What follows belongs to an exercise in optimizing a design on an open flow for small area, a short achievable clock period and few clock cycles per item; a production flow would make more cautious choices. Where RTL was checked, it was by simulation tests only, not by an equivalence proof against the original. Not every run is shown, and edits may drop behaviour that the tests do not exercise. Only the layout flow was run in runs 2 to 9; the RTL was not checked for function there.

`config.mk`:
```
export PLATFORM = sky130hd
export DESIGN_NAME = alu
export DESIGN_NICKNAME = alu
export VERILOG_FILES = /design/flow/design.v
export SDC_FILE = /design/flow/constraint.sdc
export NUM_CORES = 4
export LEC_CHECK = 0
export CAP_MARGIN = 20
export CELL_PAD_IN_SITES_DETAIL_PLACEMENT = 1
export CELL_PAD_IN_SITES_GLOBAL_PLACEMENT = 2
export CORE_MARGIN = 2
export CORE_UTILIZATION = 25
export PLACE_DENSITY = 0.5
export SLEW_MARGIN = 20
```
`constraint.sdc`:
```
create_clock -name core_clock -period 5.0 [get_ports {clk}]
set_input_delay 1.0000 -clock core_clock [delete_from_list [all_inputs] [get_ports {clk}]]
set_output_delay 1.0000 -clock core_clock [all_outputs]
set_load 0.01 [all_outputs]
```
`design.v`:
```
module alu(
        input clk,
        input rst,
        input [2:0] operation,
        input [15:0] srcA_i,
        input [15:0] srcB_i,
        input [15:0] sortNum0_i,
        input [15:0] sortNum1_i,
        input [15:0] sortNum2_i,
        input [15:0] sortNum3_i,
        input [15:0] sortNum4_i,
        input [15:0] sortNum5_i,
        input [15:0] sortNum6_i,
        input [15:0] sortNum7_i,
        input [15:0] sortNum8_i,
        output reg [15:0] data_o,
        output reg [15:0] sortNum0_o,
        output reg [15:0] sortNum1_o,
        output reg [15:0] sortNum2_o,
        output reg [15:0] sortNum3_o,
        output reg [15:0] sortNum4_o,
        output reg [15:0] sortNum5_o,
        output reg [15:0] sortNum6_o,
        output reg [15:0] sortNum7_o,
        output reg [15:0] sortNum8_o,
        output reg           done
);
localparam [2:0] OP_ADD  = 3'b000;
localparam [2:0] OP_SUB  = 3'b001;
localparam [2:0] OP_MUL  = 3'b010;
localparam [2:0] OP_DIV  = 3'b011;
localparam [2:0] OP_SORT = 3'b100;
localparam OP = 0;
localparam IDLE = 30;
localparam ADD_1 = 1;
localparam SUB_1 = 2;
localparam MUL_1 = 3;
localparam MUL_2 = 4;
localparam MUL_3 = 5;
localparam DIV_1 = 6;
localparam DIV_2 = 7;
localparam DIV_3 = 8;
localparam DIV_4 = 9;
localparam SORT_1 = 10;
localparam SORT_2 = 11;
localparam SORT_3 = 12;
localparam SORT_4 = 13;
localparam SORT_5 = 14;
localparam SORT_6 = 15;
localparam SORT_7 = 16;
localparam SORT_8 = 17;
localparam SORT_9 = 18;
localparam SORT_10 = 19;
localparam OUT = 31; 
reg signed [15:0] result;
reg OV, UN;
reg signed [32:0] P;
wire signed [15:0] P_result = P[26:11] + (P[10]&(^P[9:1]) | P[11]&P[10]&(~^P[9:1]));
wire round_bit = P[27:11] + (P[10]&(^P[9:1]) | P[11]&P[10]&(~^P[9:1]));
reg [3:0] cycle_cnt;
reg [15:0] srcA_i_tmp;
reg [15:0] divisor;
reg [31:0] remainder;
reg contrary_sign_flag;
reg [4:0]cycle_cnt2;
wire [15:0] srcA_i_n = ~srcA_i + 1;
reg [15:0] sortNum[0:15];
assign sortNum0_o = sortNum[0];
assign sortNum1_o = sortNum[1];
assign sortNum2_o = sortNum[2];
assign sortNum3_o = sortNum[3];
assign sortNum4_o = sortNum[4];
assign sortNum5_o = sortNum[5];
assign sortNum6_o = sortNum[6];
assign sortNum7_o = sortNum[7];
assign sortNum8_o = sortNum[8];
reg [4:0] cstate, nstate;
always@(posedge clk or posedge rst)begin
        if(rst)begin
                done <= 0;
                P <= 0;
                cycle_cnt <= 0; 
                cycle_cnt2 <= 0;
                cstate <= IDLE;
                divisor <= 0;
                remainder <= 0;
                result <= 0;
                OV <= 0; 
                UN <= 0;
        end
        else begin
                cstate <= nstate;
                case(cstate)
                        IDLE:begin
                        end
                        OP:begin
                                done <= 0;
                                case(operation)
                                        OP_ADD:begin
                                                result <= $signed(srcA_i) + $signed(srcB_i);
                                                OV <= ~srcA_i[15]&~srcB_i[15];
                                                UN <= srcA_i[15]&srcB_i[15];
                                        end
                                        OP_SUB:begin
                                                result <= $signed(srcA_i) - $signed(srcB_i);
                                                OV <= ~srcA_i[15]&srcB_i[15];
                                                UN <= srcA_i[15]&~srcB_i[15];
                                        end
                                        OP_MUL:begin
                                                P <= {16'b0, srcB_i[15:0], 1'b0};
                                                srcA_i_tmp <= srcA_i;
                                                OV <= ~srcA_i[15]&~srcB_i[15] | srcA_i[15]&srcB_i[15];
                                                UN <= srcA_i[15] ^ srcB_i[15];
                                        end
                                        OP_DIV:begin
                                                contrary_sign_flag <= srcA_i[15] ^ srcB_i[15];
                                                remainder <= srcA_i[15] ? {15'b0, srcA_i_n, 1'b0} : {15'b0, srcA_i, 1'b0};
                                                divisor <= srcB_i[15] ? ~srcB_i+1 : srcB_i;
                                        end
                                        OP_SORT:begin
                                                sortNum[0] <= sortNum0_i;
                                                sortNum[1] <= sortNum1_i;
                                                sortNum[2] <= sortNum2_i;
                                                sortNum[3] <= sortNum3_i;
                                                sortNum[4] <= sortNum4_i;
                                                sortNum[5] <= sortNum5_i;
                                                sortNum[6] <= sortNum6_i;
                                                sortNum[7] <= sortNum7_i;
                                                sortNum[8] <= sortNum8_i;
                                                sortNum[9] <= 16'hFFFF;
                                                sortNum[10] <= 16'hFFFF;
                                                sortNum[11] <= 16'hFFFF;
                                                sortNum[12] <= 16'hFFFF;
                                                sortNum[13] <= 16'hFFFF;
                                                sortNum[14] <= 16'hFFFF;
                                                sortNum[15] <= 16'hFFFF;
                                        end
                                endcase
                        end
                        ADD_1:begin
                                data_o <= OV&result[15] ? 16'h7FFF : UN&(~result[15]) ? 16'h8000 : result[15:0];
                        end
                        SUB_1:begin
                                data_o <= OV&result[15] ? 16'h7FFF : UN&(~result[15]) ? 16'h8000 : result[15:0];
                        end
                        MUL_1:begin
                                case(P[1:0])
                                        2'b00:begin
                                        end
                                        2'b01:begin
                                                P[32:17] <= $signed(P[32:17]) + $signed(srcA_i_tmp);
                                        end
                                        2'b10:begin
                                                P[32:17] <= $signed(P[32:17]) - $signed(srcA_i_tmp);
                                        end
                                        2'b11:begin
                                        end
                                endcase
                        end
                        MUL_2:begin
                                P <= P >>> 1;
                                cycle_cnt <= cycle_cnt + 1;
                        end
                        MUL_3:begin
                                data_o <= OV&P_result[15] ? 16'h7FFF : UN&(~P_result[15]) ? 16'h8000 : P_result;
                        end
                        DIV_1:begin
                                remainder[31:16] <= remainder[31:16] > divisor ? remainder[31:16] - divisor : remainder[31:16];
                        end
                        DIV_2:begin  
                                remainder <= {remainder[30:0], 1'b1};
                                cycle_cnt2 <= cycle_cnt2 + 1;
                        end
                        DIV_3:begin  
                                remainder <= remainder << 1;
                                cycle_cnt2 <= cycle_cnt2 + 1;
                        end
                        DIV_4:begin
                                data_o <= contrary_sign_flag ? ~remainder[15:0]+1 : remainder[15:0];
                        end
                        SORT_1:begin
                                sortNum[0] <= sortNum[0] > sortNum[1] ? sortNum[1] : sortNum[0];
                                sortNum[1] <= sortNum[0] > sortNum[1] ? sortNum[0] : sortNum[1];
                                sortNum[2] <= sortNum[2] < sortNum[3] ? sortNum[3] : sortNum[2];
                                sortNum[3] <= sortNum[2] < sortNum[3] ? sortNum[2] : sortNum[3];
                                sortNum[4] <= sortNum[4] > sortNum[5] ? sortNum[5] : sortNum[4];
                                sortNum[5] <= sortNum[4] > sortNum[5] ? sortNum[4] : sortNum[5];
                                sortNum[6] <= sortNum[6] < sortNum[7] ? sortNum[7] : sortNum[6];
                                sortNum[7] <= sortNum[6] < sortNum[7] ? sortNum[6] : sortNum[7];
                                sortNum[8] <= sortNum[8] > sortNum[9] ? sortNum[9] : sortNum[8];
                                sortNum[9] <= sortNum[8] > sortNum[9] ? sortNum[8] : sortNum[9];
                                sortNum[10] <= sortNum[10] < sortNum[11] ? sortNum[11] : sortNum[10];
                                sortNum[11] <= sortNum[10] < sortNum[11] ? sortNum[10] : sortNum[11];
                                sortNum[12] <= sortNum[12] > sortNum[13] ? sortNum[13] : sortNum[12];
                                sortNum[13] <= sortNum[12] > sortNum[13] ? sortNum[12] : sortNum[13];
                                sortNum[14] <= sortNum[14] < sortNum[15] ? sortNum[15] : sortNum[14];
                                sortNum[15] <= sortNum[14] < sortNum[15] ? sortNum[14] : sortNum[15];
                        end
                        SORT_2:begin
                                sortNum[0] <= sortNum[0] > sortNum[2] ? sortNum[2] : sortNum[0];
                                sortNum[2] <= sortNum[0] > sortNum[2] ? sortNum[0] : sortNum[2];
                                sortNum[1] <= sortNum[1] > sortNum[3] ? sortNum[3] : sortNum[1];
                                sortNum[3] <= sortNum[1] > sortNum[3] ? sortNum[1] : sortNum[3];
                                sortNum[4] <= sortNum[4] < sortNum[6] ? sortNum[6] : sortNum[4];
                                sortNum[6] <= sortNum[4] < sortNum[6] ? sortNum[4] : sortNum[6];
                                sortNum[5] <= sortNum[5] < sortNum[7] ? sortNum[7] : sortNum[5];
                                sortNum[7] <= sortNum[5] < sortNum[7] ? sortNum[5] : sortNum[7];
                                sortNum[8] <= sortNum[8] > sortNum[10] ? sortNum[10] : sortNum[8];
                                sortNum[10] <= sortNum[8] > sortNum[10] ? sortNum[8] : sortNum[10];
                                sortNum[9] <= sortNum[9] > sortNum[11] ? sortNum[11] : sortNum[9];
                                sortNum[11] <= sortNum[9] > sortNum[11] ? sortNum[9] : sortNum[11];
                                sortNum[12] <= sortNum[12] < sortNum[14] ? sortNum[14] : sortNum[12];
                                sortNum[14] <= sortNum[12] < sortNum[14] ? sortNum[12] : sortNum[14];
                                sortNum[13] <= sortNum[13] < sortNum[15] ? sortNum[15] : sortNum[13];
                                sortNum[15] <= sortNum[13] < sortNum[15] ? sortNum[13] : sortNum[15];
                        end
                        SORT_3:begin
                                sortNum[0] <= sortNum[0] > sortNum[1] ? sortNum[1] : sortNum[0]; 
                                sortNum[1] <= sortNum[0] > sortNum[1] ? sortNum[0] : sortNum[1];
                                sortNum[2] <= sortNum[2] > sortNum[3] ? sortNum[3] : sortNum[2];
                                sortNum[3] <= sortNum[2] > sortNum[3] ? sortNum[2] : sortNum[3];
                                sortNum[4] <= sortNum[4] < sortNum[5] ? sortNum[5] : sortNum[4];
                                sortNum[5] <= sortNum[4] < sortNum[5] ? sortNum[4] : sortNum[5];
                                sortNum[6] <= sortNum[6] < sortNum[7] ? sortNum[7] : sortNum[6];
                                sortNum[7] <= sortNum[6] < sortNum[7] ? sortNum[6] : sortNum[7];
                                sortNum[8] <= sortNum[8] > sortNum[9] ? sortNum[9] : sortNum[8];
                                sortNum[9] <= sortNum[8] > sortNum[9] ? sortNum[8] : sortNum[9];
                                sortNum[10] <= sortNum[10] > sortNum[11] ? sortNum[11] : sortNum[10];
                                sortNum[11] <= sortNum[10] > sortNum[11] ? sortNum[10] : sortNum[11];
                                sortNum[12] <= sortNum[12] < sortNum[13] ? sortNum[13] : sortNum[12];
                                sortNum[13] <= sortNum[12] < sortNum[13] ? sortNum[12] : sortNum[13];
                                sortNum[14] <= sortNum[14] < sortNum[15] ? sortNum[15] : sortNum[14];
                                sortNum[15] <= sortNum[14] < sortNum[15] ? sortNum[14] : sortNum[15];
                        end
                        SORT_4:begin
                                sortNum[0] <= sortNum[0] > sortNum[4] ? sortNum[4] : sortNum[0]; 
                                sortNum[4] <= sortNum[0] > sortNum[4] ? sortNum[0] : sortNum[4];
                                sortNum[1] <= sortNum[1] > sortNum[5] ? sortNum[5] : sortNum[1];
                                sortNum[5] <= sortNum[1] > sortNum[5] ? sortNum[1] : sortNum[5];
                                sortNum[2] <= sortNum[2] > sortNum[6] ? sortNum[6] : sortNum[2];
                                sortNum[6] <= sortNum[2] > sortNum[6] ? sortNum[2] : sortNum[6];
                                sortNum[3] <= sortNum[3] > sortNum[7] ? sortNum[7] : sortNum[3];
                                sortNum[7] <= sortNum[3] > sortNum[7] ? sortNum[3] : sortNum[7];
                                sortNum[8] <= sortNum[8] < sortNum[12] ? sortNum[12] : sortNum[8];
                                sortNum[12] <= sortNum[8] < sortNum[12] ? sortNum[8] : sortNum[12];
                                sortNum[9] <= sortNum[9] < sortNum[13] ? sortNum[13] : sortNum[9];
                                sortNum[13] <= sortNum[9] < sortNum[13] ? sortNum[9] : sortNum[13];
                                sortNum[10] <= sortNum[10] < sortNum[14] ? sortNum[14] : sortNum[10];
                                sortNum[14] <= sortNum[10] < sortNum[14] ? sortNum[10] : sortNum[14];
                                sortNum[11] <= sortNum[11] < sortNum[15] ? sortNum[15] : sortNum[11];
                                sortNum[15] <= sortNum[11] < sortNum[15] ? sortNum[11] : sortNum[15];
                        end
                        SORT_5:begin
                                sortNum[0] <= sortNum[0] > sortNum[2] ? sortNum[2] : sortNum[0];
                                sortNum[2] <= sortNum[0] > sortNum[2] ? sortNum[0] : sortNum[2];
                                sortNum[1] <= sortNum[1] > sortNum[3] ? sortNum[3] : sortNum[1];
                                sortNum[3] <= sortNum[1] > sortNum[3] ? sortNum[1] : sortNum[3];
                                sortNum[4] <= sortNum[4] > sortNum[6] ? sortNum[6] : sortNum[4];
                                sortNum[6] <= sortNum[4] > sortNum[6] ? sortNum[4] : sortNum[6];
                                sortNum[5] <= sortNum[5] > sortNum[7] ? sortNum[7] : sortNum[5];
                                sortNum[7] <= sortNum[5] > sortNum[7] ? sortNum[5] : sortNum[7];
                                sortNum[8] <= sortNum[8] < sortNum[10] ? sortNum[10] : sortNum[8];
                                sortNum[10] <= sortNum[8] < sortNum[10] ? sortNum[8] : sortNum[10];
                                sortNum[9] <= sortNum[9] < sortNum[11] ? sortNum[11] : sortNum[9];
                                sortNum[11] <= sortNum[9] < sortNum[11] ? sortNum[9] : sortNum[11];
                                sortNum[12] <= sortNum[12] < sortNum[14] ? sortNum[14] : sortNum[12];
                                sortNum[14] <= sortNum[12] < sortNum[14] ? sortNum[12] : sortNum[14];
                                sortNum[13] <= sortNum[13] < sortNum[15] ? sortNum[15] : sortNum[13];
                                sortNum[15] <= sortNum[13] < sortNum[15] ? sortNum[13] : sortNum[15];
                        end
                        SORT_6:begin
                                sortNum[0] <= sortNum[0] > sortNum[1] ? sortNum[1] : sortNum[0]; 
                                sortNum[1] <= sortNum[0] > sortNum[1] ? sortNum[0] : sortNum[1];
                                sortNum[2] <= sortNum[2] > sortNum[3] ? sortNum[3] : sortNum[2];
                                sortNum[3] <= sortNum[2] > sortNum[3] ? sortNum[2] : sortNum[3];
                                sortNum[4] <= sortNum[4] > sortNum[5] ? sortNum[5] : sortNum[4];
                                sortNum[5] <= sortNum[4] > sortNum[5] ? sortNum[4] : sortNum[5];
                                sortNum[6] <= sortNum[6] > sortNum[7] ? sortNum[7] : sortNum[6];
                                sortNum[7] <= sortNum[6] > sortNum[7] ? sortNum[6] : sortNum[7];
                                sortNum[8] <= sortNum[8] < sortNum[9] ? sortNum[9] : sortNum[8];
                                sortNum[9] <= sortNum[8] < sortNum[9] ? sortNum[8] : sortNum[9];
                                sortNum[10] <= sortNum[10] < sortNum[11] ? sortNum[11] : sortNum[10];
                                sortNum[11] <= sortNum[10] < sortNum[11] ? sortNum[10] : sortNum[11];
                                sortNum[12] <= sortNum[12] < sortNum[13] ? sortNum[13] : sortNum[12];
                                sortNum[13] <= sortNum[12] < sortNum[13] ? sortNum[12] : sortNum[13];
                                sortNum[14] <= sortNum[14] < sortNum[15] ? sortNum[15] : sortNum[14];
                                sortNum[15] <= sortNum[14] < sortNum[15] ? sortNum[14] : sortNum[15];
                        end
                        SORT_7:begin
                                sortNum[0] <= sortNum[0] > sortNum[8] ? sortNum[8] : sortNum[0]; 
                                sortNum[8] <= sortNum[0] > sortNum[8] ? sortNum[0] : sortNum[8];
                                sortNum[1] <= sortNum[1] > sortNum[9] ? sortNum[9] : sortNum[1];
                                sortNum[9] <= sortNum[1] > sortNum[9] ? sortNum[1] : sortNum[9];
                                sortNum[2] <= sortNum[2] > sortNum[10] ? sortNum[10] : sortNum[2];
                                sortNum[10] <= sortNum[2] > sortNum[10] ? sortNum[2] : sortNum[10];
                                sortNum[3] <= sortNum[3] > sortNum[11] ? sortNum[11] : sortNum[3];
                                sortNum[11] <= sortNum[3] > sortNum[11] ? sortNum[3] : sortNum[11];
                                sortNum[4] <= sortNum[4] > sortNum[12] ? sortNum[12] : sortNum[4];
                                sortNum[12] <= sortNum[4] > sortNum[12] ? sortNum[4] : sortNum[12];
                                sortNum[5] <= sortNum[5] > sortNum[13] ? sortNum[13] : sortNum[5];
                                sortNum[13] <= sortNum[5] > sortNum[13] ? sortNum[5] : sortNum[13];
                                sortNum[6] <= sortNum[6] > sortNum[14] ? sortNum[14] : sortNum[6];
                                sortNum[14] <= sortNum[6] > sortNum[14] ? sortNum[6] : sortNum[14];
                                sortNum[7] <= sortNum[7] > sortNum[15] ? sortNum[15] : sortNum[7];
                                sortNum[15] <= sortNum[7] > sortNum[15] ? sortNum[7] : sortNum[15];
                        end
                        SORT_8:begin
                                sortNum[0] <= sortNum[0] > sortNum[4] ? sortNum[4] : sortNum[0]; 
                                sortNum[4] <= sortNum[0] > sortNum[4] ? sortNum[0] : sortNum[4];
                                sortNum[1] <= sortNum[1] > sortNum[5] ? sortNum[5] : sortNum[1];
                                sortNum[5] <= sortNum[1] > sortNum[5] ? sortNum[1] : sortNum[5];
                                sortNum[2] <= sortNum[2] > sortNum[6] ? sortNum[6] : sortNum[2];
                                sortNum[6] <= sortNum[2] > sortNum[6] ? sortNum[2] : sortNum[6];
                                sortNum[3] <= sortNum[3] > sortNum[7] ? sortNum[7] : sortNum[3];
                                sortNum[7] <= sortNum[3] > sortNum[7] ? sortNum[3] : sortNum[7];
                                sortNum[8] <= sortNum[8] > sortNum[12] ? sortNum[12] : sortNum[8];
                                sortNum[12] <= sortNum[8] > sortNum[12] ? sortNum[8] : sortNum[12];
                                sortNum[9] <= sortNum[9] > sortNum[13] ? sortNum[13] : sortNum[9];
                                sortNum[13] <= sortNum[9] > sortNum[13] ? sortNum[9] : sortNum[13];
                                sortNum[10] <= sortNum[10] > sortNum[14] ? sortNum[14] : sortNum[10];
                                sortNum[14] <= sortNum[10] > sortNum[14] ? sortNum[10] : sortNum[14];
                                sortNum[11] <= sortNum[11] > sortNum[15] ? sortNum[15] : sortNum[11];
                                sortNum[15] <= sortNum[11] > sortNum[15] ? sortNum[11] : sortNum[15];
                        end
                        SORT_9:begin
                                sortNum[0] <= sortNum[0] > sortNum[2] ? sortNum[2] : sortNum[0];
                                sortNum[2] <= sortNum[0] > sortNum[2] ? sortNum[0] : sortNum[2];
                                sortNum[1] <= sortNum[1] > sortNum[3] ? sortNum[3] : sortNum[1];
                                sortNum[3] <= sortNum[1] > sortNum[3] ? sortNum[1] : sortNum[3];
                                sortNum[4] <= sortNum[4] > sortNum[6] ? sortNum[6] : sortNum[4];
                                sortNum[6] <= sortNum[4] > sortNum[6] ? sortNum[4] : sortNum[6];
                                sortNum[5] <= sortNum[5] > sortNum[7] ? sortNum[7] : sortNum[5];
                                sortNum[7] <= sortNum[5] > sortNum[7] ? sortNum[5] : sortNum[7];
                                sortNum[8] <= sortNum[8] > sortNum[10] ? sortNum[10] : sortNum[8];
                                sortNum[10] <= sortNum[8] > sortNum[10] ? sortNum[8] : sortNum[10];
                                sortNum[9] <= sortNum[9] > sortNum[11] ? sortNum[11] : sortNum[9];
                                sortNum[11] <= sortNum[9] > sortNum[11] ? sortNum[9] : sortNum[11];
                                sortNum[12] <= sortNum[12] > sortNum[14] ? sortNum[14] : sortNum[12];
                                sortNum[14] <= sortNum[12] > sortNum[14] ? sortNum[12] : sortNum[14];
                                sortNum[13] <= sortNum[13] > sortNum[15] ? sortNum[15] : sortNum[13];
                                sortNum[15] <= sortNum[13] > sortNum[15] ? sortNum[13] : sortNum[15];
                        end
                        SORT_10:begin
                                sortNum[0] <= sortNum[0] > sortNum[1] ? sortNum[1] : sortNum[0]; 
                                sortNum[1] <= sortNum[0] > sortNum[1] ? sortNum[0] : sortNum[1];
                                sortNum[2] <= sortNum[2] > sortNum[3] ? sortNum[3] : sortNum[2];
                                sortNum[3] <= sortNum[2] > sortNum[3] ? sortNum[2] : sortNum[3];
                                sortNum[4] <= sortNum[4] > sortNum[5] ? sortNum[5] : sortNum[4];
                                sortNum[5] <= sortNum[4] > sortNum[5] ? sortNum[4] : sortNum[5];
                                sortNum[6] <= sortNum[6] > sortNum[7] ? sortNum[7] : sortNum[6];
                                sortNum[7] <= sortNum[6] > sortNum[7] ? sortNum[6] : sortNum[7];
                                sortNum[8] <= sortNum[8] > sortNum[9] ? sortNum[9] : sortNum[8];
                                sortNum[9] <= sortNum[8] > sortNum[9] ? sortNum[8] : sortNum[9];
                                sortNum[10] <= sortNum[10] > sortNum[11] ? sortNum[11] : sortNum[10];
                                sortNum[11] <= sortNum[10] > sortNum[11] ? sortNum[10] : sortNum[11];
                                sortNum[12] <= sortNum[12] > sortNum[13] ? sortNum[13] : sortNum[12];
                                sortNum[13] <= sortNum[12] > sortNum[13] ? sortNum[12] : sortNum[13];
                                sortNum[14] <= sortNum[14] > sortNum[15] ? sortNum[15] : sortNum[14];
                                sortNum[15] <= sortNum[14] > sortNum[15] ? sortNum[14] : sortNum[15];
                        end
                        OUT:begin
                                done <= 1;
                                contrary_sign_flag <= 0;
                                P <= 0;
                                remainder <= 0;
                                cycle_cnt <= 0;
                                cycle_cnt2 <= 0;
                        end
                endcase
        end
end
always@*begin
        if(rst)begin
                nstate = OP;
        end
        else begin
                nstate = 'bx;
                case(cstate)
                        IDLE:begin
                                nstate = OP;
                        end
                        OP:begin
                                case(operation)
                                        OP_ADD:begin
                                                nstate = ADD_1;
                                        end
                                        OP_SUB:begin
                                                nstate = SUB_1;
                                        end
                                        OP_MUL:begin
                                                nstate = MUL_1;
                                        end
                                        OP_DIV:begin
                                                nstate = DIV_1;
                                        end
                                        OP_SORT:begin
                                                nstate = SORT_1;
                                        end                
                                endcase
                        end
                        ADD_1:begin
                                nstate = OUT;
                        end
                        SUB_1:begin
                                nstate = OUT;
                        end
                        MUL_1:begin
                                nstate = MUL_2;
                        end
                        MUL_2:begin
                                nstate = cycle_cnt == 15 ? MUL_3 : MUL_1;
                        end
                        MUL_3:begin
                                nstate = OUT;
                        end
                        DIV_1:begin
                                nstate = remainder[31:16] > divisor ? DIV_2 : DIV_3;
                        end
                        DIV_2:begin
                                nstate = cycle_cnt2 == 25 ? DIV_4 : DIV_1;
                        end
                        DIV_3:begin
                                nstate = cycle_cnt2 == 25 ? DIV_4 : DIV_1;
                        end
                        DIV_4:begin
                                nstate = OUT;
                        end
                        SORT_1:begin
                                nstate = SORT_2;
                        end
                        SORT_2:begin
                                nstate = SORT_3;
                        end
                        SORT_3:begin
                                nstate = SORT_4;
                        end
                        SORT_4:begin
                                nstate = SORT_5;
                        end
                        SORT_5:begin
                                nstate = SORT_6;
                        end
                        SORT_6:begin
                                nstate = SORT_7;
                        end
                        SORT_7:begin
                                nstate = SORT_8;
                        end
                        SORT_8:begin
                                nstate = SORT_9;
                        end
                        SORT_9:begin
                                nstate = SORT_10;
                        end
                        SORT_10:begin
                                nstate = OUT;
                        end
                        OUT:begin
                                nstate = OP;
                        end
                endcase
        end
end
endmodule
```
`run.sh`:
```
#!/bin/bash
# synth_recipe.tcl (not shown) runs the flow's synth.tcl, then flattens the netlist and writes it again
# the make line also repeats each setting of config.mk as NAME=value (left out here)
make -C /OpenROAD-flow-scripts/flow DESIGN_CONFIG=/design/flow/config.mk WORK_HOME=/design/flow/orfs CLKGATE_MAP_FILE= SYNTH_SCRIPT=/design/flow/synth_recipe.tcl finish
```
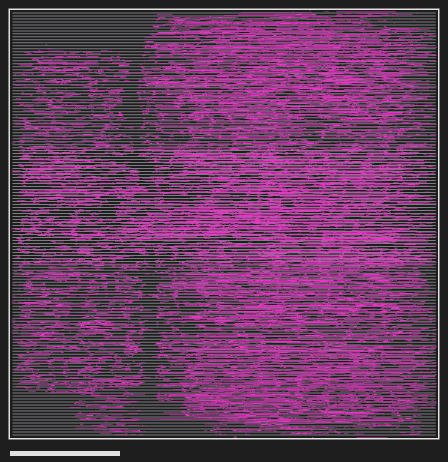
Run 1: the metal 1 layer
Bar = 100 um. Supply wires on this layer in grey.
wire length on this layer: 100 mm
share of all routed wire: 44%

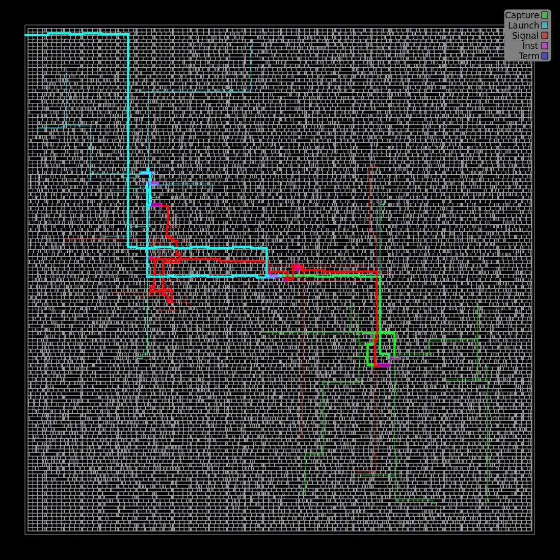
Run 1: path with the least slack
Setup WS post-layout: 0.859 ns
setup_tns: 0 ns
Final Util: 31.2%

==> flow_summary.json, run 1 <==
{
  "yosysUniqueCellTypes": 89,
  "synth_compound_area_share_pct": 25.8,
  "clockRootBuffer": "clkbuf_16",
  "area_growth_pct": 24.3,
  "slew_violations": 0,
  "fin_crit_sh_pct": 82.8,
  "drt_iter0_drc": 4101,
  "ctsResizeCount": 0,
  "post_cts_buffers": 0,
  "grt_pass1_wl_mm": 315,
  "wl_mm": 229,
  "status": "complete, no violations",
  "reg2reg_from": "cstate[4]$_DFF_PP1_",
  "dieArea_sq_um": 151000,
  "ios": 342,
  "start_kind": "flip-flop",
  "synth_edf_count": 289,
  "synth_fa_ha_area_share_pct": 19.5,
  "synth-seq-area-share_pct": 31.1,
  "grt_pass1_vias": 38705,
  "cap_violations": 0,
  "final_cells": 6501,
  "max_freq_ghz": 0.241,
  "clock_sinks": 403,
  "hold-path-cell-count": 2,
  "syn_area_sq_um": 37000,
  "hpwl_mm": 180,
  "initial_utilization_pct": 25.1,
  "min_to": "divisor[1]$_DFFE_PP0P_",
  "overflow": 0,
  "muxShareOfSynthArea_pct": 0.331,
  "portBuffers": 341,
  "drive_above_1_share_pct": 8.21,
  "htree_levels": 2,
  "grt_max_degree": 139,
  "clkTransAtPathRegs_ns": 0.06,
  "numPlacedInstances": 6391,
  "reg2reg_to": "sortNum[13][4]$_DFFE_PP_"
}
Testbench counts for the RTL of run 1, summed over its fixed seeds: cycles 34,171, items 1,600.
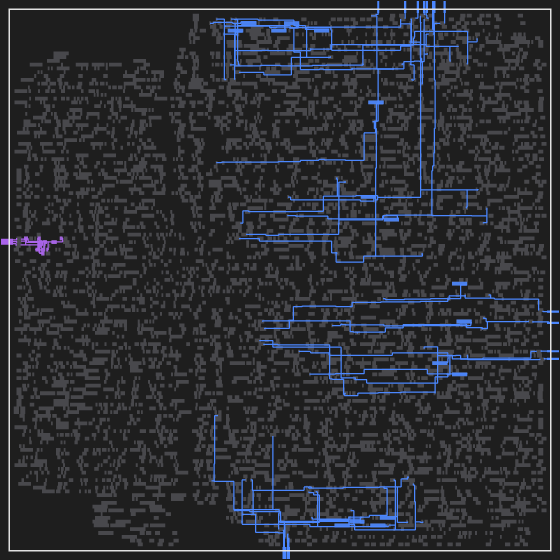
Run 1: wires at chosen ports, followed through buffers
| port | colour | bits | direction | edge | end cells | buffers | wire |
|---|---|---|---|---|---|---|---|
| sortNum7_o | blue | 16 | output | 8 top, 4 bottom, 4 right | 16 | 30 | 5360 um |
| operation | purple | 3 | input | left | 12 | 3 | 137 um |

## run 1: sequential cells by signal (all words and copies together), names as in the netlist
register,count
sortNum,256
P,33
remainder,32
data_o,16
divisor,16
result,16
srcA_i_tmp,16
cstate,5
cycle_cnt2,5
cycle_cnt,4
OV,1
UN,1
contrary_sign_flag,1
done,1
## run 1: metal layers
layer / track usage, % / part of all wire [%] / vias to the layer above
li1: - / - / 16817
met3: 4.01 / 6.7 / 231
met2: 48.3 / 46 / 1545
met4: 9.00 / 3.3 / 2
met5: 0 / 0.0057 / -
met1: 39.7 / 44 / 19660
## run 1: worst max-delay path by stage
stage                         from                        to  slack, ns  cells after the start
4_1_cts           P[8]$_DFFE_PP0P_       data_o[0]$_DFFE_PP_       0.85                     14
3_5_place_dp             srcB_i[0]    result[14]$_DFFE_PP0P_       0.34                     15
3_3_place_gp             srcB_i[0]    result[14]$_DFFE_PP0P_       0.33                     15
6_report       cstate[4]$_DFF_PP1_  sortNum[13][4]$_DFFE_PP_       0.86                      8
2_1_floorplan                  rst   srcA_i_tmp[0]$_DFFE_PP_       0.27                      3
5_1_grt        cstate[4]$_DFF_PP1_  sortNum[13][4]$_DFFE_PP_       0.74                      8
## run 1: worst max-delay path, cell delays in order (launching register included)
cell	delay (ns)
dfstp_2	0.96
inv_2	0.25
nand2_1	0.20
nor2_1	0.20
a21o_1	0.29
a21oi_1	0.54
o311ai_0	0.58
nor4_2	0.45
buf_4	0.37
## run 1: kinds of logic (layout without fill, tap and decap cells)
family	after synthesis	after routing
AO/OA/AOI/OAI	1328	1328
XOR/XNOR	133	133
adder cells (fa/ha/maj)	576	576
buffers and inverters	517	966
flip-flops	403	403
multiplexers	12	12
other	0	2
AND/OR/NAND/NOR	1151	1151
## run 1: metrics by stage
step	worst slack, ns	cell area (sq um)	hold WS [ns]
2_1_floorplan	0.273	37000	0.443
3_3_place_gp	0.335	44000	0.470
3_5_place_dp	0.345	44000	0.473
4_1_cts	0.850	46000	0.487
5_1_grt	0.744	46000	0.528
6_report	0.859	46000	0.480
## run 1: layout make-up
type / count / area [sq um]
fill: 16976 / 101000
clock buffer: 77 / 1630
multi-input combinational: 3200 / 23600
antenna: 2 / 5.00
clock inverter: 31 / 443
inverter: 295 / 1110
tap: 1930 / 2410
timing repair buffer: 563 / 5270
sequential: 403 / 11500
==> run 2: a larger rewrite; changed files in full <==
==> design.v <==
module alu(
        input clk,
        input rst,
        input [2:0] operation,
        input [15:0] srcA_i,
        input [15:0] srcB_i,
        input [15:0] sortNum0_i,
        input [15:0] sortNum1_i,
        input [15:0] sortNum2_i,
        input [15:0] sortNum3_i,
        input [15:0] sortNum4_i,
        input [15:0] sortNum5_i,
        input [15:0] sortNum6_i,
        input [15:0] sortNum7_i,
        input [15:0] sortNum8_i,
        output reg [15:0] data_o,
        output [15:0] sortNum0_o,
        output [15:0] sortNum1_o,
        output [15:0] sortNum2_o,
        output [15:0] sortNum3_o,
        output [15:0] sortNum4_o,
        output [15:0] sortNum5_o,
        output [15:0] sortNum6_o,
        output [15:0] sortNum7_o,
        output [15:0] sortNum8_o,
        output reg        done
);
localparam [2:0] OP_ADD  = 3'd0;
localparam [2:0] OP_SUB  = 3'd1;
localparam [2:0] OP_MUL  = 3'd2;
localparam [2:0] OP_DIV  = 3'd3;
localparam [2:0] OP_SORT = 3'd4;
wire [15:0] a = srcA_i;
wire [15:0] b = srcB_i;
reg  [3:0]  cnt;
reg  [15:0] H, L, D;
reg         prev;       
reg         neg;        
reg  [8:0]  cmp;        
reg  [15:0] S [0:8];
assign sortNum0_o = S[0];
assign sortNum1_o = S[1];
assign sortNum2_o = S[2];
assign sortNum3_o = S[3];
assign sortNum4_o = S[4];
assign sortNum5_o = S[5];
assign sortNum6_o = S[6];
assign sortNum7_o = S[7];
assign sortNum8_o = S[8];
wire        is_sub = operation[0];
wire [15:0] as_r   = is_sub ? a - b : a + b;
wire        as_ov  = ~a[15] & (b[15] ^ ~is_sub);
wire        as_un  =  a[15] & (b[15] ^  is_sub);
wire [15:0] as_res = (as_ov & as_r[15]) ? 16'h7fff :
                     (as_un & ~as_r[15]) ? 16'h8000 : as_r;
function [32:0] booth;
        input [15:0] h;
        input [15:0] l;
        input        p;
        input [15:0] m;
        reg   [15:0] s;
        begin
                case ({l[0], p})
                        2'b01:   s = h + m;
                        2'b10:   s = h - m;
                        default: s = h;
                endcase
                booth = {s[15], s[15:1], s[0], l[15:1], l[0]};
        end
endfunction
wire [15:0] m1_s  = b[0] ? -a : 16'd0;
wire [32:0] m_st1 = booth(H, L, prev, D);
wire [32:0] m_st2 = booth(m_st1[32:17], m_st1[16:1], m_st1[0], D);
wire [15:0] pf_h  = m_st1[32:17];
wire [15:0] pf_l  = m_st1[16:1];
wire        rnd   = (pf_l[9] & ^pf_l[8:0]) | (pf_l[10] & pf_l[9] & ~^pf_l[8:0]);
wire [15:0] mq    = {pf_h[9:0], pf_l[15:10]} + {15'd0, rnd};
wire [15:0] m_res = (~(a[15] ^ b[15]) & mq[15]) ? 16'h7fff :
                    ((a[15] ^ b[15]) & ~mq[15]) ? 16'h8000 : mq;
wire [15:0] am = a[15] ? -a : a;
wire [15:0] bm = b[15] ? -b : b;
wire        dv_g1 = am[15] & (bm == 16'd0);
wire [1:0]  dv_t1 = {am[15], am[14]};
wire        dv_g2 = {14'd0, dv_t1} > bm;
wire [1:0]  dv_t2 = dv_g2 ? dv_t1 - bm[1:0] : dv_t1;
function [32:0] dstep;
        input [15:0] top;
        input [15:0] low;
        input [15:0] d;
        reg          g;
        reg   [15:0] t;
        begin
                g = top > d;
                t = g ? top - d : top;
                dstep = {t[14:0], low[15], low[14:0], g, g};
        end
endfunction
wire [32:0] d_st1 = dstep(H, L, D);
wire [32:0] d_st2 = dstep(d_st1[32:17], d_st1[16:1], D);
wire [15:0] dq    = d_st2[16:1];
wire [15:0] d_res = neg ? -dq : dq;
reg  [15:0] sel;
always @* begin
        case (cnt)
                4'd0: sel = sortNum0_i;
                4'd1: sel = sortNum1_i;
                4'd2: sel = sortNum2_i;
                4'd3: sel = sortNum3_i;
                4'd4: sel = sortNum4_i;
                4'd5: sel = sortNum5_i;
                4'd6: sel = sortNum6_i;
                4'd7: sel = sortNum7_i;
                default: sel = sortNum8_i;
        endcase
end
wire [15:0] xin [0:8];
assign xin[0] = sortNum0_i;
assign xin[1] = sortNum1_i;
assign xin[2] = sortNum2_i;
assign xin[3] = sortNum3_i;
assign xin[4] = sortNum4_i;
assign xin[5] = sortNum5_i;
assign xin[6] = sortNum6_i;
assign xin[7] = sortNum7_i;
assign xin[8] = sortNum8_i;
reg [8:0] cmp_n;
integer j;
always @* begin
        for (j = 0; j < 9; j = j + 1)
                cmp_n[j] = (j < cnt) ? (xin[j] <= sel) : (xin[j] < sel);
end
reg [3:0] rank;
integer k;
always @* begin
        rank = 4'd0;
        for (k = 0; k < 9; k = k + 1)
                rank = rank + {3'd0, cmp[k]};
end
wire last = (operation == OP_MUL)  ? (cnt == 4'd8)  :
            (operation == OP_DIV)  ? (cnt == 4'd12) :
            (operation == OP_SORT) ? (cnt == 4'd9)  : 1'b1;
always @(posedge clk or posedge rst) begin
        if (rst) begin
                cnt  <= 4'd0;
                done <= 1'b0;
        end else begin
                cnt  <= last ? 4'd0 : cnt + 4'd1;
                done <= last;
        end
end
integer p;
always @(posedge clk) begin
        case (operation)
        OP_ADD, OP_SUB: begin
                data_o <= as_res;
        end
        OP_MUL: begin
                if (cnt == 4'd0) begin
                        H    <= {m1_s[15], m1_s[15:1]};
                        L    <= {m1_s[0], b[15:1]};
                        prev <= b[0];
                        D    <= a;
                end else begin
                        H    <= m_st2[32:17];
                        L    <= m_st2[16:1];
                        prev <= m_st2[0];
                end
                data_o <= m_res;
        end
        OP_DIV: begin
                if (cnt == 4'd0) begin
                        H   <= {13'd0, dv_t2, am[13]};
                        L   <= {am[12:0], 1'b0, dv_g1, dv_g2};
                        D   <= bm;
                        neg <= a[15] ^ b[15];
                end else begin
                        H   <= d_st2[32:17];
                        L   <= d_st2[16:1];
                end
                data_o <= d_res;
        end
        OP_SORT: begin
                D   <= sel;
                cmp <= cmp_n;
                if (cnt != 4'd0)
                        for (p = 0; p < 9; p = p + 1)
                                if (rank == p) S[p] <= D;
        end
        default: begin
                data_o <= as_res;
        end
        endcase
end
endmodule
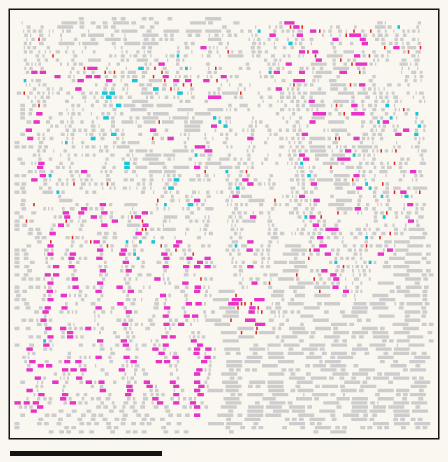
Run 2: selected gate families
Bar = 100 um.
| family | colour | cells | most used |
|---|---|---|---|
| and/or cells | cyan | 58 | or3_4 |
| inv cells | red | 95 | inv_1 |
| fa/ha/maj cells | magenta | 257 | ha_1 |

==> flow_summary.json, run 2 <==
{
  "max_freq_ghz": 0.158,
  "portBuffers": 341,
  "clockRootBuffer": "clkbuf_16",
  "hold-path-cell-count": 1,
  "setup_ws_ns": -1.33,
  "largest_reg_flops": 144,
  "cpPeakStageDelay_ns": 0.41,
  "fin_crit_sh_pct": 127,
  "clkTransAtPathRegs_ns": 0.07,
  "nFlopsAndLatches": 224,
  "finalSetupViolCount": 28,
  "buffers_excl_clock": 813,
  "drt_iter0_drc": 960,
  "htree_levels": 1,
  "clkbuf_count": 30,
  "cap_violations": 0,
  "check.faults": "setup timing",
  "nonClkBufAreaFrac_pct": 24.5,
  "syn_area_sq_um": 19300,
  "reg2reg_to": "data_o[14]$_DFFE_PN_",
  "seqCellArea_sq_um": 6700,
  "nMultiInputCombCells": 1579,
  "reg2reg_from": "H[0]$_DFFE_PN_",
  "antenna_cells": 12,
  "slowest_stage": "fa_2",
  "status": "finished with violations",
  "synth-seq-area-share_pct": 34.7,
  "hpwl_mm": 83.1,
  "regMostFlops": "S",
  "clock_sinks": 224,
  "drive_above_1_share_pct": 23.0,
  "min_to": "cnt[0]$_DFF_PP0_",
  "dieArea_sq_um": 79400,
  "tapCellCount": 1030,
  "grt_max_degree": 36,
  "fillers": 8684,
  "seq_share_pct": 23.3,
  "clkCellAreaFrac_pct": 3.25,
  "start_kind": "flip-flop",
  "multi_input_area_share_pct": 43.1,
  "wl_mm": 99.3,
  "nonClockInverterCount": 95,
  "hold_ws_ns": 0.535
}
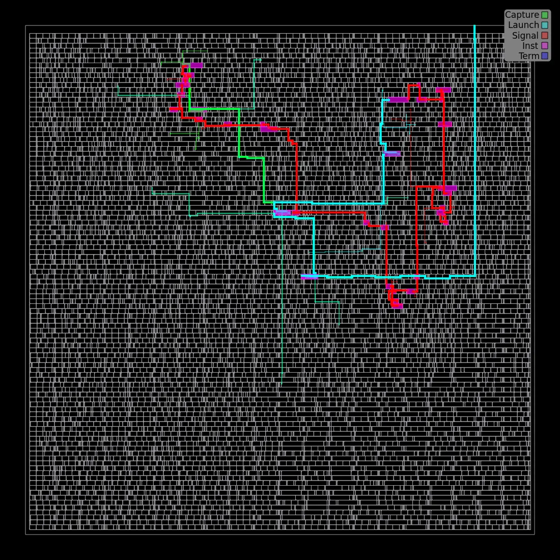
Run 2: path with the least slack
Final Util: 37.7%
Layout Cells excl Fill: 3803

run 2: cell count changes after synthesis, moves of 95 or more:
cell,change
ha_1,-326
nor2_1,-213
o21ai_0,-127
dfrtp_1,-105
a222oi_1,-144
a221o_1,-108
inv_1,-199
a31oi_1,-142
nand2_1,-222
a21oi_1,-125
o221ai_1,-95
run 2: worst max-delay path by stage:
stage	startpoint	endpoint	slack (ns)
6_report	H[0]$_DFFE_PN_	data_o[14]$_DFFE_PN_	-1.33
5_1_grt	H[0]$_DFFE_PN_	data_o[14]$_DFFE_PN_	-1.60
4_1_cts	H[0]$_DFFE_PN_	data_o[14]$_DFFE_PN_	-1.32
3_5_place_dp	H[0]$_DFFE_PN_	data_o[14]$_DFFE_PN_	-1.52
3_3_place_gp	H[0]$_DFFE_PN_	data_o[14]$_DFFE_PN_	-1.45
2_1_floorplan	D[0]$_DFFE_PP_	data_o[14]$_DFFE_PN_	-1.43
run 2: per-layer routing:
| layer | vias up | track usage (%) | share of wire (%) |
|---|---|---|---|
| met4 | 0 | 6.94 | 2.6 |
| met3 | 98 | 2.20 | 3.6 |
| met5 | - | 0 | 0 |
| met2 | 430 | 41.6 | 48 |
| met1 | 9582 | 33.9 | 46 |
| li1 | 9028 | - | - |
run 2: metrics by stage:
stage / worst slack [ns] / area, sq um / cells
2_1_floorplan: -1.43 / 19500 / 1974
3_3_place_gp: -1.45 / 27300 / 3723
3_5_place_dp: -1.52 / 27300 / 3723
4_1_cts: -1.32 / 28600 / 3790
5_1_grt: -1.60 / 28700 / 3801
6_report: -1.33 / 28700 / 3803
run 2: worst max-delay path, delay by kind of cell, from the launching register on:
family / cells / cell delay [ns]
AND/OR/NAND/NOR: 6 / 1.50
buffers and inverters: 5 / 0.68
multiplexers: 2 / 0.64
XOR/XNOR: 1 / 0.09
adder cells (fa/ha/maj): 4 / 0.91
flip-flops: 1 / 0.39
AO/OA/AOI/OAI: 11 / 1.83
run 2: cells by family after synthesis:
logic type | share of synthesized area [%]
mux | 3.60
flops | 34.7
fa+ha+maj | 17.1
simple gates | 15.1
buf+inv | 3.44
compound gates | 19.1
xor+xnor | 6.94
run 2: repair_timing:
action | CTS | global route
cloned | 2 | 0
endpoints found under the setup margin | 31 | 32
setup buffers | 15 | 1
resized for setup | 51 | 18
endpoints found under the hold margin | 0 | 0
pin swaps | 12 | 8
--- run 3 (changed files replaced; the others as in run 2) ---
==> design.v <==
module alu(
        input clk,
        input rst,
        input [2:0] operation,
        input [15:0] srcA_i,
        input [15:0] srcB_i,
        input [15:0] sortNum0_i,
        input [15:0] sortNum1_i,
        input [15:0] sortNum2_i,
        input [15:0] sortNum3_i,
        input [15:0] sortNum4_i,
        input [15:0] sortNum5_i,
        input [15:0] sortNum6_i,
        input [15:0] sortNum7_i,
        input [15:0] sortNum8_i,
        output reg [15:0] data_o,
        output [15:0] sortNum0_o,
        output [15:0] sortNum1_o,
        output [15:0] sortNum2_o,
        output [15:0] sortNum3_o,
        output [15:0] sortNum4_o,
        output [15:0] sortNum5_o,
        output [15:0] sortNum6_o,
        output [15:0] sortNum7_o,
        output [15:0] sortNum8_o,
        output reg        done
);
localparam [2:0] OP_ADD  = 3'd0;
localparam [2:0] OP_SUB  = 3'd1;
localparam [2:0] OP_MUL  = 3'd2;
localparam [2:0] OP_DIV  = 3'd3;
localparam [2:0] OP_SORT = 3'd4;
wire [15:0] a = srcA_i;
wire [15:0] b = srcB_i;
reg  [4:0]  cnt;
reg  [15:0] H, L, D;
reg         prev;       
reg         neg;        
reg  [8:0]  cmp;        
reg  [15:0] S [0:8];
assign sortNum0_o = S[0];
assign sortNum1_o = S[1];
assign sortNum2_o = S[2];
assign sortNum3_o = S[3];
assign sortNum4_o = S[4];
assign sortNum5_o = S[5];
assign sortNum6_o = S[6];
assign sortNum7_o = S[7];
assign sortNum8_o = S[8];
wire first = (cnt == 5'd0);
wire        is_sub = operation[0];
wire [15:0] as_r   = is_sub ? a - b : a + b;
wire        as_ov  = ~a[15] & (b[15] ^ ~is_sub);
wire        as_un  =  a[15] & (b[15] ^  is_sub);
wire [15:0] as_res = (as_ov & as_r[15]) ? 16'h7fff :
                     (as_un & ~as_r[15]) ? 16'h8000 : as_r;
wire [15:0] m1_s = b[0] ? -a : 16'd0;
reg  [15:0] m_s;
always @* begin
        case ({L[0], prev})
                2'b01:   m_s = H + D;
                2'b10:   m_s = H - D;
                default: m_s = H;
        endcase
end
wire        rnd   = (L[9] & ^L[8:0]) | (L[10] & L[9] & ~^L[8:0]);
wire [15:0] mq    = {H[9:0], L[15:10]} + {15'd0, rnd};
wire [15:0] m_res = (~(a[15] ^ b[15]) & mq[15]) ? 16'h7fff :
                    ((a[15] ^ b[15]) & ~mq[15]) ? 16'h8000 : mq;
wire [15:0] am = a[15] ? -a : a;
wire [15:0] bm = b[15] ? -b : b;
wire        dv_g1 = am[15] & (bm == 16'd0);
wire [1:0]  dv_t1 = {am[15], am[14]};
wire        dv_g2 = {14'd0, dv_t1} > bm;
wire [1:0]  dv_t2 = dv_g2 ? dv_t1 - bm[1:0] : dv_t1;
wire        d_g = H > D;
wire [15:0] d_t = d_g ? H - D : H;
wire [15:0] dq = {L[14:0], d_g};
reg  [15:0] orl;
integer q;
always @* begin
        orl[0] = 1'b0;
        for (q = 1; q < 16; q = q + 1)
                orl[q] = orl[q-1] | L[q-1];
end
wire [15:0] d_res = neg ? {dq[15:1] ^ (orl[14:0] | {15{d_g}}), d_g} : dq;
reg  [15:0] sel;
always @* begin
        case (cnt[3:0])
                4'd0: sel = sortNum0_i;
                4'd1: sel = sortNum1_i;
                4'd2: sel = sortNum2_i;
                4'd3: sel = sortNum3_i;
                4'd4: sel = sortNum4_i;
                4'd5: sel = sortNum5_i;
                4'd6: sel = sortNum6_i;
                4'd7: sel = sortNum7_i;
                default: sel = sortNum8_i;
        endcase
end
wire [15:0] xin [0:8];
assign xin[0] = sortNum0_i;
assign xin[1] = sortNum1_i;
assign xin[2] = sortNum2_i;
assign xin[3] = sortNum3_i;
assign xin[4] = sortNum4_i;
assign xin[5] = sortNum5_i;
assign xin[6] = sortNum6_i;
assign xin[7] = sortNum7_i;
assign xin[8] = sortNum8_i;
reg [8:0] cmp_n;
integer j;
always @* begin
        for (j = 0; j < 9; j = j + 1)
                cmp_n[j] = (j < cnt[3:0]) ? (xin[j] <= sel) : (xin[j] < sel);
end
reg [3:0] rank;
integer k;
always @* begin
        rank = 4'd0;
        for (k = 0; k < 9; k = k + 1)
                rank = rank + {3'd0, cmp[k]};
end
wire last = (operation == OP_MUL)  ? (cnt == 5'd16) :
            (operation == OP_DIV)  ? (cnt == 5'd24) :
            (operation == OP_SORT) ? (cnt == 5'd9)  : 1'b1;
always @(posedge clk or posedge rst) begin
        if (rst) begin
                cnt  <= 5'd0;
                done <= 1'b0;
        end else begin
                cnt  <= last ? 5'd0 : cnt + 5'd1;
                done <= last;
        end
end
always @(posedge clk) begin
        cmp <= cmp_n;
        neg <= a[15] ^ b[15];
        case (operation)
        OP_MUL: begin
                if (first) begin
                        H    <= {m1_s[15], m1_s[15:1]};
                        L    <= {m1_s[0], b[15:1]};
                        prev <= b[0];
                end else begin
                        H    <= {m_s[15], m_s[15:1]};
                        L    <= {m_s[0], L[15:1]};
                        prev <= L[0];
                end
                D      <= a;
                data_o <= m_res;
        end
        OP_DIV: begin
                if (first) begin
                        H <= {13'd0, dv_t2, am[13]};
                        L <= {am[12:0], 1'b0, dv_g1, dv_g2};
                end else begin
                        H <= {d_t[14:0], L[15]};
                        L <= {L[14:0], d_g};
                end
                prev   <= 1'b0;
                D      <= bm;
                data_o <= d_res;
        end
        OP_SORT: begin
                H      <= {m_s[15], m_s[15:1]};
                L      <= {m_s[0], L[15:1]};
                prev   <= L[0];
                D      <= sel;
                data_o <= as_res;
        end
        default: begin
                H      <= {m_s[15], m_s[15:1]};
                L      <= {m_s[0], L[15:1]};
                prev   <= L[0];
                D      <= a;
                data_o <= as_res;
        end
        endcase
end
integer p;
always @(posedge clk)
        if (operation == OP_SORT && !first)
                for (p = 0; p < 9; p = p + 1)
                        if (rank == p) S[p] <= D;
endmodule
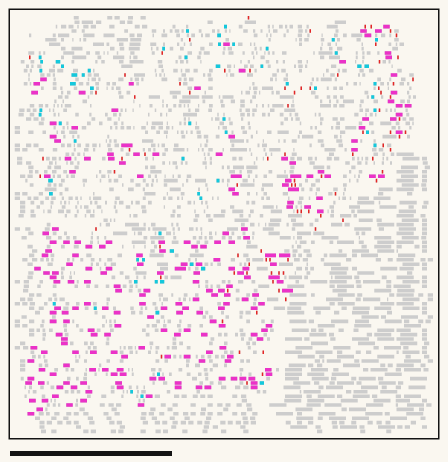
Run 3: selected gate families
Bar = 100 um.
| family | colour | cells | most used |
|---|---|---|---|
| fa/ha/maj cells | magenta | 220 | ha_1 |
| and/or cells | cyan | 61 | and3_1 |
| inv cells | red | 87 | inv_1 |

==> flow_summary.json, run 3 <==
{
  "status": "complete, no violations",
  "area_growth_pct": 35.8,
  "slowest_stage": "or3b_2",
  "htree_levels": 1,
  "slew_violations": 0,
  "syn_area_sq_um": 17000,
  "cp-startpoint": "srcB_i[0]",
  "placed_cell_area_sq_um": 22100,
  "tapCellCount": 873,
  "portBuffers": 341,
  "path_cells": "clkdlybuf4s50_1 -> inv_1 -> ha_1 -> or3b_2 -> nor3_1 -> nor2_1 -> xnor2_1 -> ha_1 -> a211o_1 -> or2_1 -> o2111ai_2 -> nand4_2 -> and4_4 -> or3_4 -> or3b_1 -> a311oi_1",
  "clkTransAtPathRegs_ns": 0.06,
  "regMostFlops": "S",
  "start_kind": "input port",
  "fillers": 7621,
  "grt_max_degree": 35,
  "wl_mm": 81.2,
  "clkbuf_count": 31,
  "hpwl_mm": 67.1,
  "clkCellAreaFrac_pct": 4.00,
  "drt_iter0_drc": 938,
  "fin_crit_sh_pct": 90.4,
  "clockRootBuffer": "clkbuf_16",
  "drive_above_1_share_pct": 9.44,
  "multi_input_area_sq_um": 10400,
  "seqCellArea_sq_um": 5980,
  "overflow": 0,
  "nonClkBufAreaFrac_pct": 19.0,
  "initial_utilization_pct": 25.3,
  "synth_edf_count": 144,
  "seq_share_pct": 25.9,
  "fin_area_sq_um": 23000,
  "crit_top_cell": "ha_1",
  "preCtsSetupSlack_ns": -0.424,
  "critPathBufInv": 2,
  "largest_class": "multi-input gates",
  "grt_pass1_wl_mm": 118,
  "cpPeakStageDelay_ns": 0.46,
  "nMultiInputCombCells": 1393,
  "antenna_cells": 2,
  "yosysUniqueCellTypes": 86,
  "dieArea_sq_um": 70000,
  "setup_ws_ns": 0.480,
  "nonClockInverterCount": 87,
  "buffers_excl_clock": 469,
  "multi_input_area_share_pct": 44.9,
  "finalSetupViolCount": 0,
  "hold_ws_ns": 0.570
}
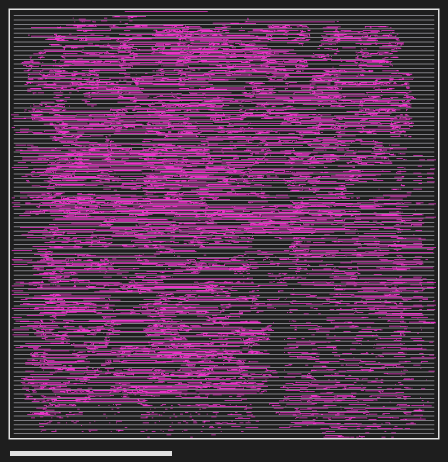
Run 3: the metal 1 layer
Bar = 100 um. Supply wires on this layer in grey.
wire length on this layer: 38.1 mm
share of all routed wire: 47%

run 3: cell types whose count changed in the layout (fill, tap and decap cells not counted), moves of 28 or more:
cell / change
buf_4: -331
ha_1: -28
o21ai_0: +36
nand2_1: -40
xnor2_1: -42
edfxtp_1: -75
dfxtp_1: +75
run 3: path summary, 6_finish.rpt:
kind	endpoint	slack, ns	cells past startpoint
setup / recovery	data_o[14]$_DFF_P_	0.48	16
hold / removal	L[1]$_DFF_P_	0.57	2
setup reg to reg	cmp[5]$_DFF_P_	0.64	16
hold reg to reg	L[1]$_DFF_P_	0.57	2
max in group asynchronous	cnt[1]$_DFF_PP0_	4.07	2
min in group asynchronous	done$_DFF_PP0_	0.71	2
run 3: worst register-to-register path: cells and delay by family, from the launching register on:
kind | cells | cell delay [ns]
AOI/OAI and AO/OA | 8 | 1.80
DFF | 1 | 0.39
and+or+nand+nor | 6 | 1.58
adders and majority gates | 1 | 0.17
buffers and inverters | 1 | 0.24
run 3: cells by family (layout without fill, tap and decap cells):
logic type | count (synthesis) | in the layout | share of synthesized area, %
compound gates | 537 | 537 | 21.4
simple gates | 495 | 495 | 15.0
flops | 225 | 225 | 35.2
fa+ha+maj | 220 | 220 | 16.6
buf+inv | 186 | 607 | 4.20
xor+xnor | 105 | 105 | 5.42
mux | 36 | 36 | 2.20
other cells | 0 | 2 | 0
run 3: through the flow:
stage	utilization, %	setup TNS [ns]
floorplan	-	0
global placement	32.9	-2.09
detailed placement	32.9	-3.73
CTS	34.3	0
global route	34.3	0
finish	34.3	0
run 3: repair_timing:
action,4_1_cts,5_1_grt
gates resized for setup,0,1
setup endpoints to repair,0,7
buffers inserted,0,0
run 3: metal layers:
| layer | up-vias | global-route usage (%) | part of all wire [%] |
|---|---|---|---|
| met1 | 7983 | 30.9 | 47 |
| met4 | 2 | 4.79 | 2.0 |
| met2 | 375 | 38.7 | 47 |
| met3 | 76 | 2.52 | 3.8 |
| met5 | - | 0 | 0.012 |
| li1 | 7639 | - | - |
==> run 3 -> run 4 <==
--- a/design.v
+++ b/design.v
@@ -108,11 +108,24 @@
 assign xin[6] = sortNum6_i;
 assign xin[7] = sortNum7_i;
 assign xin[8] = sortNum8_i;
+function gtc;
+        input [15:0] x;
+        input [15:0] y;
+        input        ci;
+        integer i;
+        reg c;
+        begin
+                c = ci;
+                for (i = 0; i < 16; i = i + 1)
+                        c = (x[i] & ~y[i]) | ((x[i] | ~y[i]) & c);
+                gtc = c;
+        end
+endfunction
 reg [8:0] cmp_n;
 integer j;
 always @* begin
         for (j = 0; j < 9; j = j + 1)
-                cmp_n[j] = (j < cnt[3:0]) ? (xin[j] <= sel) : (xin[j] < sel);
+                cmp_n[j] = gtc(sel, xin[j], j < cnt[3:0]);
 end
 reg [3:0] rank;
 integer k;
--- a/config.mk
+++ b/config.mk
@@ -11,4 +11,5 @@
 export CORE_MARGIN = 2
 export CORE_UTILIZATION = 25
 export PLACE_DENSITY = 0.5
+export SETUP_SLACK_MARGIN = 2.5
 export SLEW_MARGIN = 20
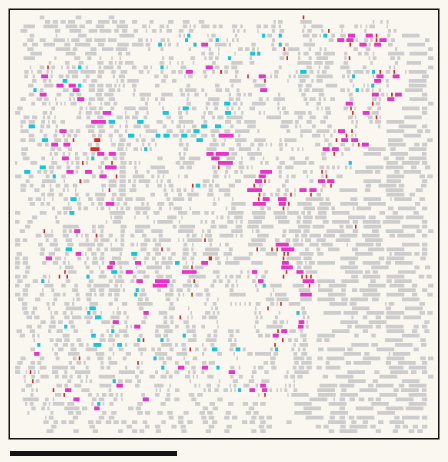
Run 4: selected gate families
Bar = 100 um.
Layout Cells excl Fill: 3211
most common library cell in the layout ignoring fill and taps: clkdlybuf4s50_1

==> flow_summary.json, run 4 <==
{
  "met1Wirelength_mm": 38.5,
  "crit_top_cell": "or3_4",
  "start_kind": "input port",
  "path_cells": "buf_8 -> or3_4 -> or3_4 -> or2_4 -> or4_4 -> or3_4 -> or3_4 -> nor3_4 -> ha_4 -> fa_2 -> mux2_4 -> o211ai_1 -> o221ai_1",
  "preCtsSetupSlack_ns": -0.359,
  "overflow": 0,
  "grt_max_degree": 29,
  "setup_ws_ns": 0.831,
  "grt_pass1_vias": 17301,
  "cap_violations": 0,
  "yosysUniqueCellTypes": 93,
  "clkTransAtPathRegs_ns": 0.06,
  "critPathBufInv": 1,
  "max_freq_ghz": 0.240,
  "reg2reg_from": "cmp[0]$_DFF_P_",
  "largest_reg_flops": 144,
  "regMostFlops": "S",
  "drt_iter0_drc": 904,
  "min_to": "S[1][2]$_DFFE_PP_",
  "cp-startpoint": "srcA_i[1]",
  "wl_mm": 82.8,
  "finalSetupViolCount": 0,
  "htree_levels": 1,
  "grt_pass1_wl_mm": 119,
  "clock_sinks": 225,
  "reg2reg_to": "S[7][5]$_DFFE_PP_",
  "area_growth_pct": 64.1,
  "synth-seq-area-share_pct": 37.6,
  "hpwl_mm": 63.4,
  "crit_family": "simple AND/OR/NAND/NOR gates",
  "cpPeakStageDelay_ns": 0.43,
  "slew_violations": 0,
  "portBuffers": 341,
  "ios": 342,
  "syn_area_sq_um": 15900,
  "synth_edf_count": 144,
  "status": "complete, no violations",
  "top_layer_used": "met4",
  "dieArea_sq_um": 65500,
  "numPlacedInstances": 2960,
  "initial_utilization_pct": 25.2,
  "drive_above_1_share_pct": 30.8
}
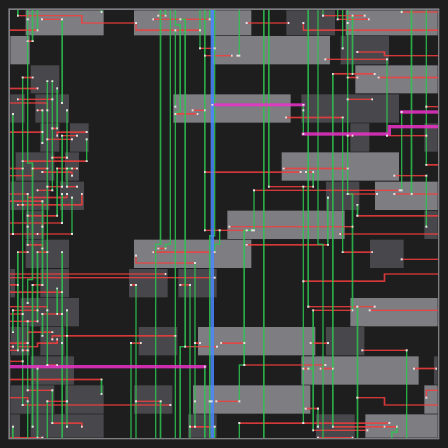
Run 4: a small window of the routed layout
Region (172, 44) to (212, 84) um. Cells in grey, sequential cells in the stronger grey; small squares are vias.
| layer | colour |
|---|---|
| M3 | magenta |
| M4 | blue |
| M1 | red |
| M2 | green |
netlist names of flops here include: S (14), cmp (1)
most frequent: edfxtp_1 (14), clkdlybuf4s50_1 (7), a21oi_1 (3)
sequential cells in the window: 15
cells with their middle in the window: 47

## run 4: cells by family (layout without fill, tap and decap cells)
family / Yosys count / after routing / synth area share, %
other cells: 0 / 2 / 0
buf+inv: 200 / 820 / 5.16
xor+xnor: 122 / 122 / 6.78
compound gates: 589 / 590 / 25.6
mux: 32 / 32 / 2.10
fa+ha+maj: 102 / 102 / 8.07
flops: 225 / 225 / 37.6
simple gates: 472 / 472 / 14.7
## run 4: per-layer routing
| metal | vias to the layer above | track usage (%) |
|---|---|---|
| met5 | - | 0 |
| met4 | 0 | 6.03 |
| met3 | 83 | 2.54 |
| met2 | 452 | 40.3 |
| met1 | 8352 | 33.4 |
| li1 | 7781 | - |
## run 4: final cells by class
cell class / count / area [sq um]
fill: 7019 / 36900
multi-input combinational: 1318 / 11100
timing repair buffer: 686 / 6750
sequential: 225 / 6010
tap: 846 / 1060
clock buffer: 33 / 698
inverter: 84 / 338
clock inverter: 17 / 138
antenna: 2 / 5.00
## run 4: how the worst max path moves through the flow
stage | cells past startpoint | to
4_1_cts | 13 | H[2]$_DFF_P_
3_5_place_dp | 17 | data_o[4]$_DFF_P_
6_report | 13 | H[2]$_DFF_P_
5_1_grt | 20 | data_o[14]$_DFF_P_
3_3_place_gp | 16 | data_o[4]$_DFF_P_
2_1_floorplan | 14 | H[2]$_DFF_P_
## run 4: per-stage QoR
step	util [%]	hold slack [ns]	instance area [sq um]	setup TNS (ns)
2_1_floorplan	-	0.495	16600	0
3_3_place_gp	34.2	0.575	21500	-1.58
3_5_place_dp	34.2	0.564	21500	-3.03
4_1_cts	39.5	0.592	24900	0
5_1_grt	41.4	0.606	26100	0
6_report	41.4	0.584	26100	0
## run 4: what timing repair did
item,in CTS,in global routing
setup endpoints to repair,235,232
pin swaps,127,129
cloned,7,2
buffers inserted,147,43
endpoints found under the hold margin,0,0
gates resized for setup,355,199
hold buffers,0,0
==> run 4 -> run 5 <==
--- a/config.mk
+++ b/config.mk
@@ -11,5 +11,5 @@
 export CORE_MARGIN = 2
 export CORE_UTILIZATION = 25
 export PLACE_DENSITY = 0.5
-export SETUP_SLACK_MARGIN = 2.5
+export SETUP_SLACK_MARGIN = 2.0
 export SLEW_MARGIN = 20
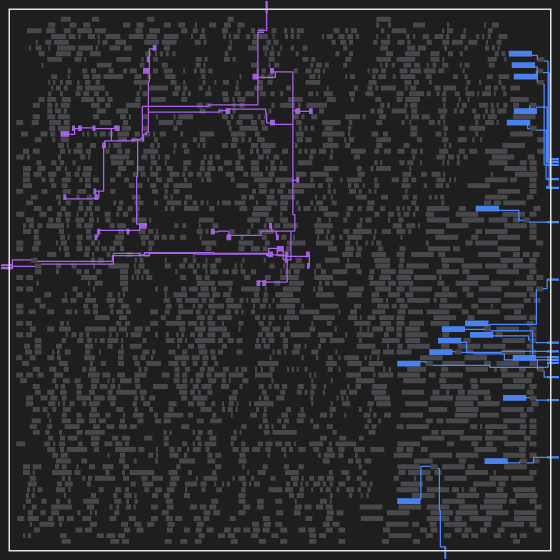
Run 5: wires at chosen ports, followed through buffers
Port Buffers: 341
Top Ports: 342

==> flow_summary.json, run 5 <==
{
  "yosysUniqueCellTypes": 93,
  "cpPeakStageDelay_ns": 0.37,
  "grt_max_degree": 43,
  "crit_top_cell": "or3_4",
  "ctsHoldBuffers": 0,
  "synth_compound_area_share_pct": 25.6,
  "start_kind": "input port",
  "mostFrequentLayoutCell": "clkdlybuf4s50_1",
  "synth-simple-area-share_pct": 14.7,
  "critPathBufInv": 3,
  "hpwl_mm": 63.6,
  "dieArea_sq_um": 65500,
  "initial_utilization_pct": 25.2,
  "synth_top_family_by_area": "compound AO/OA/AOI/OAI gates",
  "synthXorXnorAreaFrac_pct": 6.78,
  "max_freq_ghz": 0.242,
  "grt_pass1_wl_mm": 121,
  "crit_family": "simple AND/OR/NAND/NOR gates",
  "largest_reg_flops": 144,
  "path_cells": "buf_6 -> or3_4 -> or3_4 -> nor4b_4 -> buf_4 -> buf_6 -> nor2_4 -> xnor2_2 -> ha_1 -> or3_4 -> o21ai_4 -> a21oi_4 -> a31o_4 -> a311oi_4 -> nor4_2 -> a221oi_2 -> o2111ai_1",
  "cp-startpoint": "srcB_i[0]",
  "grt_pass1_vias": 17140,
  "syn_area_sq_um": 15900,
  "fin_area_sq_um": 25600,
  "slowest_stage": "or3_4",
  "regMostFlops": "S",
  "cap_violations": 0,
  "area_growth_pct": 61.3,
  "synth_fa_ha_area_share_pct": 8.07,
  "drive_above_1_share_pct": 28.4,
  "fin_crit_sh_pct": 82.8,
  "overflow": 0,
  "finalSetupViolCount": 0,
  "fillers": 7047,
  "status": "complete, no violations"
}
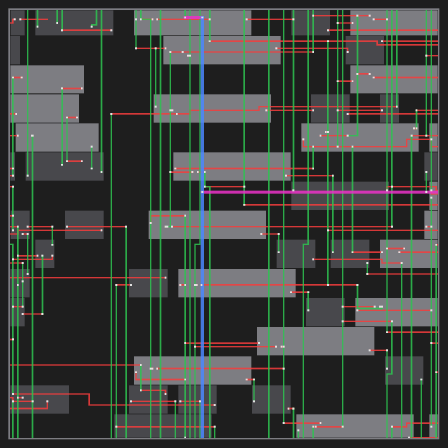
Run 5: a small window of the routed layout
Region (172, 44) to (212, 84) um. Cells in grey, sequential cells in the stronger grey; small squares are vias.

[run 5: cell counts after synthesis]
Identical to the previous run, type by type.
[run 5: per-stage QoR]
step                util [%]  worst slack [ns]  setup TNS, ns  cells  hold slack [ns]
finish                  40.7             0.861              0   3197            0.547
global route            40.7             0.679              0   3197            0.582
CTS                     39.2             0.739              0   3158            0.543
detailed placement      34.1            -0.374          -2.85   2960            0.564
global placement        34.1            -0.182          -1.59   2960            0.561
floorplan                  -             0.479              0   1742            0.495
[run 5: logic make-up (layout without fill, tap and decap cells)]
logic type,count (synthesis),after routing
muxes,32,32
AOI/OAI and AO/OA,589,590
other,0,2
DFF,225,225
and+or+nand+nor,472,472
xor gates and xnor gates,122,122
buffers and inverters,200,806
adders and majority gates,102,102
[run 5: layout make-up]
type	count	area [sq um]	area share, %
clock buffer	33	739	2.89
sequential	225	6000	23.4
tap	846	1060	4.14
inverter	84	340	1.33
timing repair buffer	670	6580	25.7
clock inverter	19	183	0.714
multi-input combinational	1318	10700	41.8
antenna	2	5.00	0.0196
[run 5: path summary, 6_finish.rpt]
path	cells past startpoint	slack (ns)	end
max	17	0.86	data_o[4]$_DFF_P_
min	1	0.55	cnt[0]$_DFF_PP0_
max reg2reg	12	1.13	S[0][10]$_DFFE_PP_
min reg2reg	1	0.55	cnt[0]$_DFF_PP0_
max in group asynchronous	2	4.14	cnt[3]$_DFF_PP0_
min in group asynchronous	2	0.64	cnt[4]$_DFF_PP0_
[run 5: layer usage]
metal | routed length [um] | GRT usage, %
met1 | 39900 | 34.7
met3 | 3540 | 2.67
met5 | 13 | 0
met4 | 1460 | 4.26
met2 | 38800 | 41.0
[run 5: repair_timing]
item,4_1_cts,5_1_grt
buffers inserted,138,37
pin swaps,100,110
gates resized for setup,290,148
gates cloned,8,0
endpoints found under the hold margin,0,0
endpoints found under the setup margin,201,191
==> run 6: a larger rewrite; changed files in full <==
==> design.v <==
module alu(
        input clk,
        input rst,
        input [2:0] operation,
        input [15:0] srcA_i,
        input [15:0] srcB_i,
        input [15:0] sortNum0_i,
        input [15:0] sortNum1_i,
        input [15:0] sortNum2_i,
        input [15:0] sortNum3_i,
        input [15:0] sortNum4_i,
        input [15:0] sortNum5_i,
        input [15:0] sortNum6_i,
        input [15:0] sortNum7_i,
        input [15:0] sortNum8_i,
        output reg [15:0] data_o,
        output [15:0] sortNum0_o,
        output [15:0] sortNum1_o,
        output [15:0] sortNum2_o,
        output [15:0] sortNum3_o,
        output [15:0] sortNum4_o,
        output [15:0] sortNum5_o,
        output [15:0] sortNum6_o,
        output [15:0] sortNum7_o,
        output [15:0] sortNum8_o,
        output reg        done
);
localparam [2:0] OP_ADD  = 3'd0;
localparam [2:0] OP_SUB  = 3'd1;
localparam [2:0] OP_MUL  = 3'd2;
localparam [2:0] OP_DIV  = 3'd3;
localparam [2:0] OP_SORT = 3'd4;
wire [15:0] a = srcA_i;
wire [15:0] b = srcB_i;
reg  [3:0]  cnt;
reg  [15:0] H, L, D;
reg  [16:0] D3;
reg         prev;       
reg  [8:0]  cmp;        
reg  [15:0] S [0:8];
assign sortNum0_o = S[0];
assign sortNum1_o = S[1];
assign sortNum2_o = S[2];
assign sortNum3_o = S[3];
assign sortNum4_o = S[4];
assign sortNum5_o = S[5];
assign sortNum6_o = S[6];
assign sortNum7_o = S[7];
assign sortNum8_o = S[8];
wire first = (cnt == 4'd0);
function gtc;
        input [16:0] x;
        input [16:0] y;
        input        ci;
        integer i;
        reg c;
        begin
                c = ci;
                for (i = 0; i < 17; i = i + 1)
                        c = (x[i] & ~y[i]) | ((x[i] | ~y[i]) & c);
                gtc = c;
        end
endfunction
wire        is_sub = operation[0];
wire [15:0] as_r   = is_sub ? a - b : a + b;
wire        as_ov  = ~a[15] & (b[15] ^ ~is_sub);
wire        as_un  =  a[15] & (b[15] ^  is_sub);
wire [15:0] as_res = (as_ov & as_r[15]) ? 16'h7fff :
                     (as_un & ~as_r[15]) ? 16'h8000 : as_r;
wire [15:0] m1_s = b[0] ? -a : 16'd0;
wire        e1p = ~L[0] & prev, e1n = L[0] & ~prev;    
wire        e2p = ~L[1] & L[0], e2n = L[1] & ~L[0];    
wire [15:0] y1  = e1p ? D : e1n ? ~D : 16'd0;
wire [15:0] y2  = e2p ? D : e2n ? ~D : 16'd0;
wire        c1  = e1p ? 1'b0 : e1n;                    
wire [15:0] ms  = H ^ y1;
wire [15:0] mk  = H & y1;
wire        mt0 = ms[0] & c1;
wire        mo1 = ms[0] ^ c1;                          
wire [15:0] ua  = {1'b0, ms[15:1]};
wire [15:0] ub  = {1'b0, mk[14:0]};
wire [14:0] u14 = {1'b0, ua[13:0]} + {1'b0, ub[13:0]} + {14'd0, mt0};
wire        uc  = u14[14];                             
wire        mf  = (ua[14] | ub[14] | uc) & ~(ua[14] & ub[14] & uc);   
wire [15:0] cs_s = ua ^ ub ^ y2;
wire [15:0] cs_c = (ua & ub) | (ua & y2) | (ub & y2);
wire [15:0] s2r  = cs_s + {cs_c[14:0], mt0} + {15'd0, e2n};
wire [15:0] s2   = {s2r[15] ^ mf, s2r[14:0]};
wire        rnd  = (L[10] & ^L[9:1]) | (L[11] & L[10] & ~^L[9:1]);
wire [4:0]  ql   = L[15:11] + {4'd0, rnd};
wire        c5   = rnd & (&L[15:11]);
wire [10:0] fa_  = H[10:0];
wire [10:0] fb_  = y1[10:0];
wire [10:0] fc_  = {9'd0, c1 & c5, c1 ^ c5};
wire [10:0] qh   = (fa_ ^ fb_ ^ fc_) + {((fa_ & fb_) | (fa_ & fc_) | (fb_ & fc_)), 1'b0};
wire [15:0] mq   = {qh, ql};
wire [15:0] m_res = (~(a[15] ^ b[15]) & mq[15]) ? 16'h7fff :
                    ((a[15] ^ b[15]) & ~mq[15]) ? 16'h8000 : mq;
wire [15:0] nb = b ^ {16{b[15]}};
wire [15:0] am = a[15] ? -a : a;
wire [15:0] bm = nb + {15'd0, b[15]};
wire [16:0] t3a = {1'b0, nb};
wire [16:0] t3b = {nb, 1'b0};
wire [16:0] t3c = {15'd0, b[15], b[15]};
wire [16:0] bm3 = (t3a ^ t3b ^ t3c) + {((t3a & t3b) | (t3a & t3c) | (t3b & t3c)), 1'b0};
wire        dv_g1 = am[15] & (bm == 16'd0);
wire [1:0]  dv_t1 = {am[15], am[14]};
wire        dv_g2 = {14'd0, dv_t1} > bm;
wire [1:0]  dv_t2 = dv_g2 ? dv_t1 - bm[1:0] : dv_t1;
wire [16:0] X    = {H, L[15]};
wire        d_g1 = gtc({1'b0, H}, {1'b0, D}, 1'b0);
wire        d_ms = H[15] & gtc({2'b0, H[14:0]}, {1'b0, D}, 1'b1);
wire        d_ca = gtc({1'b0, X[15:0]}, {1'b0, D}, 1'b0);
wire        d_c3 = gtc(X, D3, 1'b0);
wire        d_ch = X[16] & ~D3[16] & gtc({1'b0, X[15:0]}, {1'b0, D3[15:0]}, 1'b0);
wire        d_g2 = d_g1 ? (d_ms ? d_ch : d_c3) : d_ca;
wire [14:0] r0   = X[14:0];
wire [14:0] r1   = X[14:0] - D[14:0];
wire [14:0] r2   = X[14:0] - {D[13:0], 1'b0};
wire [14:0] r3   = X[14:0] - D3[14:0];
wire [14:0] rA   = d_g1 ? r2 : r0;
wire [14:0] rB   = d_g1 ? r3 : r1;
wire [14:0] rr   = d_g2 ? rB : rA;
wire        neg = a[15] ^ b[15];
wire [15:0] dq  = {L[13:0], d_g1, d_g2};
reg  [13:0] orl;
integer q;
always @* begin
        orl[0] = 1'b0;
        for (q = 1; q < 14; q = q + 1)
                orl[q] = orl[q-1] | L[q-1];
end
wire        glo   = d_g1 | d_g2;
wire [15:0] d_res = neg ? {L[13:0] ^ (orl | {14{glo}}), d_g1 ^ d_g2, d_g2} : dq;
reg  [15:0] sel;
always @* begin
        case (cnt)
                4'd0: sel = sortNum0_i;
                4'd1: sel = sortNum1_i;
                4'd2: sel = sortNum2_i;
                4'd3: sel = sortNum3_i;
                4'd4: sel = sortNum4_i;
                4'd5: sel = sortNum5_i;
                4'd6: sel = sortNum6_i;
                4'd7: sel = sortNum7_i;
                default: sel = sortNum8_i;
        endcase
end
wire [15:0] xin [0:8];
assign xin[0] = sortNum0_i;
assign xin[1] = sortNum1_i;
assign xin[2] = sortNum2_i;
assign xin[3] = sortNum3_i;
assign xin[4] = sortNum4_i;
assign xin[5] = sortNum5_i;
assign xin[6] = sortNum6_i;
assign xin[7] = sortNum7_i;
assign xin[8] = sortNum8_i;
reg [8:0] cmp_n;
integer j;
always @* begin
        for (j = 0; j < 9; j = j + 1)
                cmp_n[j] = gtc({1'b0, sel}, {1'b0, xin[j]}, j < cnt);
end
reg [3:0] rank;
integer k;
always @* begin
        rank = 4'd0;
        for (k = 0; k < 9; k = k + 1)
                rank = rank + {3'd0, cmp[k]};
end
wire last = (operation == OP_MUL)  ? (cnt == 4'd8)  :
            (operation == OP_DIV)  ? (cnt == 4'd12) :
            (operation == OP_SORT) ? (cnt == 4'd9)  : 1'b1;
always @(posedge clk or posedge rst) begin
        if (rst) begin
                cnt  <= 4'd0;
                done <= 1'b0;
        end else begin
                cnt  <= last ? 4'd0 : cnt + 4'd1;
                done <= last;
        end
end
always @(posedge clk) begin
        cmp <= cmp_n;
        D3  <= bm3;
        case (operation)
        OP_MUL: begin
                if (first) begin
                        H    <= {m1_s[15], m1_s[15:1]};
                        L    <= {m1_s[0], b[15:1]};
                        prev <= b[0];
                end else begin
                        H    <= {s2[15], s2[15:1]};
                        L    <= {s2[0], mo1, L[15:2]};
                        prev <= L[1];
                end
                D      <= a;
                data_o <= m_res;
        end
        OP_DIV: begin
                if (first) begin
                        H <= {13'd0, dv_t2, am[13]};
                        L <= {am[12:0], 1'b0, dv_g1, dv_g2};
                end else begin
                        H <= {rr, L[14]};
                        L <= {L[13:0], d_g1, d_g2};
                end
                prev   <= L[1];
                D      <= bm;
                data_o <= d_res;
        end
        OP_SORT: begin
                H      <= {s2[15], s2[15:1]};
                L      <= {s2[0], mo1, L[15:2]};
                prev   <= L[1];
                D      <= sel;
                data_o <= as_res;
        end
        default: begin
                H      <= {s2[15], s2[15:1]};
                L      <= {s2[0], mo1, L[15:2]};
                prev   <= L[1];
                D      <= a;
                data_o <= as_res;
        end
        endcase
end
integer p;
always @(posedge clk)
        if (operation == OP_SORT && !first)
                for (p = 0; p < 9; p = p + 1)
                        if (rank == p) S[p] <= D;
endmodule
==> config.mk <==
export PLATFORM = sky130hd
export DESIGN_NAME = alu
export DESIGN_NICKNAME = alu
export VERILOG_FILES = /design/flow/design.v
export SDC_FILE = /design/flow/constraint.sdc
export NUM_CORES = 4
export LEC_CHECK = 0
export CAP_MARGIN = 20
export CELL_PAD_IN_SITES_DETAIL_PLACEMENT = 1
export CELL_PAD_IN_SITES_GLOBAL_PLACEMENT = 2
export CORE_MARGIN = 2
export CORE_UTILIZATION = 25
export PLACE_DENSITY = 0.5
export SETUP_SLACK_MARGIN = 0.0
export SLEW_MARGIN = 20
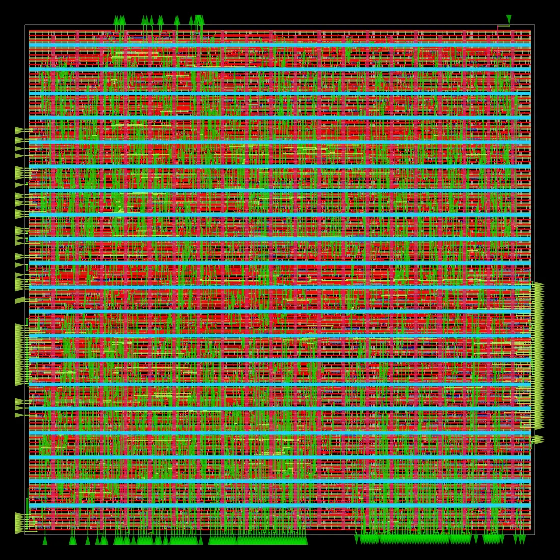
Run 6: top view of the die
Site Rows: 103
Die W: 286 um
Layout Cells excl Fill: 3936

==> flow_summary.json, run 6 <==
{
  "fin_area_sq_um": 27900,
  "cap_violations": 0,
  "fin_crit_sh_pct": 96.3,
  "tns_ns": 0,
  "path_cells": "inv_1 -> ha_1 -> buf_4 -> a22o_1 -> a22oi_1 -> o211ai_1 -> o32ai_1 -> a221oi_1 -> o21ai_0 -> a31o_1 -> maj3_2 -> maj3_2 -> maj3_2 -> maj3_2 -> maj3_2 -> a2bb2oi_2",
  "clkTransAtPathRegs_ns": 0.06,
  "placed_cell_area_sq_um": 26700,
  "clockRootBuffer": "clkbuf_16",
  "numPlacedInstances": 3878,
  "start_kind": "flip-flop",
  "seqCellArea_sq_um": 6280,
  "ctsResizeCount": 1,
  "utilization_pct": 35.3,
  "initial_utilization_pct": 25.2,
  "reg2reg_from": "cnt[0]$_DFF_PP0_",
  "mostFrequentLayoutCell": "clkdlybuf4s50_1",
  "fillers": 9230,
  "dieArea_sq_um": 81800,
  "portBuffers": 341,
  "grt_pass1_wl_mm": 143,
  "antenna_cells": 0,
  "overflow": 0,
  "syn_area_sq_um": 19900,
  "rr_worst_depth": 16,
  "drt_iter0_drc": 1104,
  "status": "complete, no violations",
  "synth_edf_count": 144,
  "yosysUniqueCellTypes": 92,
  "largest_reg_flops": 144,
  "finalSetupViolCount": 0
}
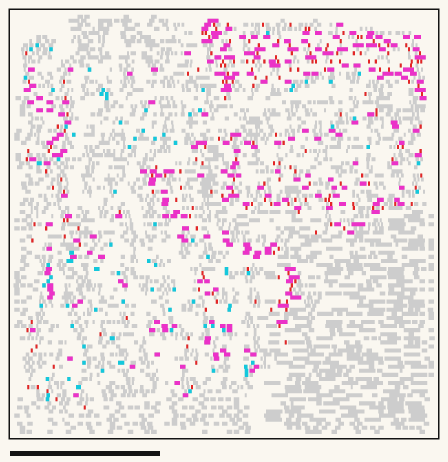
Run 6: selected gate families
Bar = 100 um.
| family | colour | cells | most used |
|---|---|---|---|
| and/or cells | cyan | 85 | or3_1 |
| inv cells | red | 203 | inv_1 |
| fa/ha/maj cells | magenta | 237 | ha_1 |

[run 6: cell types whose count changed after synthesis, sizes merged, moves of 19 or more]
cell	change
a21oi	+35
o21ai	+32
maj3	+28
a21boi	+24
nand2	+48
ha	+86
xnor2	+23
nor2b	+19
fa	+21
inv	+119
nor2	+39
[run 6: critical path, delay by kind of cell (launching register included)]
| kind | cells | cell delay, ns |
|---|---|---|
| DFF | 1 | 0.38 |
| AOI/OAI and AO/OA | 8 | 1.66 |
| buffers and inverters | 2 | 0.51 |
| adders and majority gates | 6 | 2.15 |
[run 6: routing by layer]
layer  global-route usage [%]  routed length (um)
met2                     41.3               48100
met5                        0                   0
met3                     1.91                3070
met1                     31.0               44900
met4                     4.91                1910
[run 6: stage by stage]
step	setup WS (ns)	hold WS [ns]
floorplan	0.0469	0.528
global placement	-0.332	0.567
detailed placement	-0.456	0.574
CTS	0.0241	0.567
global route	-0.0311	0.588
finish	0.185	0.582
[run 6: logic make-up (layout without fill, tap and decap cells)]
family | Yosys count | count (layout) | share of synthesized area, %
buffers and inverters | 309 | 918 | 6.09
muxes | 34 | 34 | 1.77
adders and majority gates | 237 | 237 | 15.4
AOI/OAI and AO/OA | 715 | 715 | 24.4
DFF | 240 | 240 | 31.5
xor gates and xnor gates | 156 | 156 | 6.87
and+or+nand+nor | 586 | 586 | 13.9
[run 6: worst max-delay path by stage]
stage	cells after the start	startpoint	slack (ns)	endpoint
floorplan	25	D[8]$_DFF_P_	0.05	H[14]$_DFF_P_
global placement	17	srcA_i[0]	-0.33	H[1]$_DFF_P_
detailed placement	17	srcA_i[0]	-0.46	H[1]$_DFF_P_
CTS	21	L[0]$_DFF_P_	0.02	H[14]$_DFF_P_
global route	17	srcA_i[1]	-0.03	H[1]$_DFF_P_
finish	16	cnt[0]$_DFF_PP0_	0.19	cmp[1]$_DFF_P_
[run 6: area by class of cell]
| class | count | share of cell area (%) |
|---|---|---|
| Timing Repair Buffer | 661 | 21.1 |
| Multi-Input combinational cell | 1728 | 45.2 |
| Tap cell | 1050 | 4.72 |
| Inverter | 203 | 2.74 |
| Clock inverter | 21 | 1.04 |
| Clock buffer | 33 | 2.69 |
| Sequential cell | 240 | 22.5 |
==> run 6 -> run 7 <==
--- a/config.mk
+++ b/config.mk
@@ -11,5 +11,5 @@
 export CORE_MARGIN = 2
 export CORE_UTILIZATION = 25
 export PLACE_DENSITY = 0.5
-export SETUP_SLACK_MARGIN = 0.0
+export SETUP_SLACK_MARGIN = 1.5
 export SLEW_MARGIN = 20
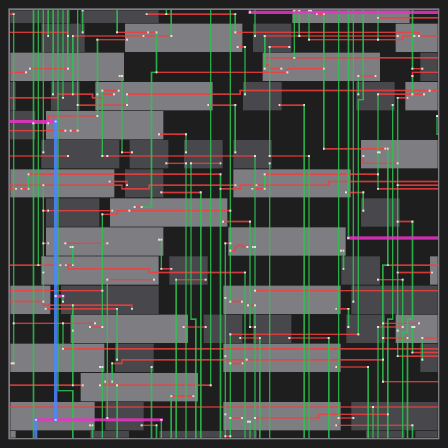
Run 7: a small window of the routed layout
Region (194, 51) to (234, 91) um. Cells in grey, sequential cells in the stronger grey; small squares are vias.
| layer | colour |
|---|---|
| M3 | magenta |
| M4 | blue |
| M2 | green |
| M1 | red |
sequential cells in the window: 19
most frequent: edfxtp_1 (19), clkdlybuf4s50_1 (15), buf_16 (2)
netlist names of flops here include: S (19)
cells with their middle in the window: 41

==> flow_summary.json, run 7 <==
{
  "status": "complete, no violations",
  "ctsHoldBuffers": 0,
  "grt_pass1_vias": 21822,
  "setup_ws_ns": 0.524,
  "grt_max_degree": 31,
  "fillers": 8978,
  "grt_busiest_layer": "met2",
  "htree_levels": 1,
  "dieArea_sq_um": 81800,
  "cap_violations": 0,
  "reg.largest.list": "S: 144 flops, D3: 17 flops",
  "hold-path-cell-count": 1,
  "use_met2_pct": 42.9,
  "grt.met3_usage_pct": 2.13,
  "die_w_um": 286,
  "max_freq_ghz": 0.223,
  "syn_area_sq_um": 19900,
  "synth_edf_count": 144,
  "drive_above_1_share_pct": 28.0,
  "regMostFlops": "S",
  "std_cell_rows": 103,
  "synthXorXnorAreaFrac_pct": 6.87,
  "slowest_stage": "o21bai_2",
  "slew_violations": 0,
  "path_cells": "buf_4 -> maj3_1 -> maj3_1 -> a21oi_1 -> o221ai_1 -> nor2_1 -> nor3_1 -> o21bai_2 -> clkinvlp_4 -> or2_2 -> a21oi_1 -> or2_4",
  "muxShareOfSynthArea_pct": 1.77,
  "clockRootBuffer": "clkbuf_16",
  "overflow": 0,
  "preCtsSetupSlack_ns": -0.217,
  "yosysUniqueCellTypes": 92,
  "crit_cells": 12,
  "area_growth_pct": 54.9,
  "synth_compound_area_share_pct": 24.4,
  "portBuffers": 341,
  "synth-simple-area-share_pct": 13.9,
  "crit_family": "compound AO/OA/AOI/OAI gates",
  "synth-seq-area-share_pct": 31.5,
  "start_kind": "flip-flop",
  "synth_fa_ha_area_share_pct": 15.4,
  "use_met1_pct": 31.5,
  "initial_utilization_pct": 25.2,
  "finalSetupViolCount": 0,
  "rr_worst_depth": 12,
  "critPathBufInv": 2,
  "cpPeakStageDelay_ns": 0.78,
  "placed_cell_area_sq_um": 26200
}
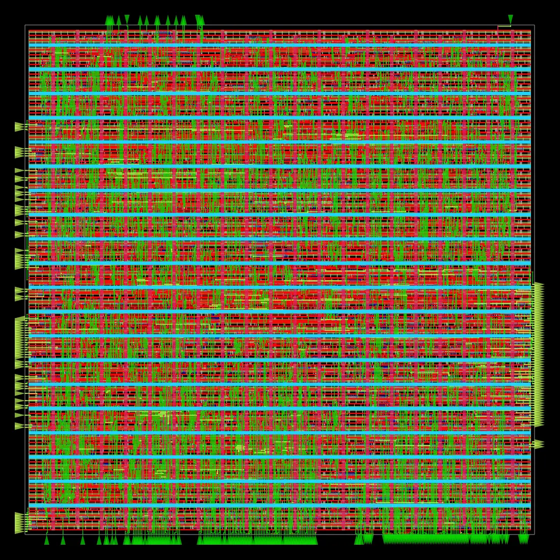
Run 7: top view of the die
drt total wl: 101 mm
die height: 286 um
Final Util: 39.1%
Layout Cells excl Fill: 3999
final instance area: 30800 sq um

-- run 7: area by class of cell --
cell class	count	area (sq um)	area share (%)
inverter	203	813	2.64
tap	1050	1310	4.27
clock buffer	44	853	2.77
clock inverter	12	184	0.597
multi-input combinational	1730	14400	46.8
sequential	240	6320	20.5
timing repair buffer	719	6910	22.4
antenna	1	2.50	0.00812
-- run 7: metrics by stage --
| step | std cells | hold WS (ns) | util [%] | TNS, ns |
|---|---|---|---|---|
| detailed placement | 3744 | 0.572 | 33.3 | -0.975 |
| CTS | 3971 | 0.500 | 38.3 | 0 |
| global route | 3999 | 0.539 | 39.1 | 0 |
| finish | 3999 | 0.516 | 39.1 | 0 |
| floorplan | 2277 | 0.481 | - | 0 |
| global placement | 3744 | 0.566 | 33.2 | -0.258 |
-- run 7: per-layer routing --
layer | wire length [um] | share of wire [%]
met4 | 2260 | 2.2
met1 | 45500 | 45
met5 | 0 | 0
met3 | 3000 | 3.0
met2 | 50200 | 50
-- run 7: final timing paths --
| path | from | to | slack (ns) |
|---|---|---|---|
| max | D[8]$_DFF_P_ | data_o[0]$_DFF_P_ | 0.52 |
| min | cnt[0]$_DFF_PP0_ | cnt[0]$_DFF_PP0_ | 0.52 |
| max reg2reg | D[8]$_DFF_P_ | data_o[0]$_DFF_P_ | 0.52 |
| min reg2reg | cnt[0]$_DFF_PP0_ | cnt[0]$_DFF_PP0_ | 0.52 |
| max in group asynchronous | rst | cnt[2]$_DFF_PP0_ | 4.12 |
| min in group asynchronous | rst | done$_DFF_PP0_ | 0.66 |
-- run 7: what timing repair did --
item	4_1_cts	5_1_grt
resized for setup	364	93
setup buffers	160	27
endpoints found under the setup margin	198	195
pin swaps	186	82
cloned	11	0
-- run 7: logic make-up after synthesis --
| group | Yosys count |
|---|---|
| AO/OA/AOI/OAI | 715 |
| XOR/XNOR | 156 |
| adder cells (fa/ha/maj) | 237 |
| buffers and inverters | 309 |
| flip-flops | 240 |
| multiplexers | 34 |
| AND/OR/NAND/NOR | 586 |
==> run 8: a larger rewrite; changed files in full <==
==> design.v <==
module alu(
        input clk,
        input rst,
        input [2:0] operation,
        input [15:0] srcA_i,
        input [15:0] srcB_i,
        input [15:0] sortNum0_i,
        input [15:0] sortNum1_i,
        input [15:0] sortNum2_i,
        input [15:0] sortNum3_i,
        input [15:0] sortNum4_i,
        input [15:0] sortNum5_i,
        input [15:0] sortNum6_i,
        input [15:0] sortNum7_i,
        input [15:0] sortNum8_i,
        output [15:0] data_o,
        output [15:0] sortNum0_o,
        output [15:0] sortNum1_o,
        output [15:0] sortNum2_o,
        output [15:0] sortNum3_o,
        output [15:0] sortNum4_o,
        output [15:0] sortNum5_o,
        output [15:0] sortNum6_o,
        output [15:0] sortNum7_o,
        output [15:0] sortNum8_o,
        output reg        done
);
localparam [2:0] OP_ADD  = 3'd0;
localparam [2:0] OP_SUB  = 3'd1;
localparam [2:0] OP_MUL  = 3'd2;
localparam [2:0] OP_DIV  = 3'd3;
localparam [2:0] OP_SORT = 3'd4;
wire [15:0] a = srcA_i;
wire [15:0] b = srcB_i;
reg  [3:0]  cnt;
reg  [15:0] H, L, D;
reg  [16:0] D3;
reg         prev;       
reg  [8:0]  cmp;        
reg  [15:0] R;          
reg         fmax, fmin;
reg  [15:0] S [0:8];
assign data_o = {(R[15] & ~fmax) | fmin, (R[14:0] | {15{fmax}}) & ~{15{fmin}}};
assign sortNum0_o = S[0];
assign sortNum1_o = S[1];
assign sortNum2_o = S[2];
assign sortNum3_o = S[3];
assign sortNum4_o = S[4];
assign sortNum5_o = S[5];
assign sortNum6_o = S[6];
assign sortNum7_o = S[7];
assign sortNum8_o = S[8];
wire first = (cnt == 4'd0);
function gt24;
        input [23:0] x;
        input [23:0] y;
        reg   [23:0] g, p;
        reg   [11:0] g1, p1;
        reg   [5:0]  g2, p2;
        reg   [2:0]  g3, p3;
        integer i;
        begin
                g = x & ~y;
                p = x | ~y;
                for (i = 0; i < 12; i = i + 1) begin
                        g1[i] = g[2*i+1] | (p[2*i+1] & g[2*i]);
                        p1[i] = p[2*i+1] & p[2*i];
                end
                for (i = 0; i < 6; i = i + 1) begin
                        g2[i] = g1[2*i+1] | (p1[2*i+1] & g1[2*i]);
                        p2[i] = p1[2*i+1] & p1[2*i];
                end
                for (i = 0; i < 3; i = i + 1) begin
                        g3[i] = g2[2*i+1] | (p2[2*i+1] & g2[2*i]);
                        p3[i] = p2[2*i+1] & p2[2*i];
                end
                gt24 = g3[2] | (p3[2] & (g3[1] | (p3[1] & g3[0])));
        end
endfunction
function [15:0] lor16;
        input [15:0] x;
        integer i;
        begin
                lor16[0] = 1'b0;
                for (i = 1; i < 16; i = i + 1)
                        lor16[i] = lor16[i-1] | x[i-1];
        end
endfunction
wire        is_sub = operation[0];
wire [15:0] as_r   = a + (b ^ {16{is_sub}}) + {15'd0, is_sub};
wire        as_ov  = ~a[15] & (b[15] ^ ~is_sub) & as_r[15];
wire        as_un  =  a[15] & (b[15] ^  is_sub) & ~as_r[15];
wire [15:0] na   = a ^ lor16(a);              
wire [15:0] m1_h = {16{b[0]}} & {na[15], na[15:1]};
wire        e1p = ~L[0] & prev, e1n = L[0] & ~prev;    
wire        e2p = ~L[1] & L[0], e2n = L[1] & ~L[0];    
wire [15:0] y1  = (D & {16{e1p | e1n}}) ^ {16{e1n}};
wire [15:0] y2  = (D & {16{e2p | e2n}}) ^ {16{e2n}};
wire        c1  = e1n;
wire [15:0] ms  = H ^ y1;
wire [15:0] mk  = H & y1;
wire        mt0 = ms[0] & c1;
wire        mo1 = ms[0] ^ c1;                          
wire [15:0] ua  = {1'b0, ms[15:1]};
wire [15:0] ub  = {1'b0, mk[14:0]};
wire [14:0] u14 = {1'b0, ua[13:0]} + {1'b0, ub[13:0]} + {14'd0, mt0};
wire        uc  = u14[14];                             
wire        mf  = (ua[14] | ub[14] | uc) & ~(ua[14] & ub[14] & uc);   
wire [15:0] cs_s = ua ^ ub ^ y2;
wire [15:0] cs_c = (ua & ub) | (ua & y2) | (ub & y2);
wire [15:0] s2r  = cs_s + {cs_c[14:0], mt0} + {15'd0, e2n};
wire [15:0] s2   = {s2r[15] ^ mf, s2r[14:0]};
wire        rnd  = (L[10] & ^L[9:1]) | (L[11] & L[10] & ~^L[9:1]);
wire [4:0]  ql   = L[15:11] + {4'd0, rnd};
wire        c5   = rnd & (&L[15:11]);
wire [10:0] fa_  = H[10:0];
wire [10:0] fb_  = y1[10:0];
wire [10:0] fc_  = {9'd0, c1 & c5, c1 ^ c5};
wire [10:0] qh   = (fa_ ^ fb_ ^ fc_) + {((fa_ & fb_) | (fa_ & fc_) | (fb_ & fc_)), 1'b0};
wire [15:0] mq   = {qh, ql};
wire        sgn  = a[15] ^ b[15];
wire [15:0] am  = a ^ ({16{a[15]}} & lor16(a));      
wire [15:0] bm  = b ^ ({16{b[15]}} & lor16(b));      
wire [15:0] nb  = b ^ {16{b[15]}};
wire [16:0] t3a = {1'b0, nb};
wire [16:0] t3b = {nb, 1'b0};
wire [16:0] t3c = {15'd0, b[15], b[15]};
wire [16:0] bm3 = (t3a ^ t3b ^ t3c) + {((t3a & t3b) | (t3a & t3c) | (t3b & t3c)), 1'b0};
wire        bz    = (b == 16'd0);
wire        b1    = (b == 16'd1) | (b == 16'hffff);
wire        dv_g1 = am[15] & bz;
wire [1:0]  dv_t1 = {am[15], am[14]};
wire        dv_g2 = ((dv_t1 != 2'd0) & bz) | (dv_t1[1] & b1);
wire [1:0]  dv_t2 = (dv_g2 & b1) ? dv_t1 - 2'd1 : dv_t1;
wire [16:0] X    = {H, L[15]};
wire        h_gt = gt24({9'd0, H[14:0]}, {9'd0, D[14:0]});
wire        h_eq = (H[14:0] == D[14:0]);
wire        d_g1 = (H[15] & ~D[15]) | (~(H[15] ^ D[15]) & h_gt);           
wire        d_ms = H[15] & ~D[15] & (h_gt | h_eq);                         
wire        d_ca = gt24({8'd0, X[15:0]}, {8'd0, D});                       
wire        x_gt = gt24({8'd0, X[15:0]}, {8'd0, D3[15:0]});
wire        d_c3 = (X[16] & ~D3[16]) | (~(X[16] ^ D3[16]) & x_gt);         
wire        d_ch = X[16] & ~D3[16] & x_gt;                                 
wire        d_g2 = d_g1 ? (d_ms ? d_ch : d_c3) : d_ca;
wire [14:0] r0   = X[14:0];
wire [14:0] r1   = X[14:0] - D[14:0];
wire [14:0] r2   = X[14:0] - {D[13:0], 1'b0};
wire [14:0] r3   = X[14:0] - D3[14:0];
wire [14:0] rA   = d_g1 ? r2 : r0;
wire [14:0] rB   = d_g1 ? r3 : r1;
wire [14:0] rr   = d_g2 ? rB : rA;
wire [15:0] dq  = {L[13:0], d_g1, d_g2};
wire [15:0] orl = lor16({2'b00, L[13:0]});
wire        glo = d_g1 | d_g2;
wire [15:0] d_res = sgn ? {L[13:0] ^ (orl[13:0] | {14{glo}}), d_g1 ^ d_g2, d_g2} : dq;
wire [15:0] xin [0:8];
assign xin[0] = sortNum0_i;
assign xin[1] = sortNum1_i;
assign xin[2] = sortNum2_i;
assign xin[3] = sortNum3_i;
assign xin[4] = sortNum4_i;
assign xin[5] = sortNum5_i;
assign xin[6] = sortNum6_i;
assign xin[7] = sortNum7_i;
assign xin[8] = sortNum8_i;
reg  [15:0] sel;
integer u;
always @* begin
        sel = 16'd0;
        for (u = 0; u < 9; u = u + 1)
                sel = sel | (xin[u] & {16{cnt == u || (u == 8 && cnt > 8)}});
end
reg [8:0] cmp_n;
integer j;
always @* begin
        for (j = 0; j < 9; j = j + 1)
                cmp_n[j] = gt24({7'd0, sel, 1'b1}, {7'd0, xin[j], ~(j < cnt)});
end
reg [3:0] rank;
integer k;
always @* begin
        rank = 4'd0;
        for (k = 0; k < 9; k = k + 1)
                rank = rank + {3'd0, cmp[k]};
end
wire last = (operation == OP_MUL)  ? (cnt == 4'd8)  :
            (operation == OP_DIV)  ? (cnt == 4'd12) :
            (operation == OP_SORT) ? (cnt == 4'd9)  : 1'b1;
always @(posedge clk or posedge rst) begin
        if (rst) begin
                cnt  <= 4'd0;
                done <= 1'b0;
        end else begin
                cnt  <= last ? 4'd0 : cnt + 4'd1;
                done <= last;
        end
end
always @(posedge clk) begin
        cmp <= cmp_n;
        D3  <= bm3;
        case (operation)
        OP_MUL: begin
                if (first) begin
                        H    <= m1_h;
                        L    <= {a[0] & b[0], b[15:1]};
                        prev <= b[0];
                end else begin
                        H    <= {s2[15], s2[15:1]};
                        L    <= {s2[0], mo1, L[15:2]};
                        prev <= L[1];
                end
                D    <= a;
                R    <= mq;
                fmax <= ~sgn & mq[15];
                fmin <= sgn & ~mq[15];
        end
        OP_DIV: begin
                if (first) begin
                        H <= {13'd0, dv_t2, am[13]};
                        L <= {am[12:0], 1'b0, dv_g1, dv_g2};
                end else begin
                        H <= {rr, L[14]};
                        L <= {L[13:0], d_g1, d_g2};
                end
                prev <= L[1];
                D    <= bm;
                R    <= d_res;
                fmax <= 1'b0;
                fmin <= 1'b0;
        end
        OP_SORT: begin
                H    <= {s2[15], s2[15:1]};
                L    <= {s2[0], mo1, L[15:2]};
                prev <= L[1];
                D    <= sel;
                R    <= as_r;
                fmax <= as_ov;
                fmin <= as_un;
        end
        default: begin
                H    <= {s2[15], s2[15:1]};
                L    <= {s2[0], mo1, L[15:2]};
                prev <= L[1];
                D    <= a;
                R    <= as_r;
                fmax <= as_ov;
                fmin <= as_un;
        end
        endcase
end
integer p;
always @(posedge clk)
        if (operation == OP_SORT && !first)
                for (p = 0; p < 9; p = p + 1)
                        if (rank == p) S[p] <= D;
endmodule
==> config.mk <==
export PLATFORM = sky130hd
export DESIGN_NAME = alu
export DESIGN_NICKNAME = alu
export VERILOG_FILES = /design/flow/design.v
export SDC_FILE = /design/flow/constraint.sdc
export NUM_CORES = 4
export LEC_CHECK = 0
export CAP_MARGIN = 20
export CELL_PAD_IN_SITES_DETAIL_PLACEMENT = 1
export CELL_PAD_IN_SITES_GLOBAL_PLACEMENT = 2
export CORE_MARGIN = 2
export CORE_UTILIZATION = 25
export PLACE_DENSITY = 0.5
export SETUP_SLACK_MARGIN = 1.0
export SLEW_MARGIN = 20
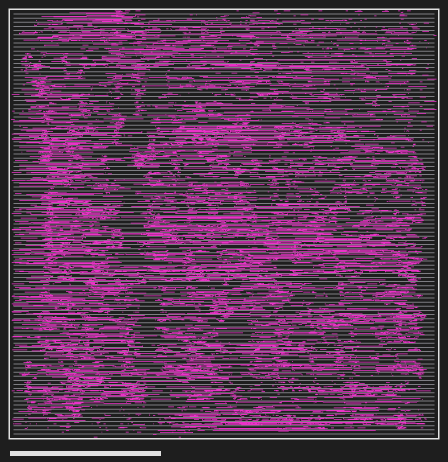
Run 8: the metal 1 layer
Bar = 100 um. Supply wires on this layer in grey.
share of all routed wire: 41%
main direction: horizontal
longest straight run: 123 um

==> flow_summary.json, run 8 <==
{
  "status": "complete, no violations",
  "overflow": 0,
  "max_freq_ghz": 0.234,
  "drive_above_1_share_pct": 20.7,
  "ios": 342,
  "largest_reg_flops": 144,
  "synth_top_family_by_area": "compound AO/OA/AOI/OAI gates",
  "clock_sinks": 242,
  "yosysUniqueCellTypes": 93,
  "drt_iter0_drc": 791,
  "synth_edf_count": 144,
  "grt_busiest_layer": "met2",
  "reg.largest.list": "S: 144 flops, D3: 17 flops",
  "die_w_um": 283,
  "grt_pass1_wl_mm": 140,
  "slew_violations": 0,
  "initial_utilization_pct": 25.2,
  "hpwl_mm": 79.2,
  "fin_crit_sh_pct": 85.6,
  "final_cells": 3734,
  "cap_violations": 0,
  "clkTransAtPathRegs_ns": 0.06,
  "wl_met3_mm": 3.63,
  "met1Wirelength_mm": 40.4,
  "wl_met2_mm": 50.8,
  "portBuffers": 341,
  "die_y_um": 283,
  "synth_fa_ha_area_share_pct": 16.6,
  "synthXorXnorAreaFrac_pct": 8.11,
  "use_met1_pct": 28.9,
  "synth_compound_area_share_pct": 22.0,
  "regMostFlops": "S",
  "wl_mm": 98.5,
  "clockRootBuffer": "clkbuf_16",
  "rr_worst_depth": 19,
  "hold-path-cell-count": 2,
  "top_layer_used": "met5"
}
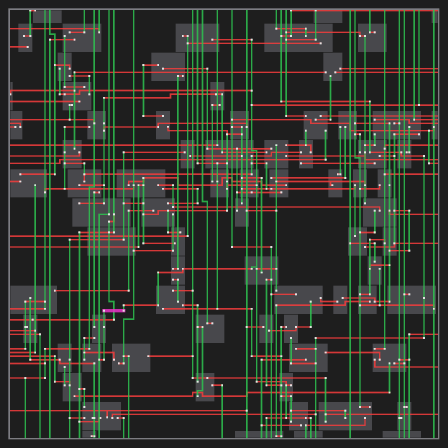
Run 8: a small window of the routed layout
Region (192, 51) to (232, 91) um. Cells in grey, sequential cells in the stronger grey; small squares are vias.

## run 8: changes by cell type in the layout (fill, tap and decap cells not counted), moves of 21 or more
cell	delta
buf_4	-66
inv_1	-52
buf_6	-43
xnor2_1	+35
nor2_1	+33
a22oi_1	+25
a21oi_1	-23
nand2_1	-21
## run 8: worst paths after layout
check,slack (ns),end,from
worst min-delay path,0.58,L[2]$_DFF_P_,L[0]$_DFF_P_
worst max-delay path,0.72,H[12]$_DFF_P_,prev$_DFF_P_
max in group asynchronous,4.10,cnt[2]$_DFF_PP0_,rst
worst max register to register,0.72,H[12]$_DFF_P_,prev$_DFF_P_
min in group asynchronous,0.68,cnt[0]$_DFF_PP0_,rst
worst min register to register,0.58,L[2]$_DFF_P_,L[0]$_DFF_P_
## run 8: timing repair
item                                    in CTS  in global routing
resized for setup                          115                143
setup buffers                               63                 30
cloned                                       1                  1
hold buffers                                 0                  0
endpoints found under the setup margin      40                 63
pin swaps                                   86                109
## run 8: cell type report
cell class / instances / area (sq um) / area share (%)
tap: 1040 / 1300 / 4.64
inverter: 146 / 573 / 2.04
sequential: 242 / 6380 / 22.7
antenna: 2 / 5.00 / 0.0178
clock inverter: 15 / 156 / 0.557
multi-input combinational: 1662 / 13400 / 47.7
clock buffer: 42 / 901 / 3.21
timing repair buffer: 585 / 5370 / 19.1
## run 8: critical path, cell delays in order, from the launching register on
cell,delay (ns)
dfxtp_2,0.33
inv_2,0.04
ha_4,0.26
nand2b_4,0.14
xnor2_1,0.13
ha_1,0.33
fa_1,0.57
ha_1,0.24
nor2b_1,0.13
o21ai_1,0.13
nand2b_1,0.10
a21o_1,0.20
a31o_4,0.26
a211oi_4,0.33
o31ai_4,0.11
xor2_2,0.24
a32oi_1,0.19
nor2_1,0.09
a21oi_2,0.22
o21ai_1,0.11
## run 8: through the flow
| stage | utilization (%) | hold slack, ns | TNS [ns] | cell area, sq um | setup slack [ns] |
|---|---|---|---|---|---|
| finish | 36.3 | 0.576 | 0 | 28100 | 0.720 |
| floorplan | - | 0.522 | 0 | 19900 | 0.558 |
| CTS | 35.3 | 0.574 | 0 | 27300 | 0.585 |
| global placement | 32.8 | 0.658 | -0.0586 | 25300 | -0.0342 |
| global route | 36.3 | 0.602 | 0 | 28000 | 0.553 |
| detailed placement | 32.8 | 0.654 | -0.164 | 25300 | -0.0775 |
==> run 8 -> run 9 <==
--- a/config.mk
+++ b/config.mk
@@ -11,5 +11,5 @@
 export CORE_MARGIN = 2
 export CORE_UTILIZATION = 25
 export PLACE_DENSITY = 0.5
-export SETUP_SLACK_MARGIN = 1.0
+export SETUP_SLACK_MARGIN = 0.0
 export SLEW_MARGIN = 20
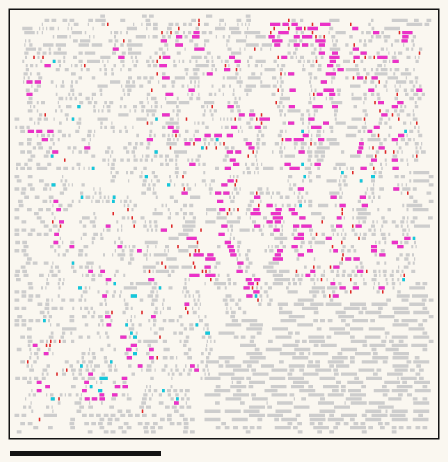
Run 9: selected gate families
Bar = 100 um.
| family | colour | cells | most used |
|---|---|---|---|
| and/or cells | cyan | 46 | and2_1 |
| inv cells | red | 146 | inv_1 |
| fa/ha/maj cells | magenta | 250 | ha_1 |

==> flow_summary.json, run 9 <==
{
  "clockRootBuffer": "clkbuf_16",
  "overflow": 0,
  "syn_area_sq_um": 19400,
  "area_growth_pct": 38.0,
  "reg2reg_from": "L[0]$_DFF_P_",
  "finalSetupViolCount": 0,
  "tns_ns": 0,
  "setup_ws_ns": 0.233,
  "cpPeakStageDelay_ns": 0.48,
  "numPlacedInstances": 3664,
  "slew_violations": 0,
  "min_from": "L[15]$_DFF_P_",
  "synth_compound_area_share_pct": 22.0,
  "preCtsSetupSlack_ns": -0.562,
  "max_freq_ghz": 0.210,
  "ctsHoldBuffers": 0,
  "std_cell_rows": 102,
  "dieArea_sq_um": 80000,
  "grt_pass1_vias": 20393,
  "fillers": 8832,
  "ios": 342,
  "grt_max_degree": 51,
  "synthXorXnorAreaFrac_pct": 8.11,
  "clkTransAtPathRegs_ns": 0.06,
  "status": "complete, no violations",
  "muxShareOfSynthArea_pct": 2.05,
  "synth_fa_ha_area_share_pct": 16.6,
  "drt_iter0_drc": 1132,
  "reg.largest.list": "S: 144 flops, D3: 17 flops",
  "die_y_um": 283,
  "rr_worst_depth": 19,
  "path_cells": "clkdlybuf4s50_1 -> inv_1 -> ha_2 -> ha_2 -> ha_2 -> ha_2 -> ha_2 -> ha_2 -> ha_2 -> ha_1 -> ha_1 -> ha_1 -> ha_1 -> ha_1 -> ha_2 -> ha_1 -> ha_1 -> inv_1 -> ha_1 -> nor2b_1 -> nor4_2 -> a221oi_2 -> o21ai_1",
  "largest_reg_flops": 144,
  "multi_input_area_sq_um": 12300,
  "synth_top_family_by_area": "compound AO/OA/AOI/OAI gates",
  "clock_sinks": 242,
  "yosysUniqueCellTypes": 93,
  "portBuffers": 341,
  "r2r_setup_slack_ns": 0.24,
  "regMostFlops": "S",
  "seqCellArea_sq_um": 6310,
  "fin_crit_sh_pct": 95.3,
  "wl_mm": 101,
  "start_kind": "input port",
  "htree_levels": 2,
  "synth-simple-area-share_pct": 13.1,
  "grt_pass1_wl_mm": 144,
  "die_w_um": 283,
  "synth_edf_count": 144,
  "hpwl_mm": 82.4,
  "reg2reg_to": "H[10]$_DFF_P_"
}
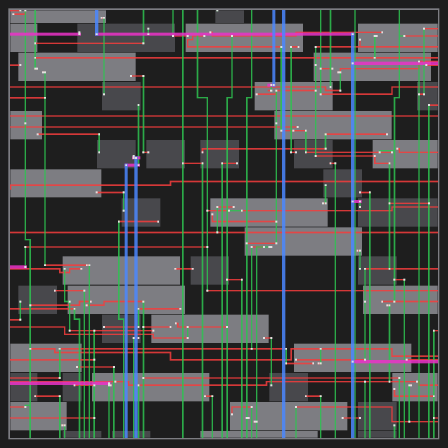
Run 9: a small window of the routed layout
Region (192, 51) to (232, 91) um. Cells in grey, sequential cells in the stronger grey; small squares are vias.
| layer | colour |
|---|---|
| M3 | magenta |
| M1 | red |
| M4 | blue |
| M2 | green |
netlist names of flops here include: S (17), H (1)
sequential cells in the window: 18
most frequent: edfxtp_1 (17), clkdlybuf4s50_1 (15), clkbuf_16 (2)
cells with their middle in the window: 36

-- run 9: cell counts after synthesis --
Identical to the previous run, type by type.
-- run 9: critical path, delay by kind of cell --
family	cells	cell delay [ns]
simple gates	2	0.44
fa+ha+maj	16	3.02
compound gates	2	0.17
buf+inv	3	0.62
-- run 9: final cells by class --
cell class | instances | share of cell area, %
clock buffer | 45 | 3.67
timing repair buffer | 576 | 19.4
clock inverter | 17 | 0.844
inverter | 146 | 2.04
tap | 1040 | 4.85
multi-input combinational | 1661 | 45.7
sequential | 242 | 23.5
antenna | 4 | 0.0373
-- run 9: routing by layer --
metal,GRT usage [%],vias to the layer above,wire length (um)
li1,-,8934,-
met1,33.1,9726,45800
met2,41.7,502,47700
met3,3.81,125,4500
met4,8.02,0,3050
met5,0,-,0
-- run 9: worst max-delay path by stage --
stage,endpoint,from,cells past startpoint,slack [ns]
after CTS,H[10]$_DFF_P_,L[0]$_DFF_P_,19,0.02
final,H[2]$_DFF_P_,srcA_i[1],23,0.23
after detailed placement,H[2]$_DFF_P_,srcA_i[0],23,-0.56
after global placement,H[2]$_DFF_P_,srcA_i[0],23,-0.49
after global routing,H[13]$_DFF_P_,prev$_DFF_P_,21,-0.01
after floorplan,H[9]$_DFF_P_,D[9]$_DFF_P_,25,0.04
-- run 9: per-stage QoR --
step / area, sq um / hold slack, ns / utilization [%]
after floorplan: 19400 / 0.477 / -
after global placement: 25500 / 0.611 / 33.0
after detailed placement: 25500 / 0.628 / 33.0
after CTS: 26700 / 0.640 / 34.6
after global routing: 26800 / 0.668 / 34.7
final: 26800 / 0.629 / 34.8
-- run 9: what timing repair did --
item,CTS,global route
setup endpoints to repair,1,11
pin swaps,0,5
gates resized for setup,2,30
setup buffers,0,1
==> run 9 -> run 10 <==
--- a/design.v
+++ b/design.v
@@ -92,8 +92,8 @@
 wire        as_un  =  a[15] & (b[15] ^  is_sub) & ~as_r[15];
 wire [15:0] na   = a ^ lor16(a);              
 wire [15:0] m1_h = {16{b[0]}} & {na[15], na[15:1]};
-wire        e1p = ~L[0] & prev, e1n = L[0] & ~prev;    
-wire        e2p = ~L[1] & L[0], e2n = L[1] & ~L[0];    
+reg         e1p, e1n, e2p, e2n;                        
+wire [2:0]  bq  = first ? b[2:0] : L[3:1];             
 wire [15:0] y1  = (D & {16{e1p | e1n}}) ^ {16{e1n}};
 wire [15:0] y2  = (D & {16{e2p | e2n}}) ^ {16{e2n}};
 wire        c1  = e1n;
@@ -103,8 +103,7 @@
 wire        mo1 = ms[0] ^ c1;                          
 wire [15:0] ua  = {1'b0, ms[15:1]};
 wire [15:0] ub  = {1'b0, mk[14:0]};
-wire [14:0] u14 = {1'b0, ua[13:0]} + {1'b0, ub[13:0]} + {14'd0, mt0};
-wire        uc  = u14[14];                             
+wire        uc  = {ua[13:0], mt0} > {~ub[13:0], 1'b0};   
 wire        mf  = (ua[14] | ub[14] | uc) & ~(ua[14] & ub[14] & uc);   
 wire [15:0] cs_s = ua ^ ub ^ y2;
 wire [15:0] cs_c = (ua & ub) | (ua & y2) | (ub & y2);
@@ -133,12 +132,12 @@
 wire        dv_g2 = ((dv_t1 != 2'd0) & bz) | (dv_t1[1] & b1);
 wire [1:0]  dv_t2 = (dv_g2 & b1) ? dv_t1 - 2'd1 : dv_t1;
 wire [16:0] X    = {H, L[15]};
-wire        h_gt = gt24({9'd0, H[14:0]}, {9'd0, D[14:0]});
+wire        h_gt = H[14:0] > D[14:0];
 wire        h_eq = (H[14:0] == D[14:0]);
 wire        d_g1 = (H[15] & ~D[15]) | (~(H[15] ^ D[15]) & h_gt);           
 wire        d_ms = H[15] & ~D[15] & (h_gt | h_eq);                         
-wire        d_ca = gt24({8'd0, X[15:0]}, {8'd0, D});                       
-wire        x_gt = gt24({8'd0, X[15:0]}, {8'd0, D3[15:0]});
+wire        d_ca = X[15:0] > D;
+wire        x_gt = X[15:0] > D3[15:0];
 wire        d_c3 = (X[16] & ~D3[16]) | (~(X[16] ^ D3[16]) & x_gt);         
 wire        d_ch = X[16] & ~D3[16] & x_gt;                                 
 wire        d_g2 = d_g1 ? (d_ms ? d_ch : d_c3) : d_ca;
@@ -174,7 +173,7 @@
 integer j;
 always @* begin
         for (j = 0; j < 9; j = j + 1)
-                cmp_n[j] = gt24({7'd0, sel, 1'b1}, {7'd0, xin[j], ~(j < cnt)});
+                cmp_n[j] = {sel, 1'b1} > {xin[j], ~(j < cnt)};
 end
 reg [3:0] rank;
 integer k;
@@ -198,6 +197,10 @@
 always @(posedge clk) begin
         cmp <= cmp_n;
         D3  <= bm3;
+        e1p <= ~bq[1] & bq[0];
+        e1n <= bq[1] & ~bq[0];
+        e2p <= ~bq[2] & bq[1];
+        e2n <= bq[2] & ~bq[1];
         case (operation)
         OP_MUL: begin
                 if (first) begin
--- a/config.mk
+++ b/config.mk
@@ -11,5 +11,5 @@
 export CORE_MARGIN = 2
 export CORE_UTILIZATION = 25
 export PLACE_DENSITY = 0.5
-export SETUP_SLACK_MARGIN = 0.0
+export SETUP_SLACK_MARGIN = 1.5
 export SLEW_MARGIN = 20
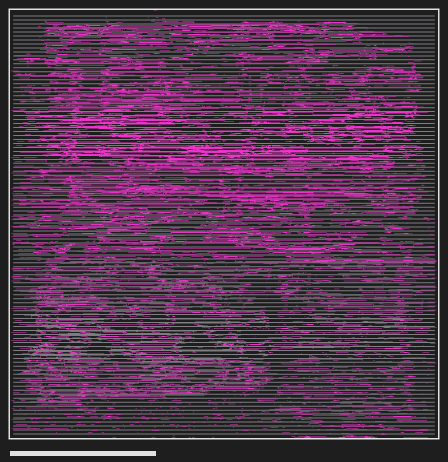
Run 10: the metal 1 layer
Bar = 100 um. Supply wires on this layer in grey.
drt total wl: 102 mm
met1 Use GR: 30.5%

==> flow_summary.json, run 10 <==
{
  "drt_iter0_drc": 973,
  "met1Wirelength_mm": 46.0,
  "hpwl_mm": 81.8,
  "path_cells": "inv_6 -> ha_4 -> nor2b_4 -> o31a_1 -> o221a_4 -> o21ai_4 -> a21boi_4 -> or2_4 -> buf_6 -> mux2_4 -> ha_4 -> fa_2 -> nand2b_4 -> a21oi_4 -> o21ai_4 -> o21ai_2 -> a21o_1 -> a21oi_2 -> xnor3_1 -> nor2_1 -> o31ai_1",
  "clock_sinks": 245,
  "max_freq_ghz": 0.236,
  "portBuffers": 341,
  "status": "complete, no violations",
  "dieArea_sq_um": 85500,
  "regMostFlops": "S",
  "critPathBufInv": 2,
  "placed_cell_area_sq_um": 26600,
  "grt_pass1_vias": 20978,
  "initial_utilization_pct": 25.3,
  "largest_reg_flops": 144,
  "post_cts_buffers": 103,
  "cpPeakStageDelay_ns": 0.38,
  "htree_levels": 2,
  "grt_max_degree": 52,
  "wl_met2_mm": 49.8,
  "syn_area_sq_um": 20800,
  "reg.largest.list": "S: 144 flops, D3: 17 flops",
  "die_w_um": 292,
  "hold_ws_ns": 0.621,
  "top_layer_used": "met4",
  "finalHoldViolCount": 0,
  "finalSetupViolCount": 0,
  "multi_input_area_sq_um": 15100,
  "synth-seq-area-share_pct": 30.6,
  "mostFrequentLayoutCell": "clkdlybuf4s50_1",
  "area_growth_pct": 47.7,
  "fin_crit_sh_pct": 84.8,
  "drive_above_1_share_pct": 22.8,
  "die_y_um": 292,
  "seqCellArea_sq_um": 6410,
  "grt.met3_usage_pct": 3.22,
  "slew_violations": 0,
  "start_kind": "flip-flop",
  "use_met2_pct": 40.5,
  "clockRootBuffer": "clkbuf_16",
  "std_cell_rows": 105,
  "wl_met3_mm": 3.74,
  "clkTransAtPathRegs_ns": 0.07,
  "ios": 342,
  "slowest_stage": "dfxtp_4",
  "hp-class": "flip-flop to flip-flop"
}
Testbench counts for the RTL of run 10, summed over its fixed seeds: cycles 10,811, items 1,600.
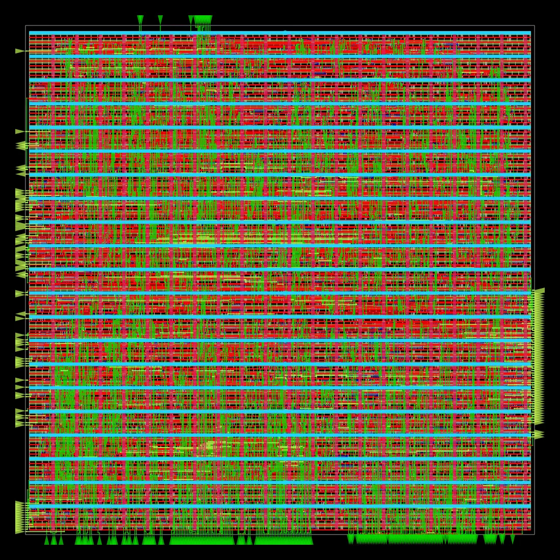
Run 10: top view of the die
final instance area: 30700 sq um
Final Util: 37.4%

-- run 10: final timing paths --
path | endpoint | depth (start not counted) | from | slack, ns
max | H[15]$_DFF_P_ | 21 | D[1]$_DFF_P_ | 0.76
min | cnt[0]$_DFF_PP0_ | 2 | cnt[0]$_DFF_PP0_ | 0.62
max reg2reg | H[15]$_DFF_P_ | 21 | D[1]$_DFF_P_ | 0.76
min reg2reg | cnt[0]$_DFF_PP0_ | 2 | cnt[0]$_DFF_PP0_ | 0.62
max in group asynchronous | cnt[2]$_DFF_PP0_ | 2 | rst | 4.17
min in group asynchronous | done$_DFF_PP0_ | 2 | rst | 0.65
-- run 10: worst register-to-register path, delay by kind of cell (launching register included) --
| family | cells | cell delay (ns) |
|---|---|---|
| AO/OA/AOI/OAI | 10 | 1.72 |
| adder cells (fa/ha/maj) | 3 | 0.72 |
| AND/OR/NAND/NOR | 4 | 0.63 |
| flip-flops | 1 | 0.38 |
| multiplexers | 1 | 0.30 |
| XOR/XNOR | 1 | 0.21 |
| buffers and inverters | 2 | 0.17 |
-- run 10: kinds of logic (layout without fill, tap and decap cells) --
group / after synthesis / after routing / share of synthesized area, %
DFF: 245 / 245 / 30.6
muxes: 41 / 41 / 2.10
other: 0 / 3 / 0
AOI/OAI and AO/OA: 601 / 601 / 19.3
xor gates and xnor gates: 148 / 148 / 6.30
buffers and inverters: 345 / 901 / 6.30
and+or+nand+nor: 536 / 536 / 12.9
adders and majority gates: 356 / 356 / 22.5
-- run 10: cell type report --
cell class              count  area share, %
flip-flops and latches    245           20.9
well taps                1070           4.36
multi-input cells        1682           49.0
repair buffers            590           18.7
diodes                      3         0.0244
inverters                 249           3.14
clock inverters            18          0.879
clock buffers              44           3.05
-- run 10: metrics by stage --
| step | std cells | setup TNS, ns | worst slack [ns] |
|---|---|---|---|
| floorplan | 2272 | 0 | 0.810 |
| global placement | 3695 | 0 | 0.00632 |
| detailed placement | 3695 | -0.0257 | -0.0185 |
| CTS | 3865 | 0 | 0.798 |
| global route | 3899 | 0 | 0.581 |
| finish | 3901 | 0 | 0.760 |

==> screenshots <==
Top view of the die.
Plate I
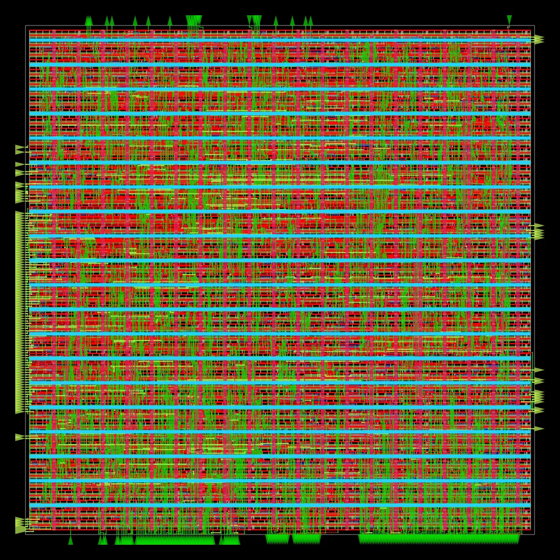
Plate II
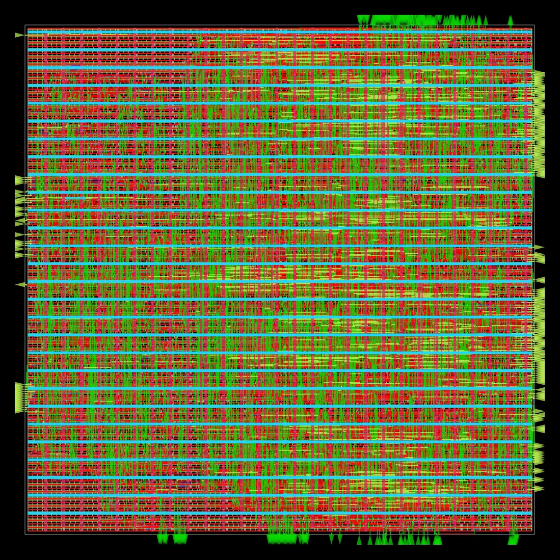
Plate III
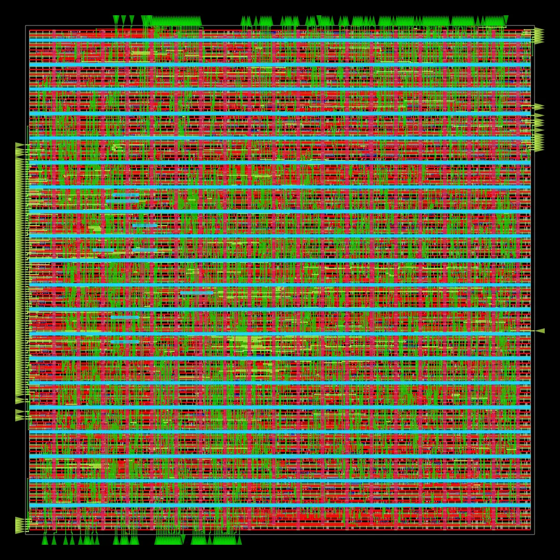
Plate IV
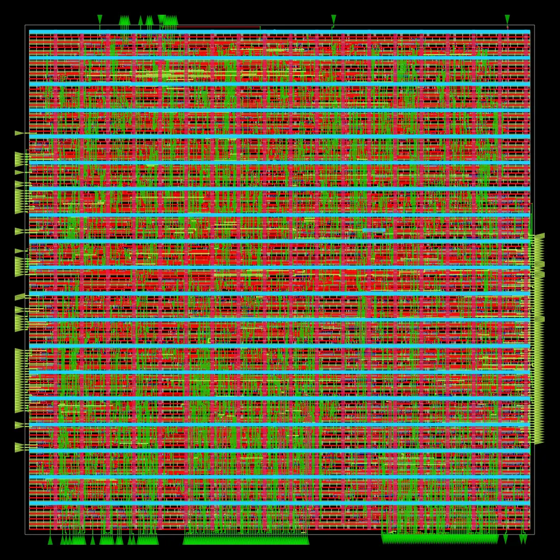
- run 9 = Plate I
- run 3 = Plate IV
- run 1 = Plate II
- run 8 = Plate III


==> notes/layouts.md <==
Pictures saved along the way, in no particular order.

A small window of the routed layout.
panel A
Region (272, 77) to (312, 117) um. Cells in grey, sequential cells in the stronger grey; small squares are vias.
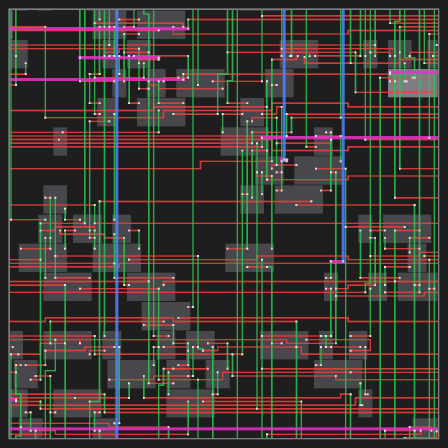
panel B
Region (194, 51) to (234, 91) um. Cells in grey, sequential cells in the stronger grey; small squares are vias.
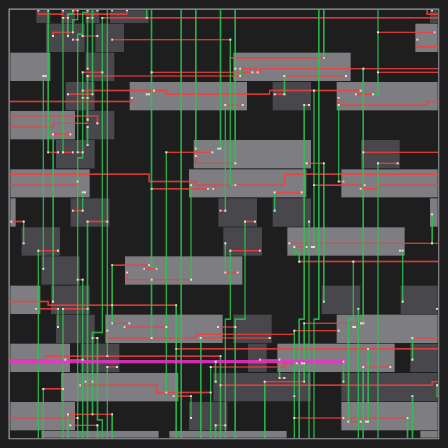
panel C
Region (178, 46) to (218, 86) um. Cells in grey, sequential cells in the stronger grey; small squares are vias.
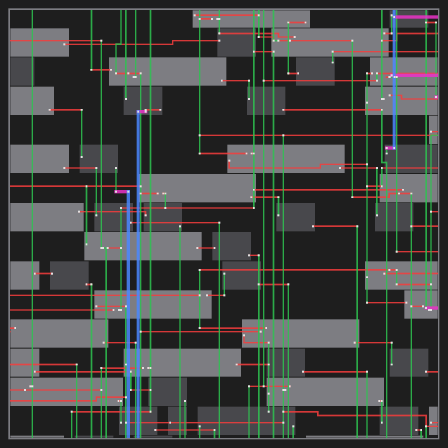
panel D
Region (199, 53) to (239, 93) um. Cells in grey, sequential cells in the stronger grey; small squares are vias.
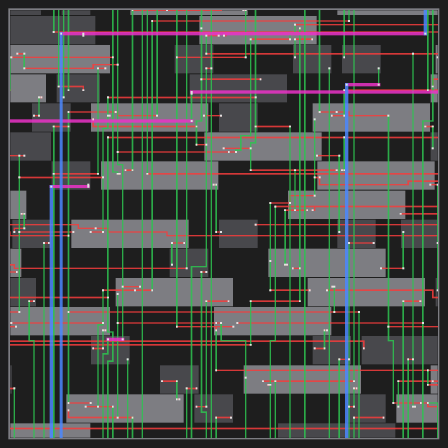
panel E
Region (191, 50) to (231, 90) um. Cells in grey, sequential cells in the stronger grey; small squares are vias.
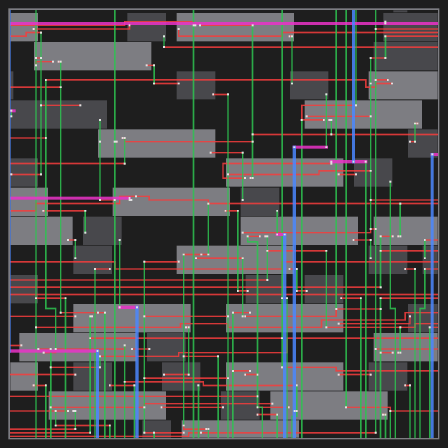
Panel C comes from run 3.
Panel E comes from run 2.
Panel D comes from run 10.
Panel B comes from run 6.
Panel A comes from run 1.

Key to panel C:
| layer | colour |
|---|---|
| M2 | green |
| M4 | blue |
| M3 | magenta |
| M1 | red |
sequential cells in the window: 18
cells with their middle in the window: 39
most frequent: edfxtp_1 (18), clkdlybuf4s50_1 (18), clkbuf_16 (2)
netlist names of flops here include: S (18)

==> what the ideal ports hide <==
No port has a modelled driver above. Below, the same layouts with a new extraction and two added sets of constraints. Step 1: set_driving_cell puts a clkbuf_16 on clk and a buf_2 on each other input, an assumption about the parent block. Step 2, shift: input delay + t, output delay - t, t = (earliest + latest rising clock arrival at the registers) / 2. This alone moves slack from input paths to output paths. Slacks: ideal / step 1 / step 2; pairs: ideal / step 1.
run	t (ns)	setup slack, ns	latest minus earliest clock arrival (ns)
run 1	0.764	0.859 / 0.859 / 0.378	0.075 / 0.074
run 2	0.629	-1.328 / -1.328 / -1.328	0.027 / 0.027
run 3	0.633	0.480 / 0.519 / -0.114	0.038 / 0.039
run 4	0.625	0.831 / 0.853 / 0.228	0.023 / 0.024
run 5	0.630	0.861 / 0.884 / 0.254	0.026 / 0.026
run 6	0.660	0.185 / 0.185 / -0.399	0.048 / 0.048
run 7	0.665	0.524 / 0.524 / 0.095	0.035 / 0.035
run 8	0.623	0.720 / 0.720 / 0.421	0.036 / 0.037
run 9	0.615	0.233 / 0.236 / -0.341	0.041 / 0.041
run 10	0.631	0.760 / 0.760 / 0.477	0.032 / 0.033
With both steps, setup timing fails in run 3, run 6 and run 9, where it was met with ideal ports. For run 5, which loses most, drivers alone change the setup slack by +0.023 ns; drivers and shift together by -0.607 ns.
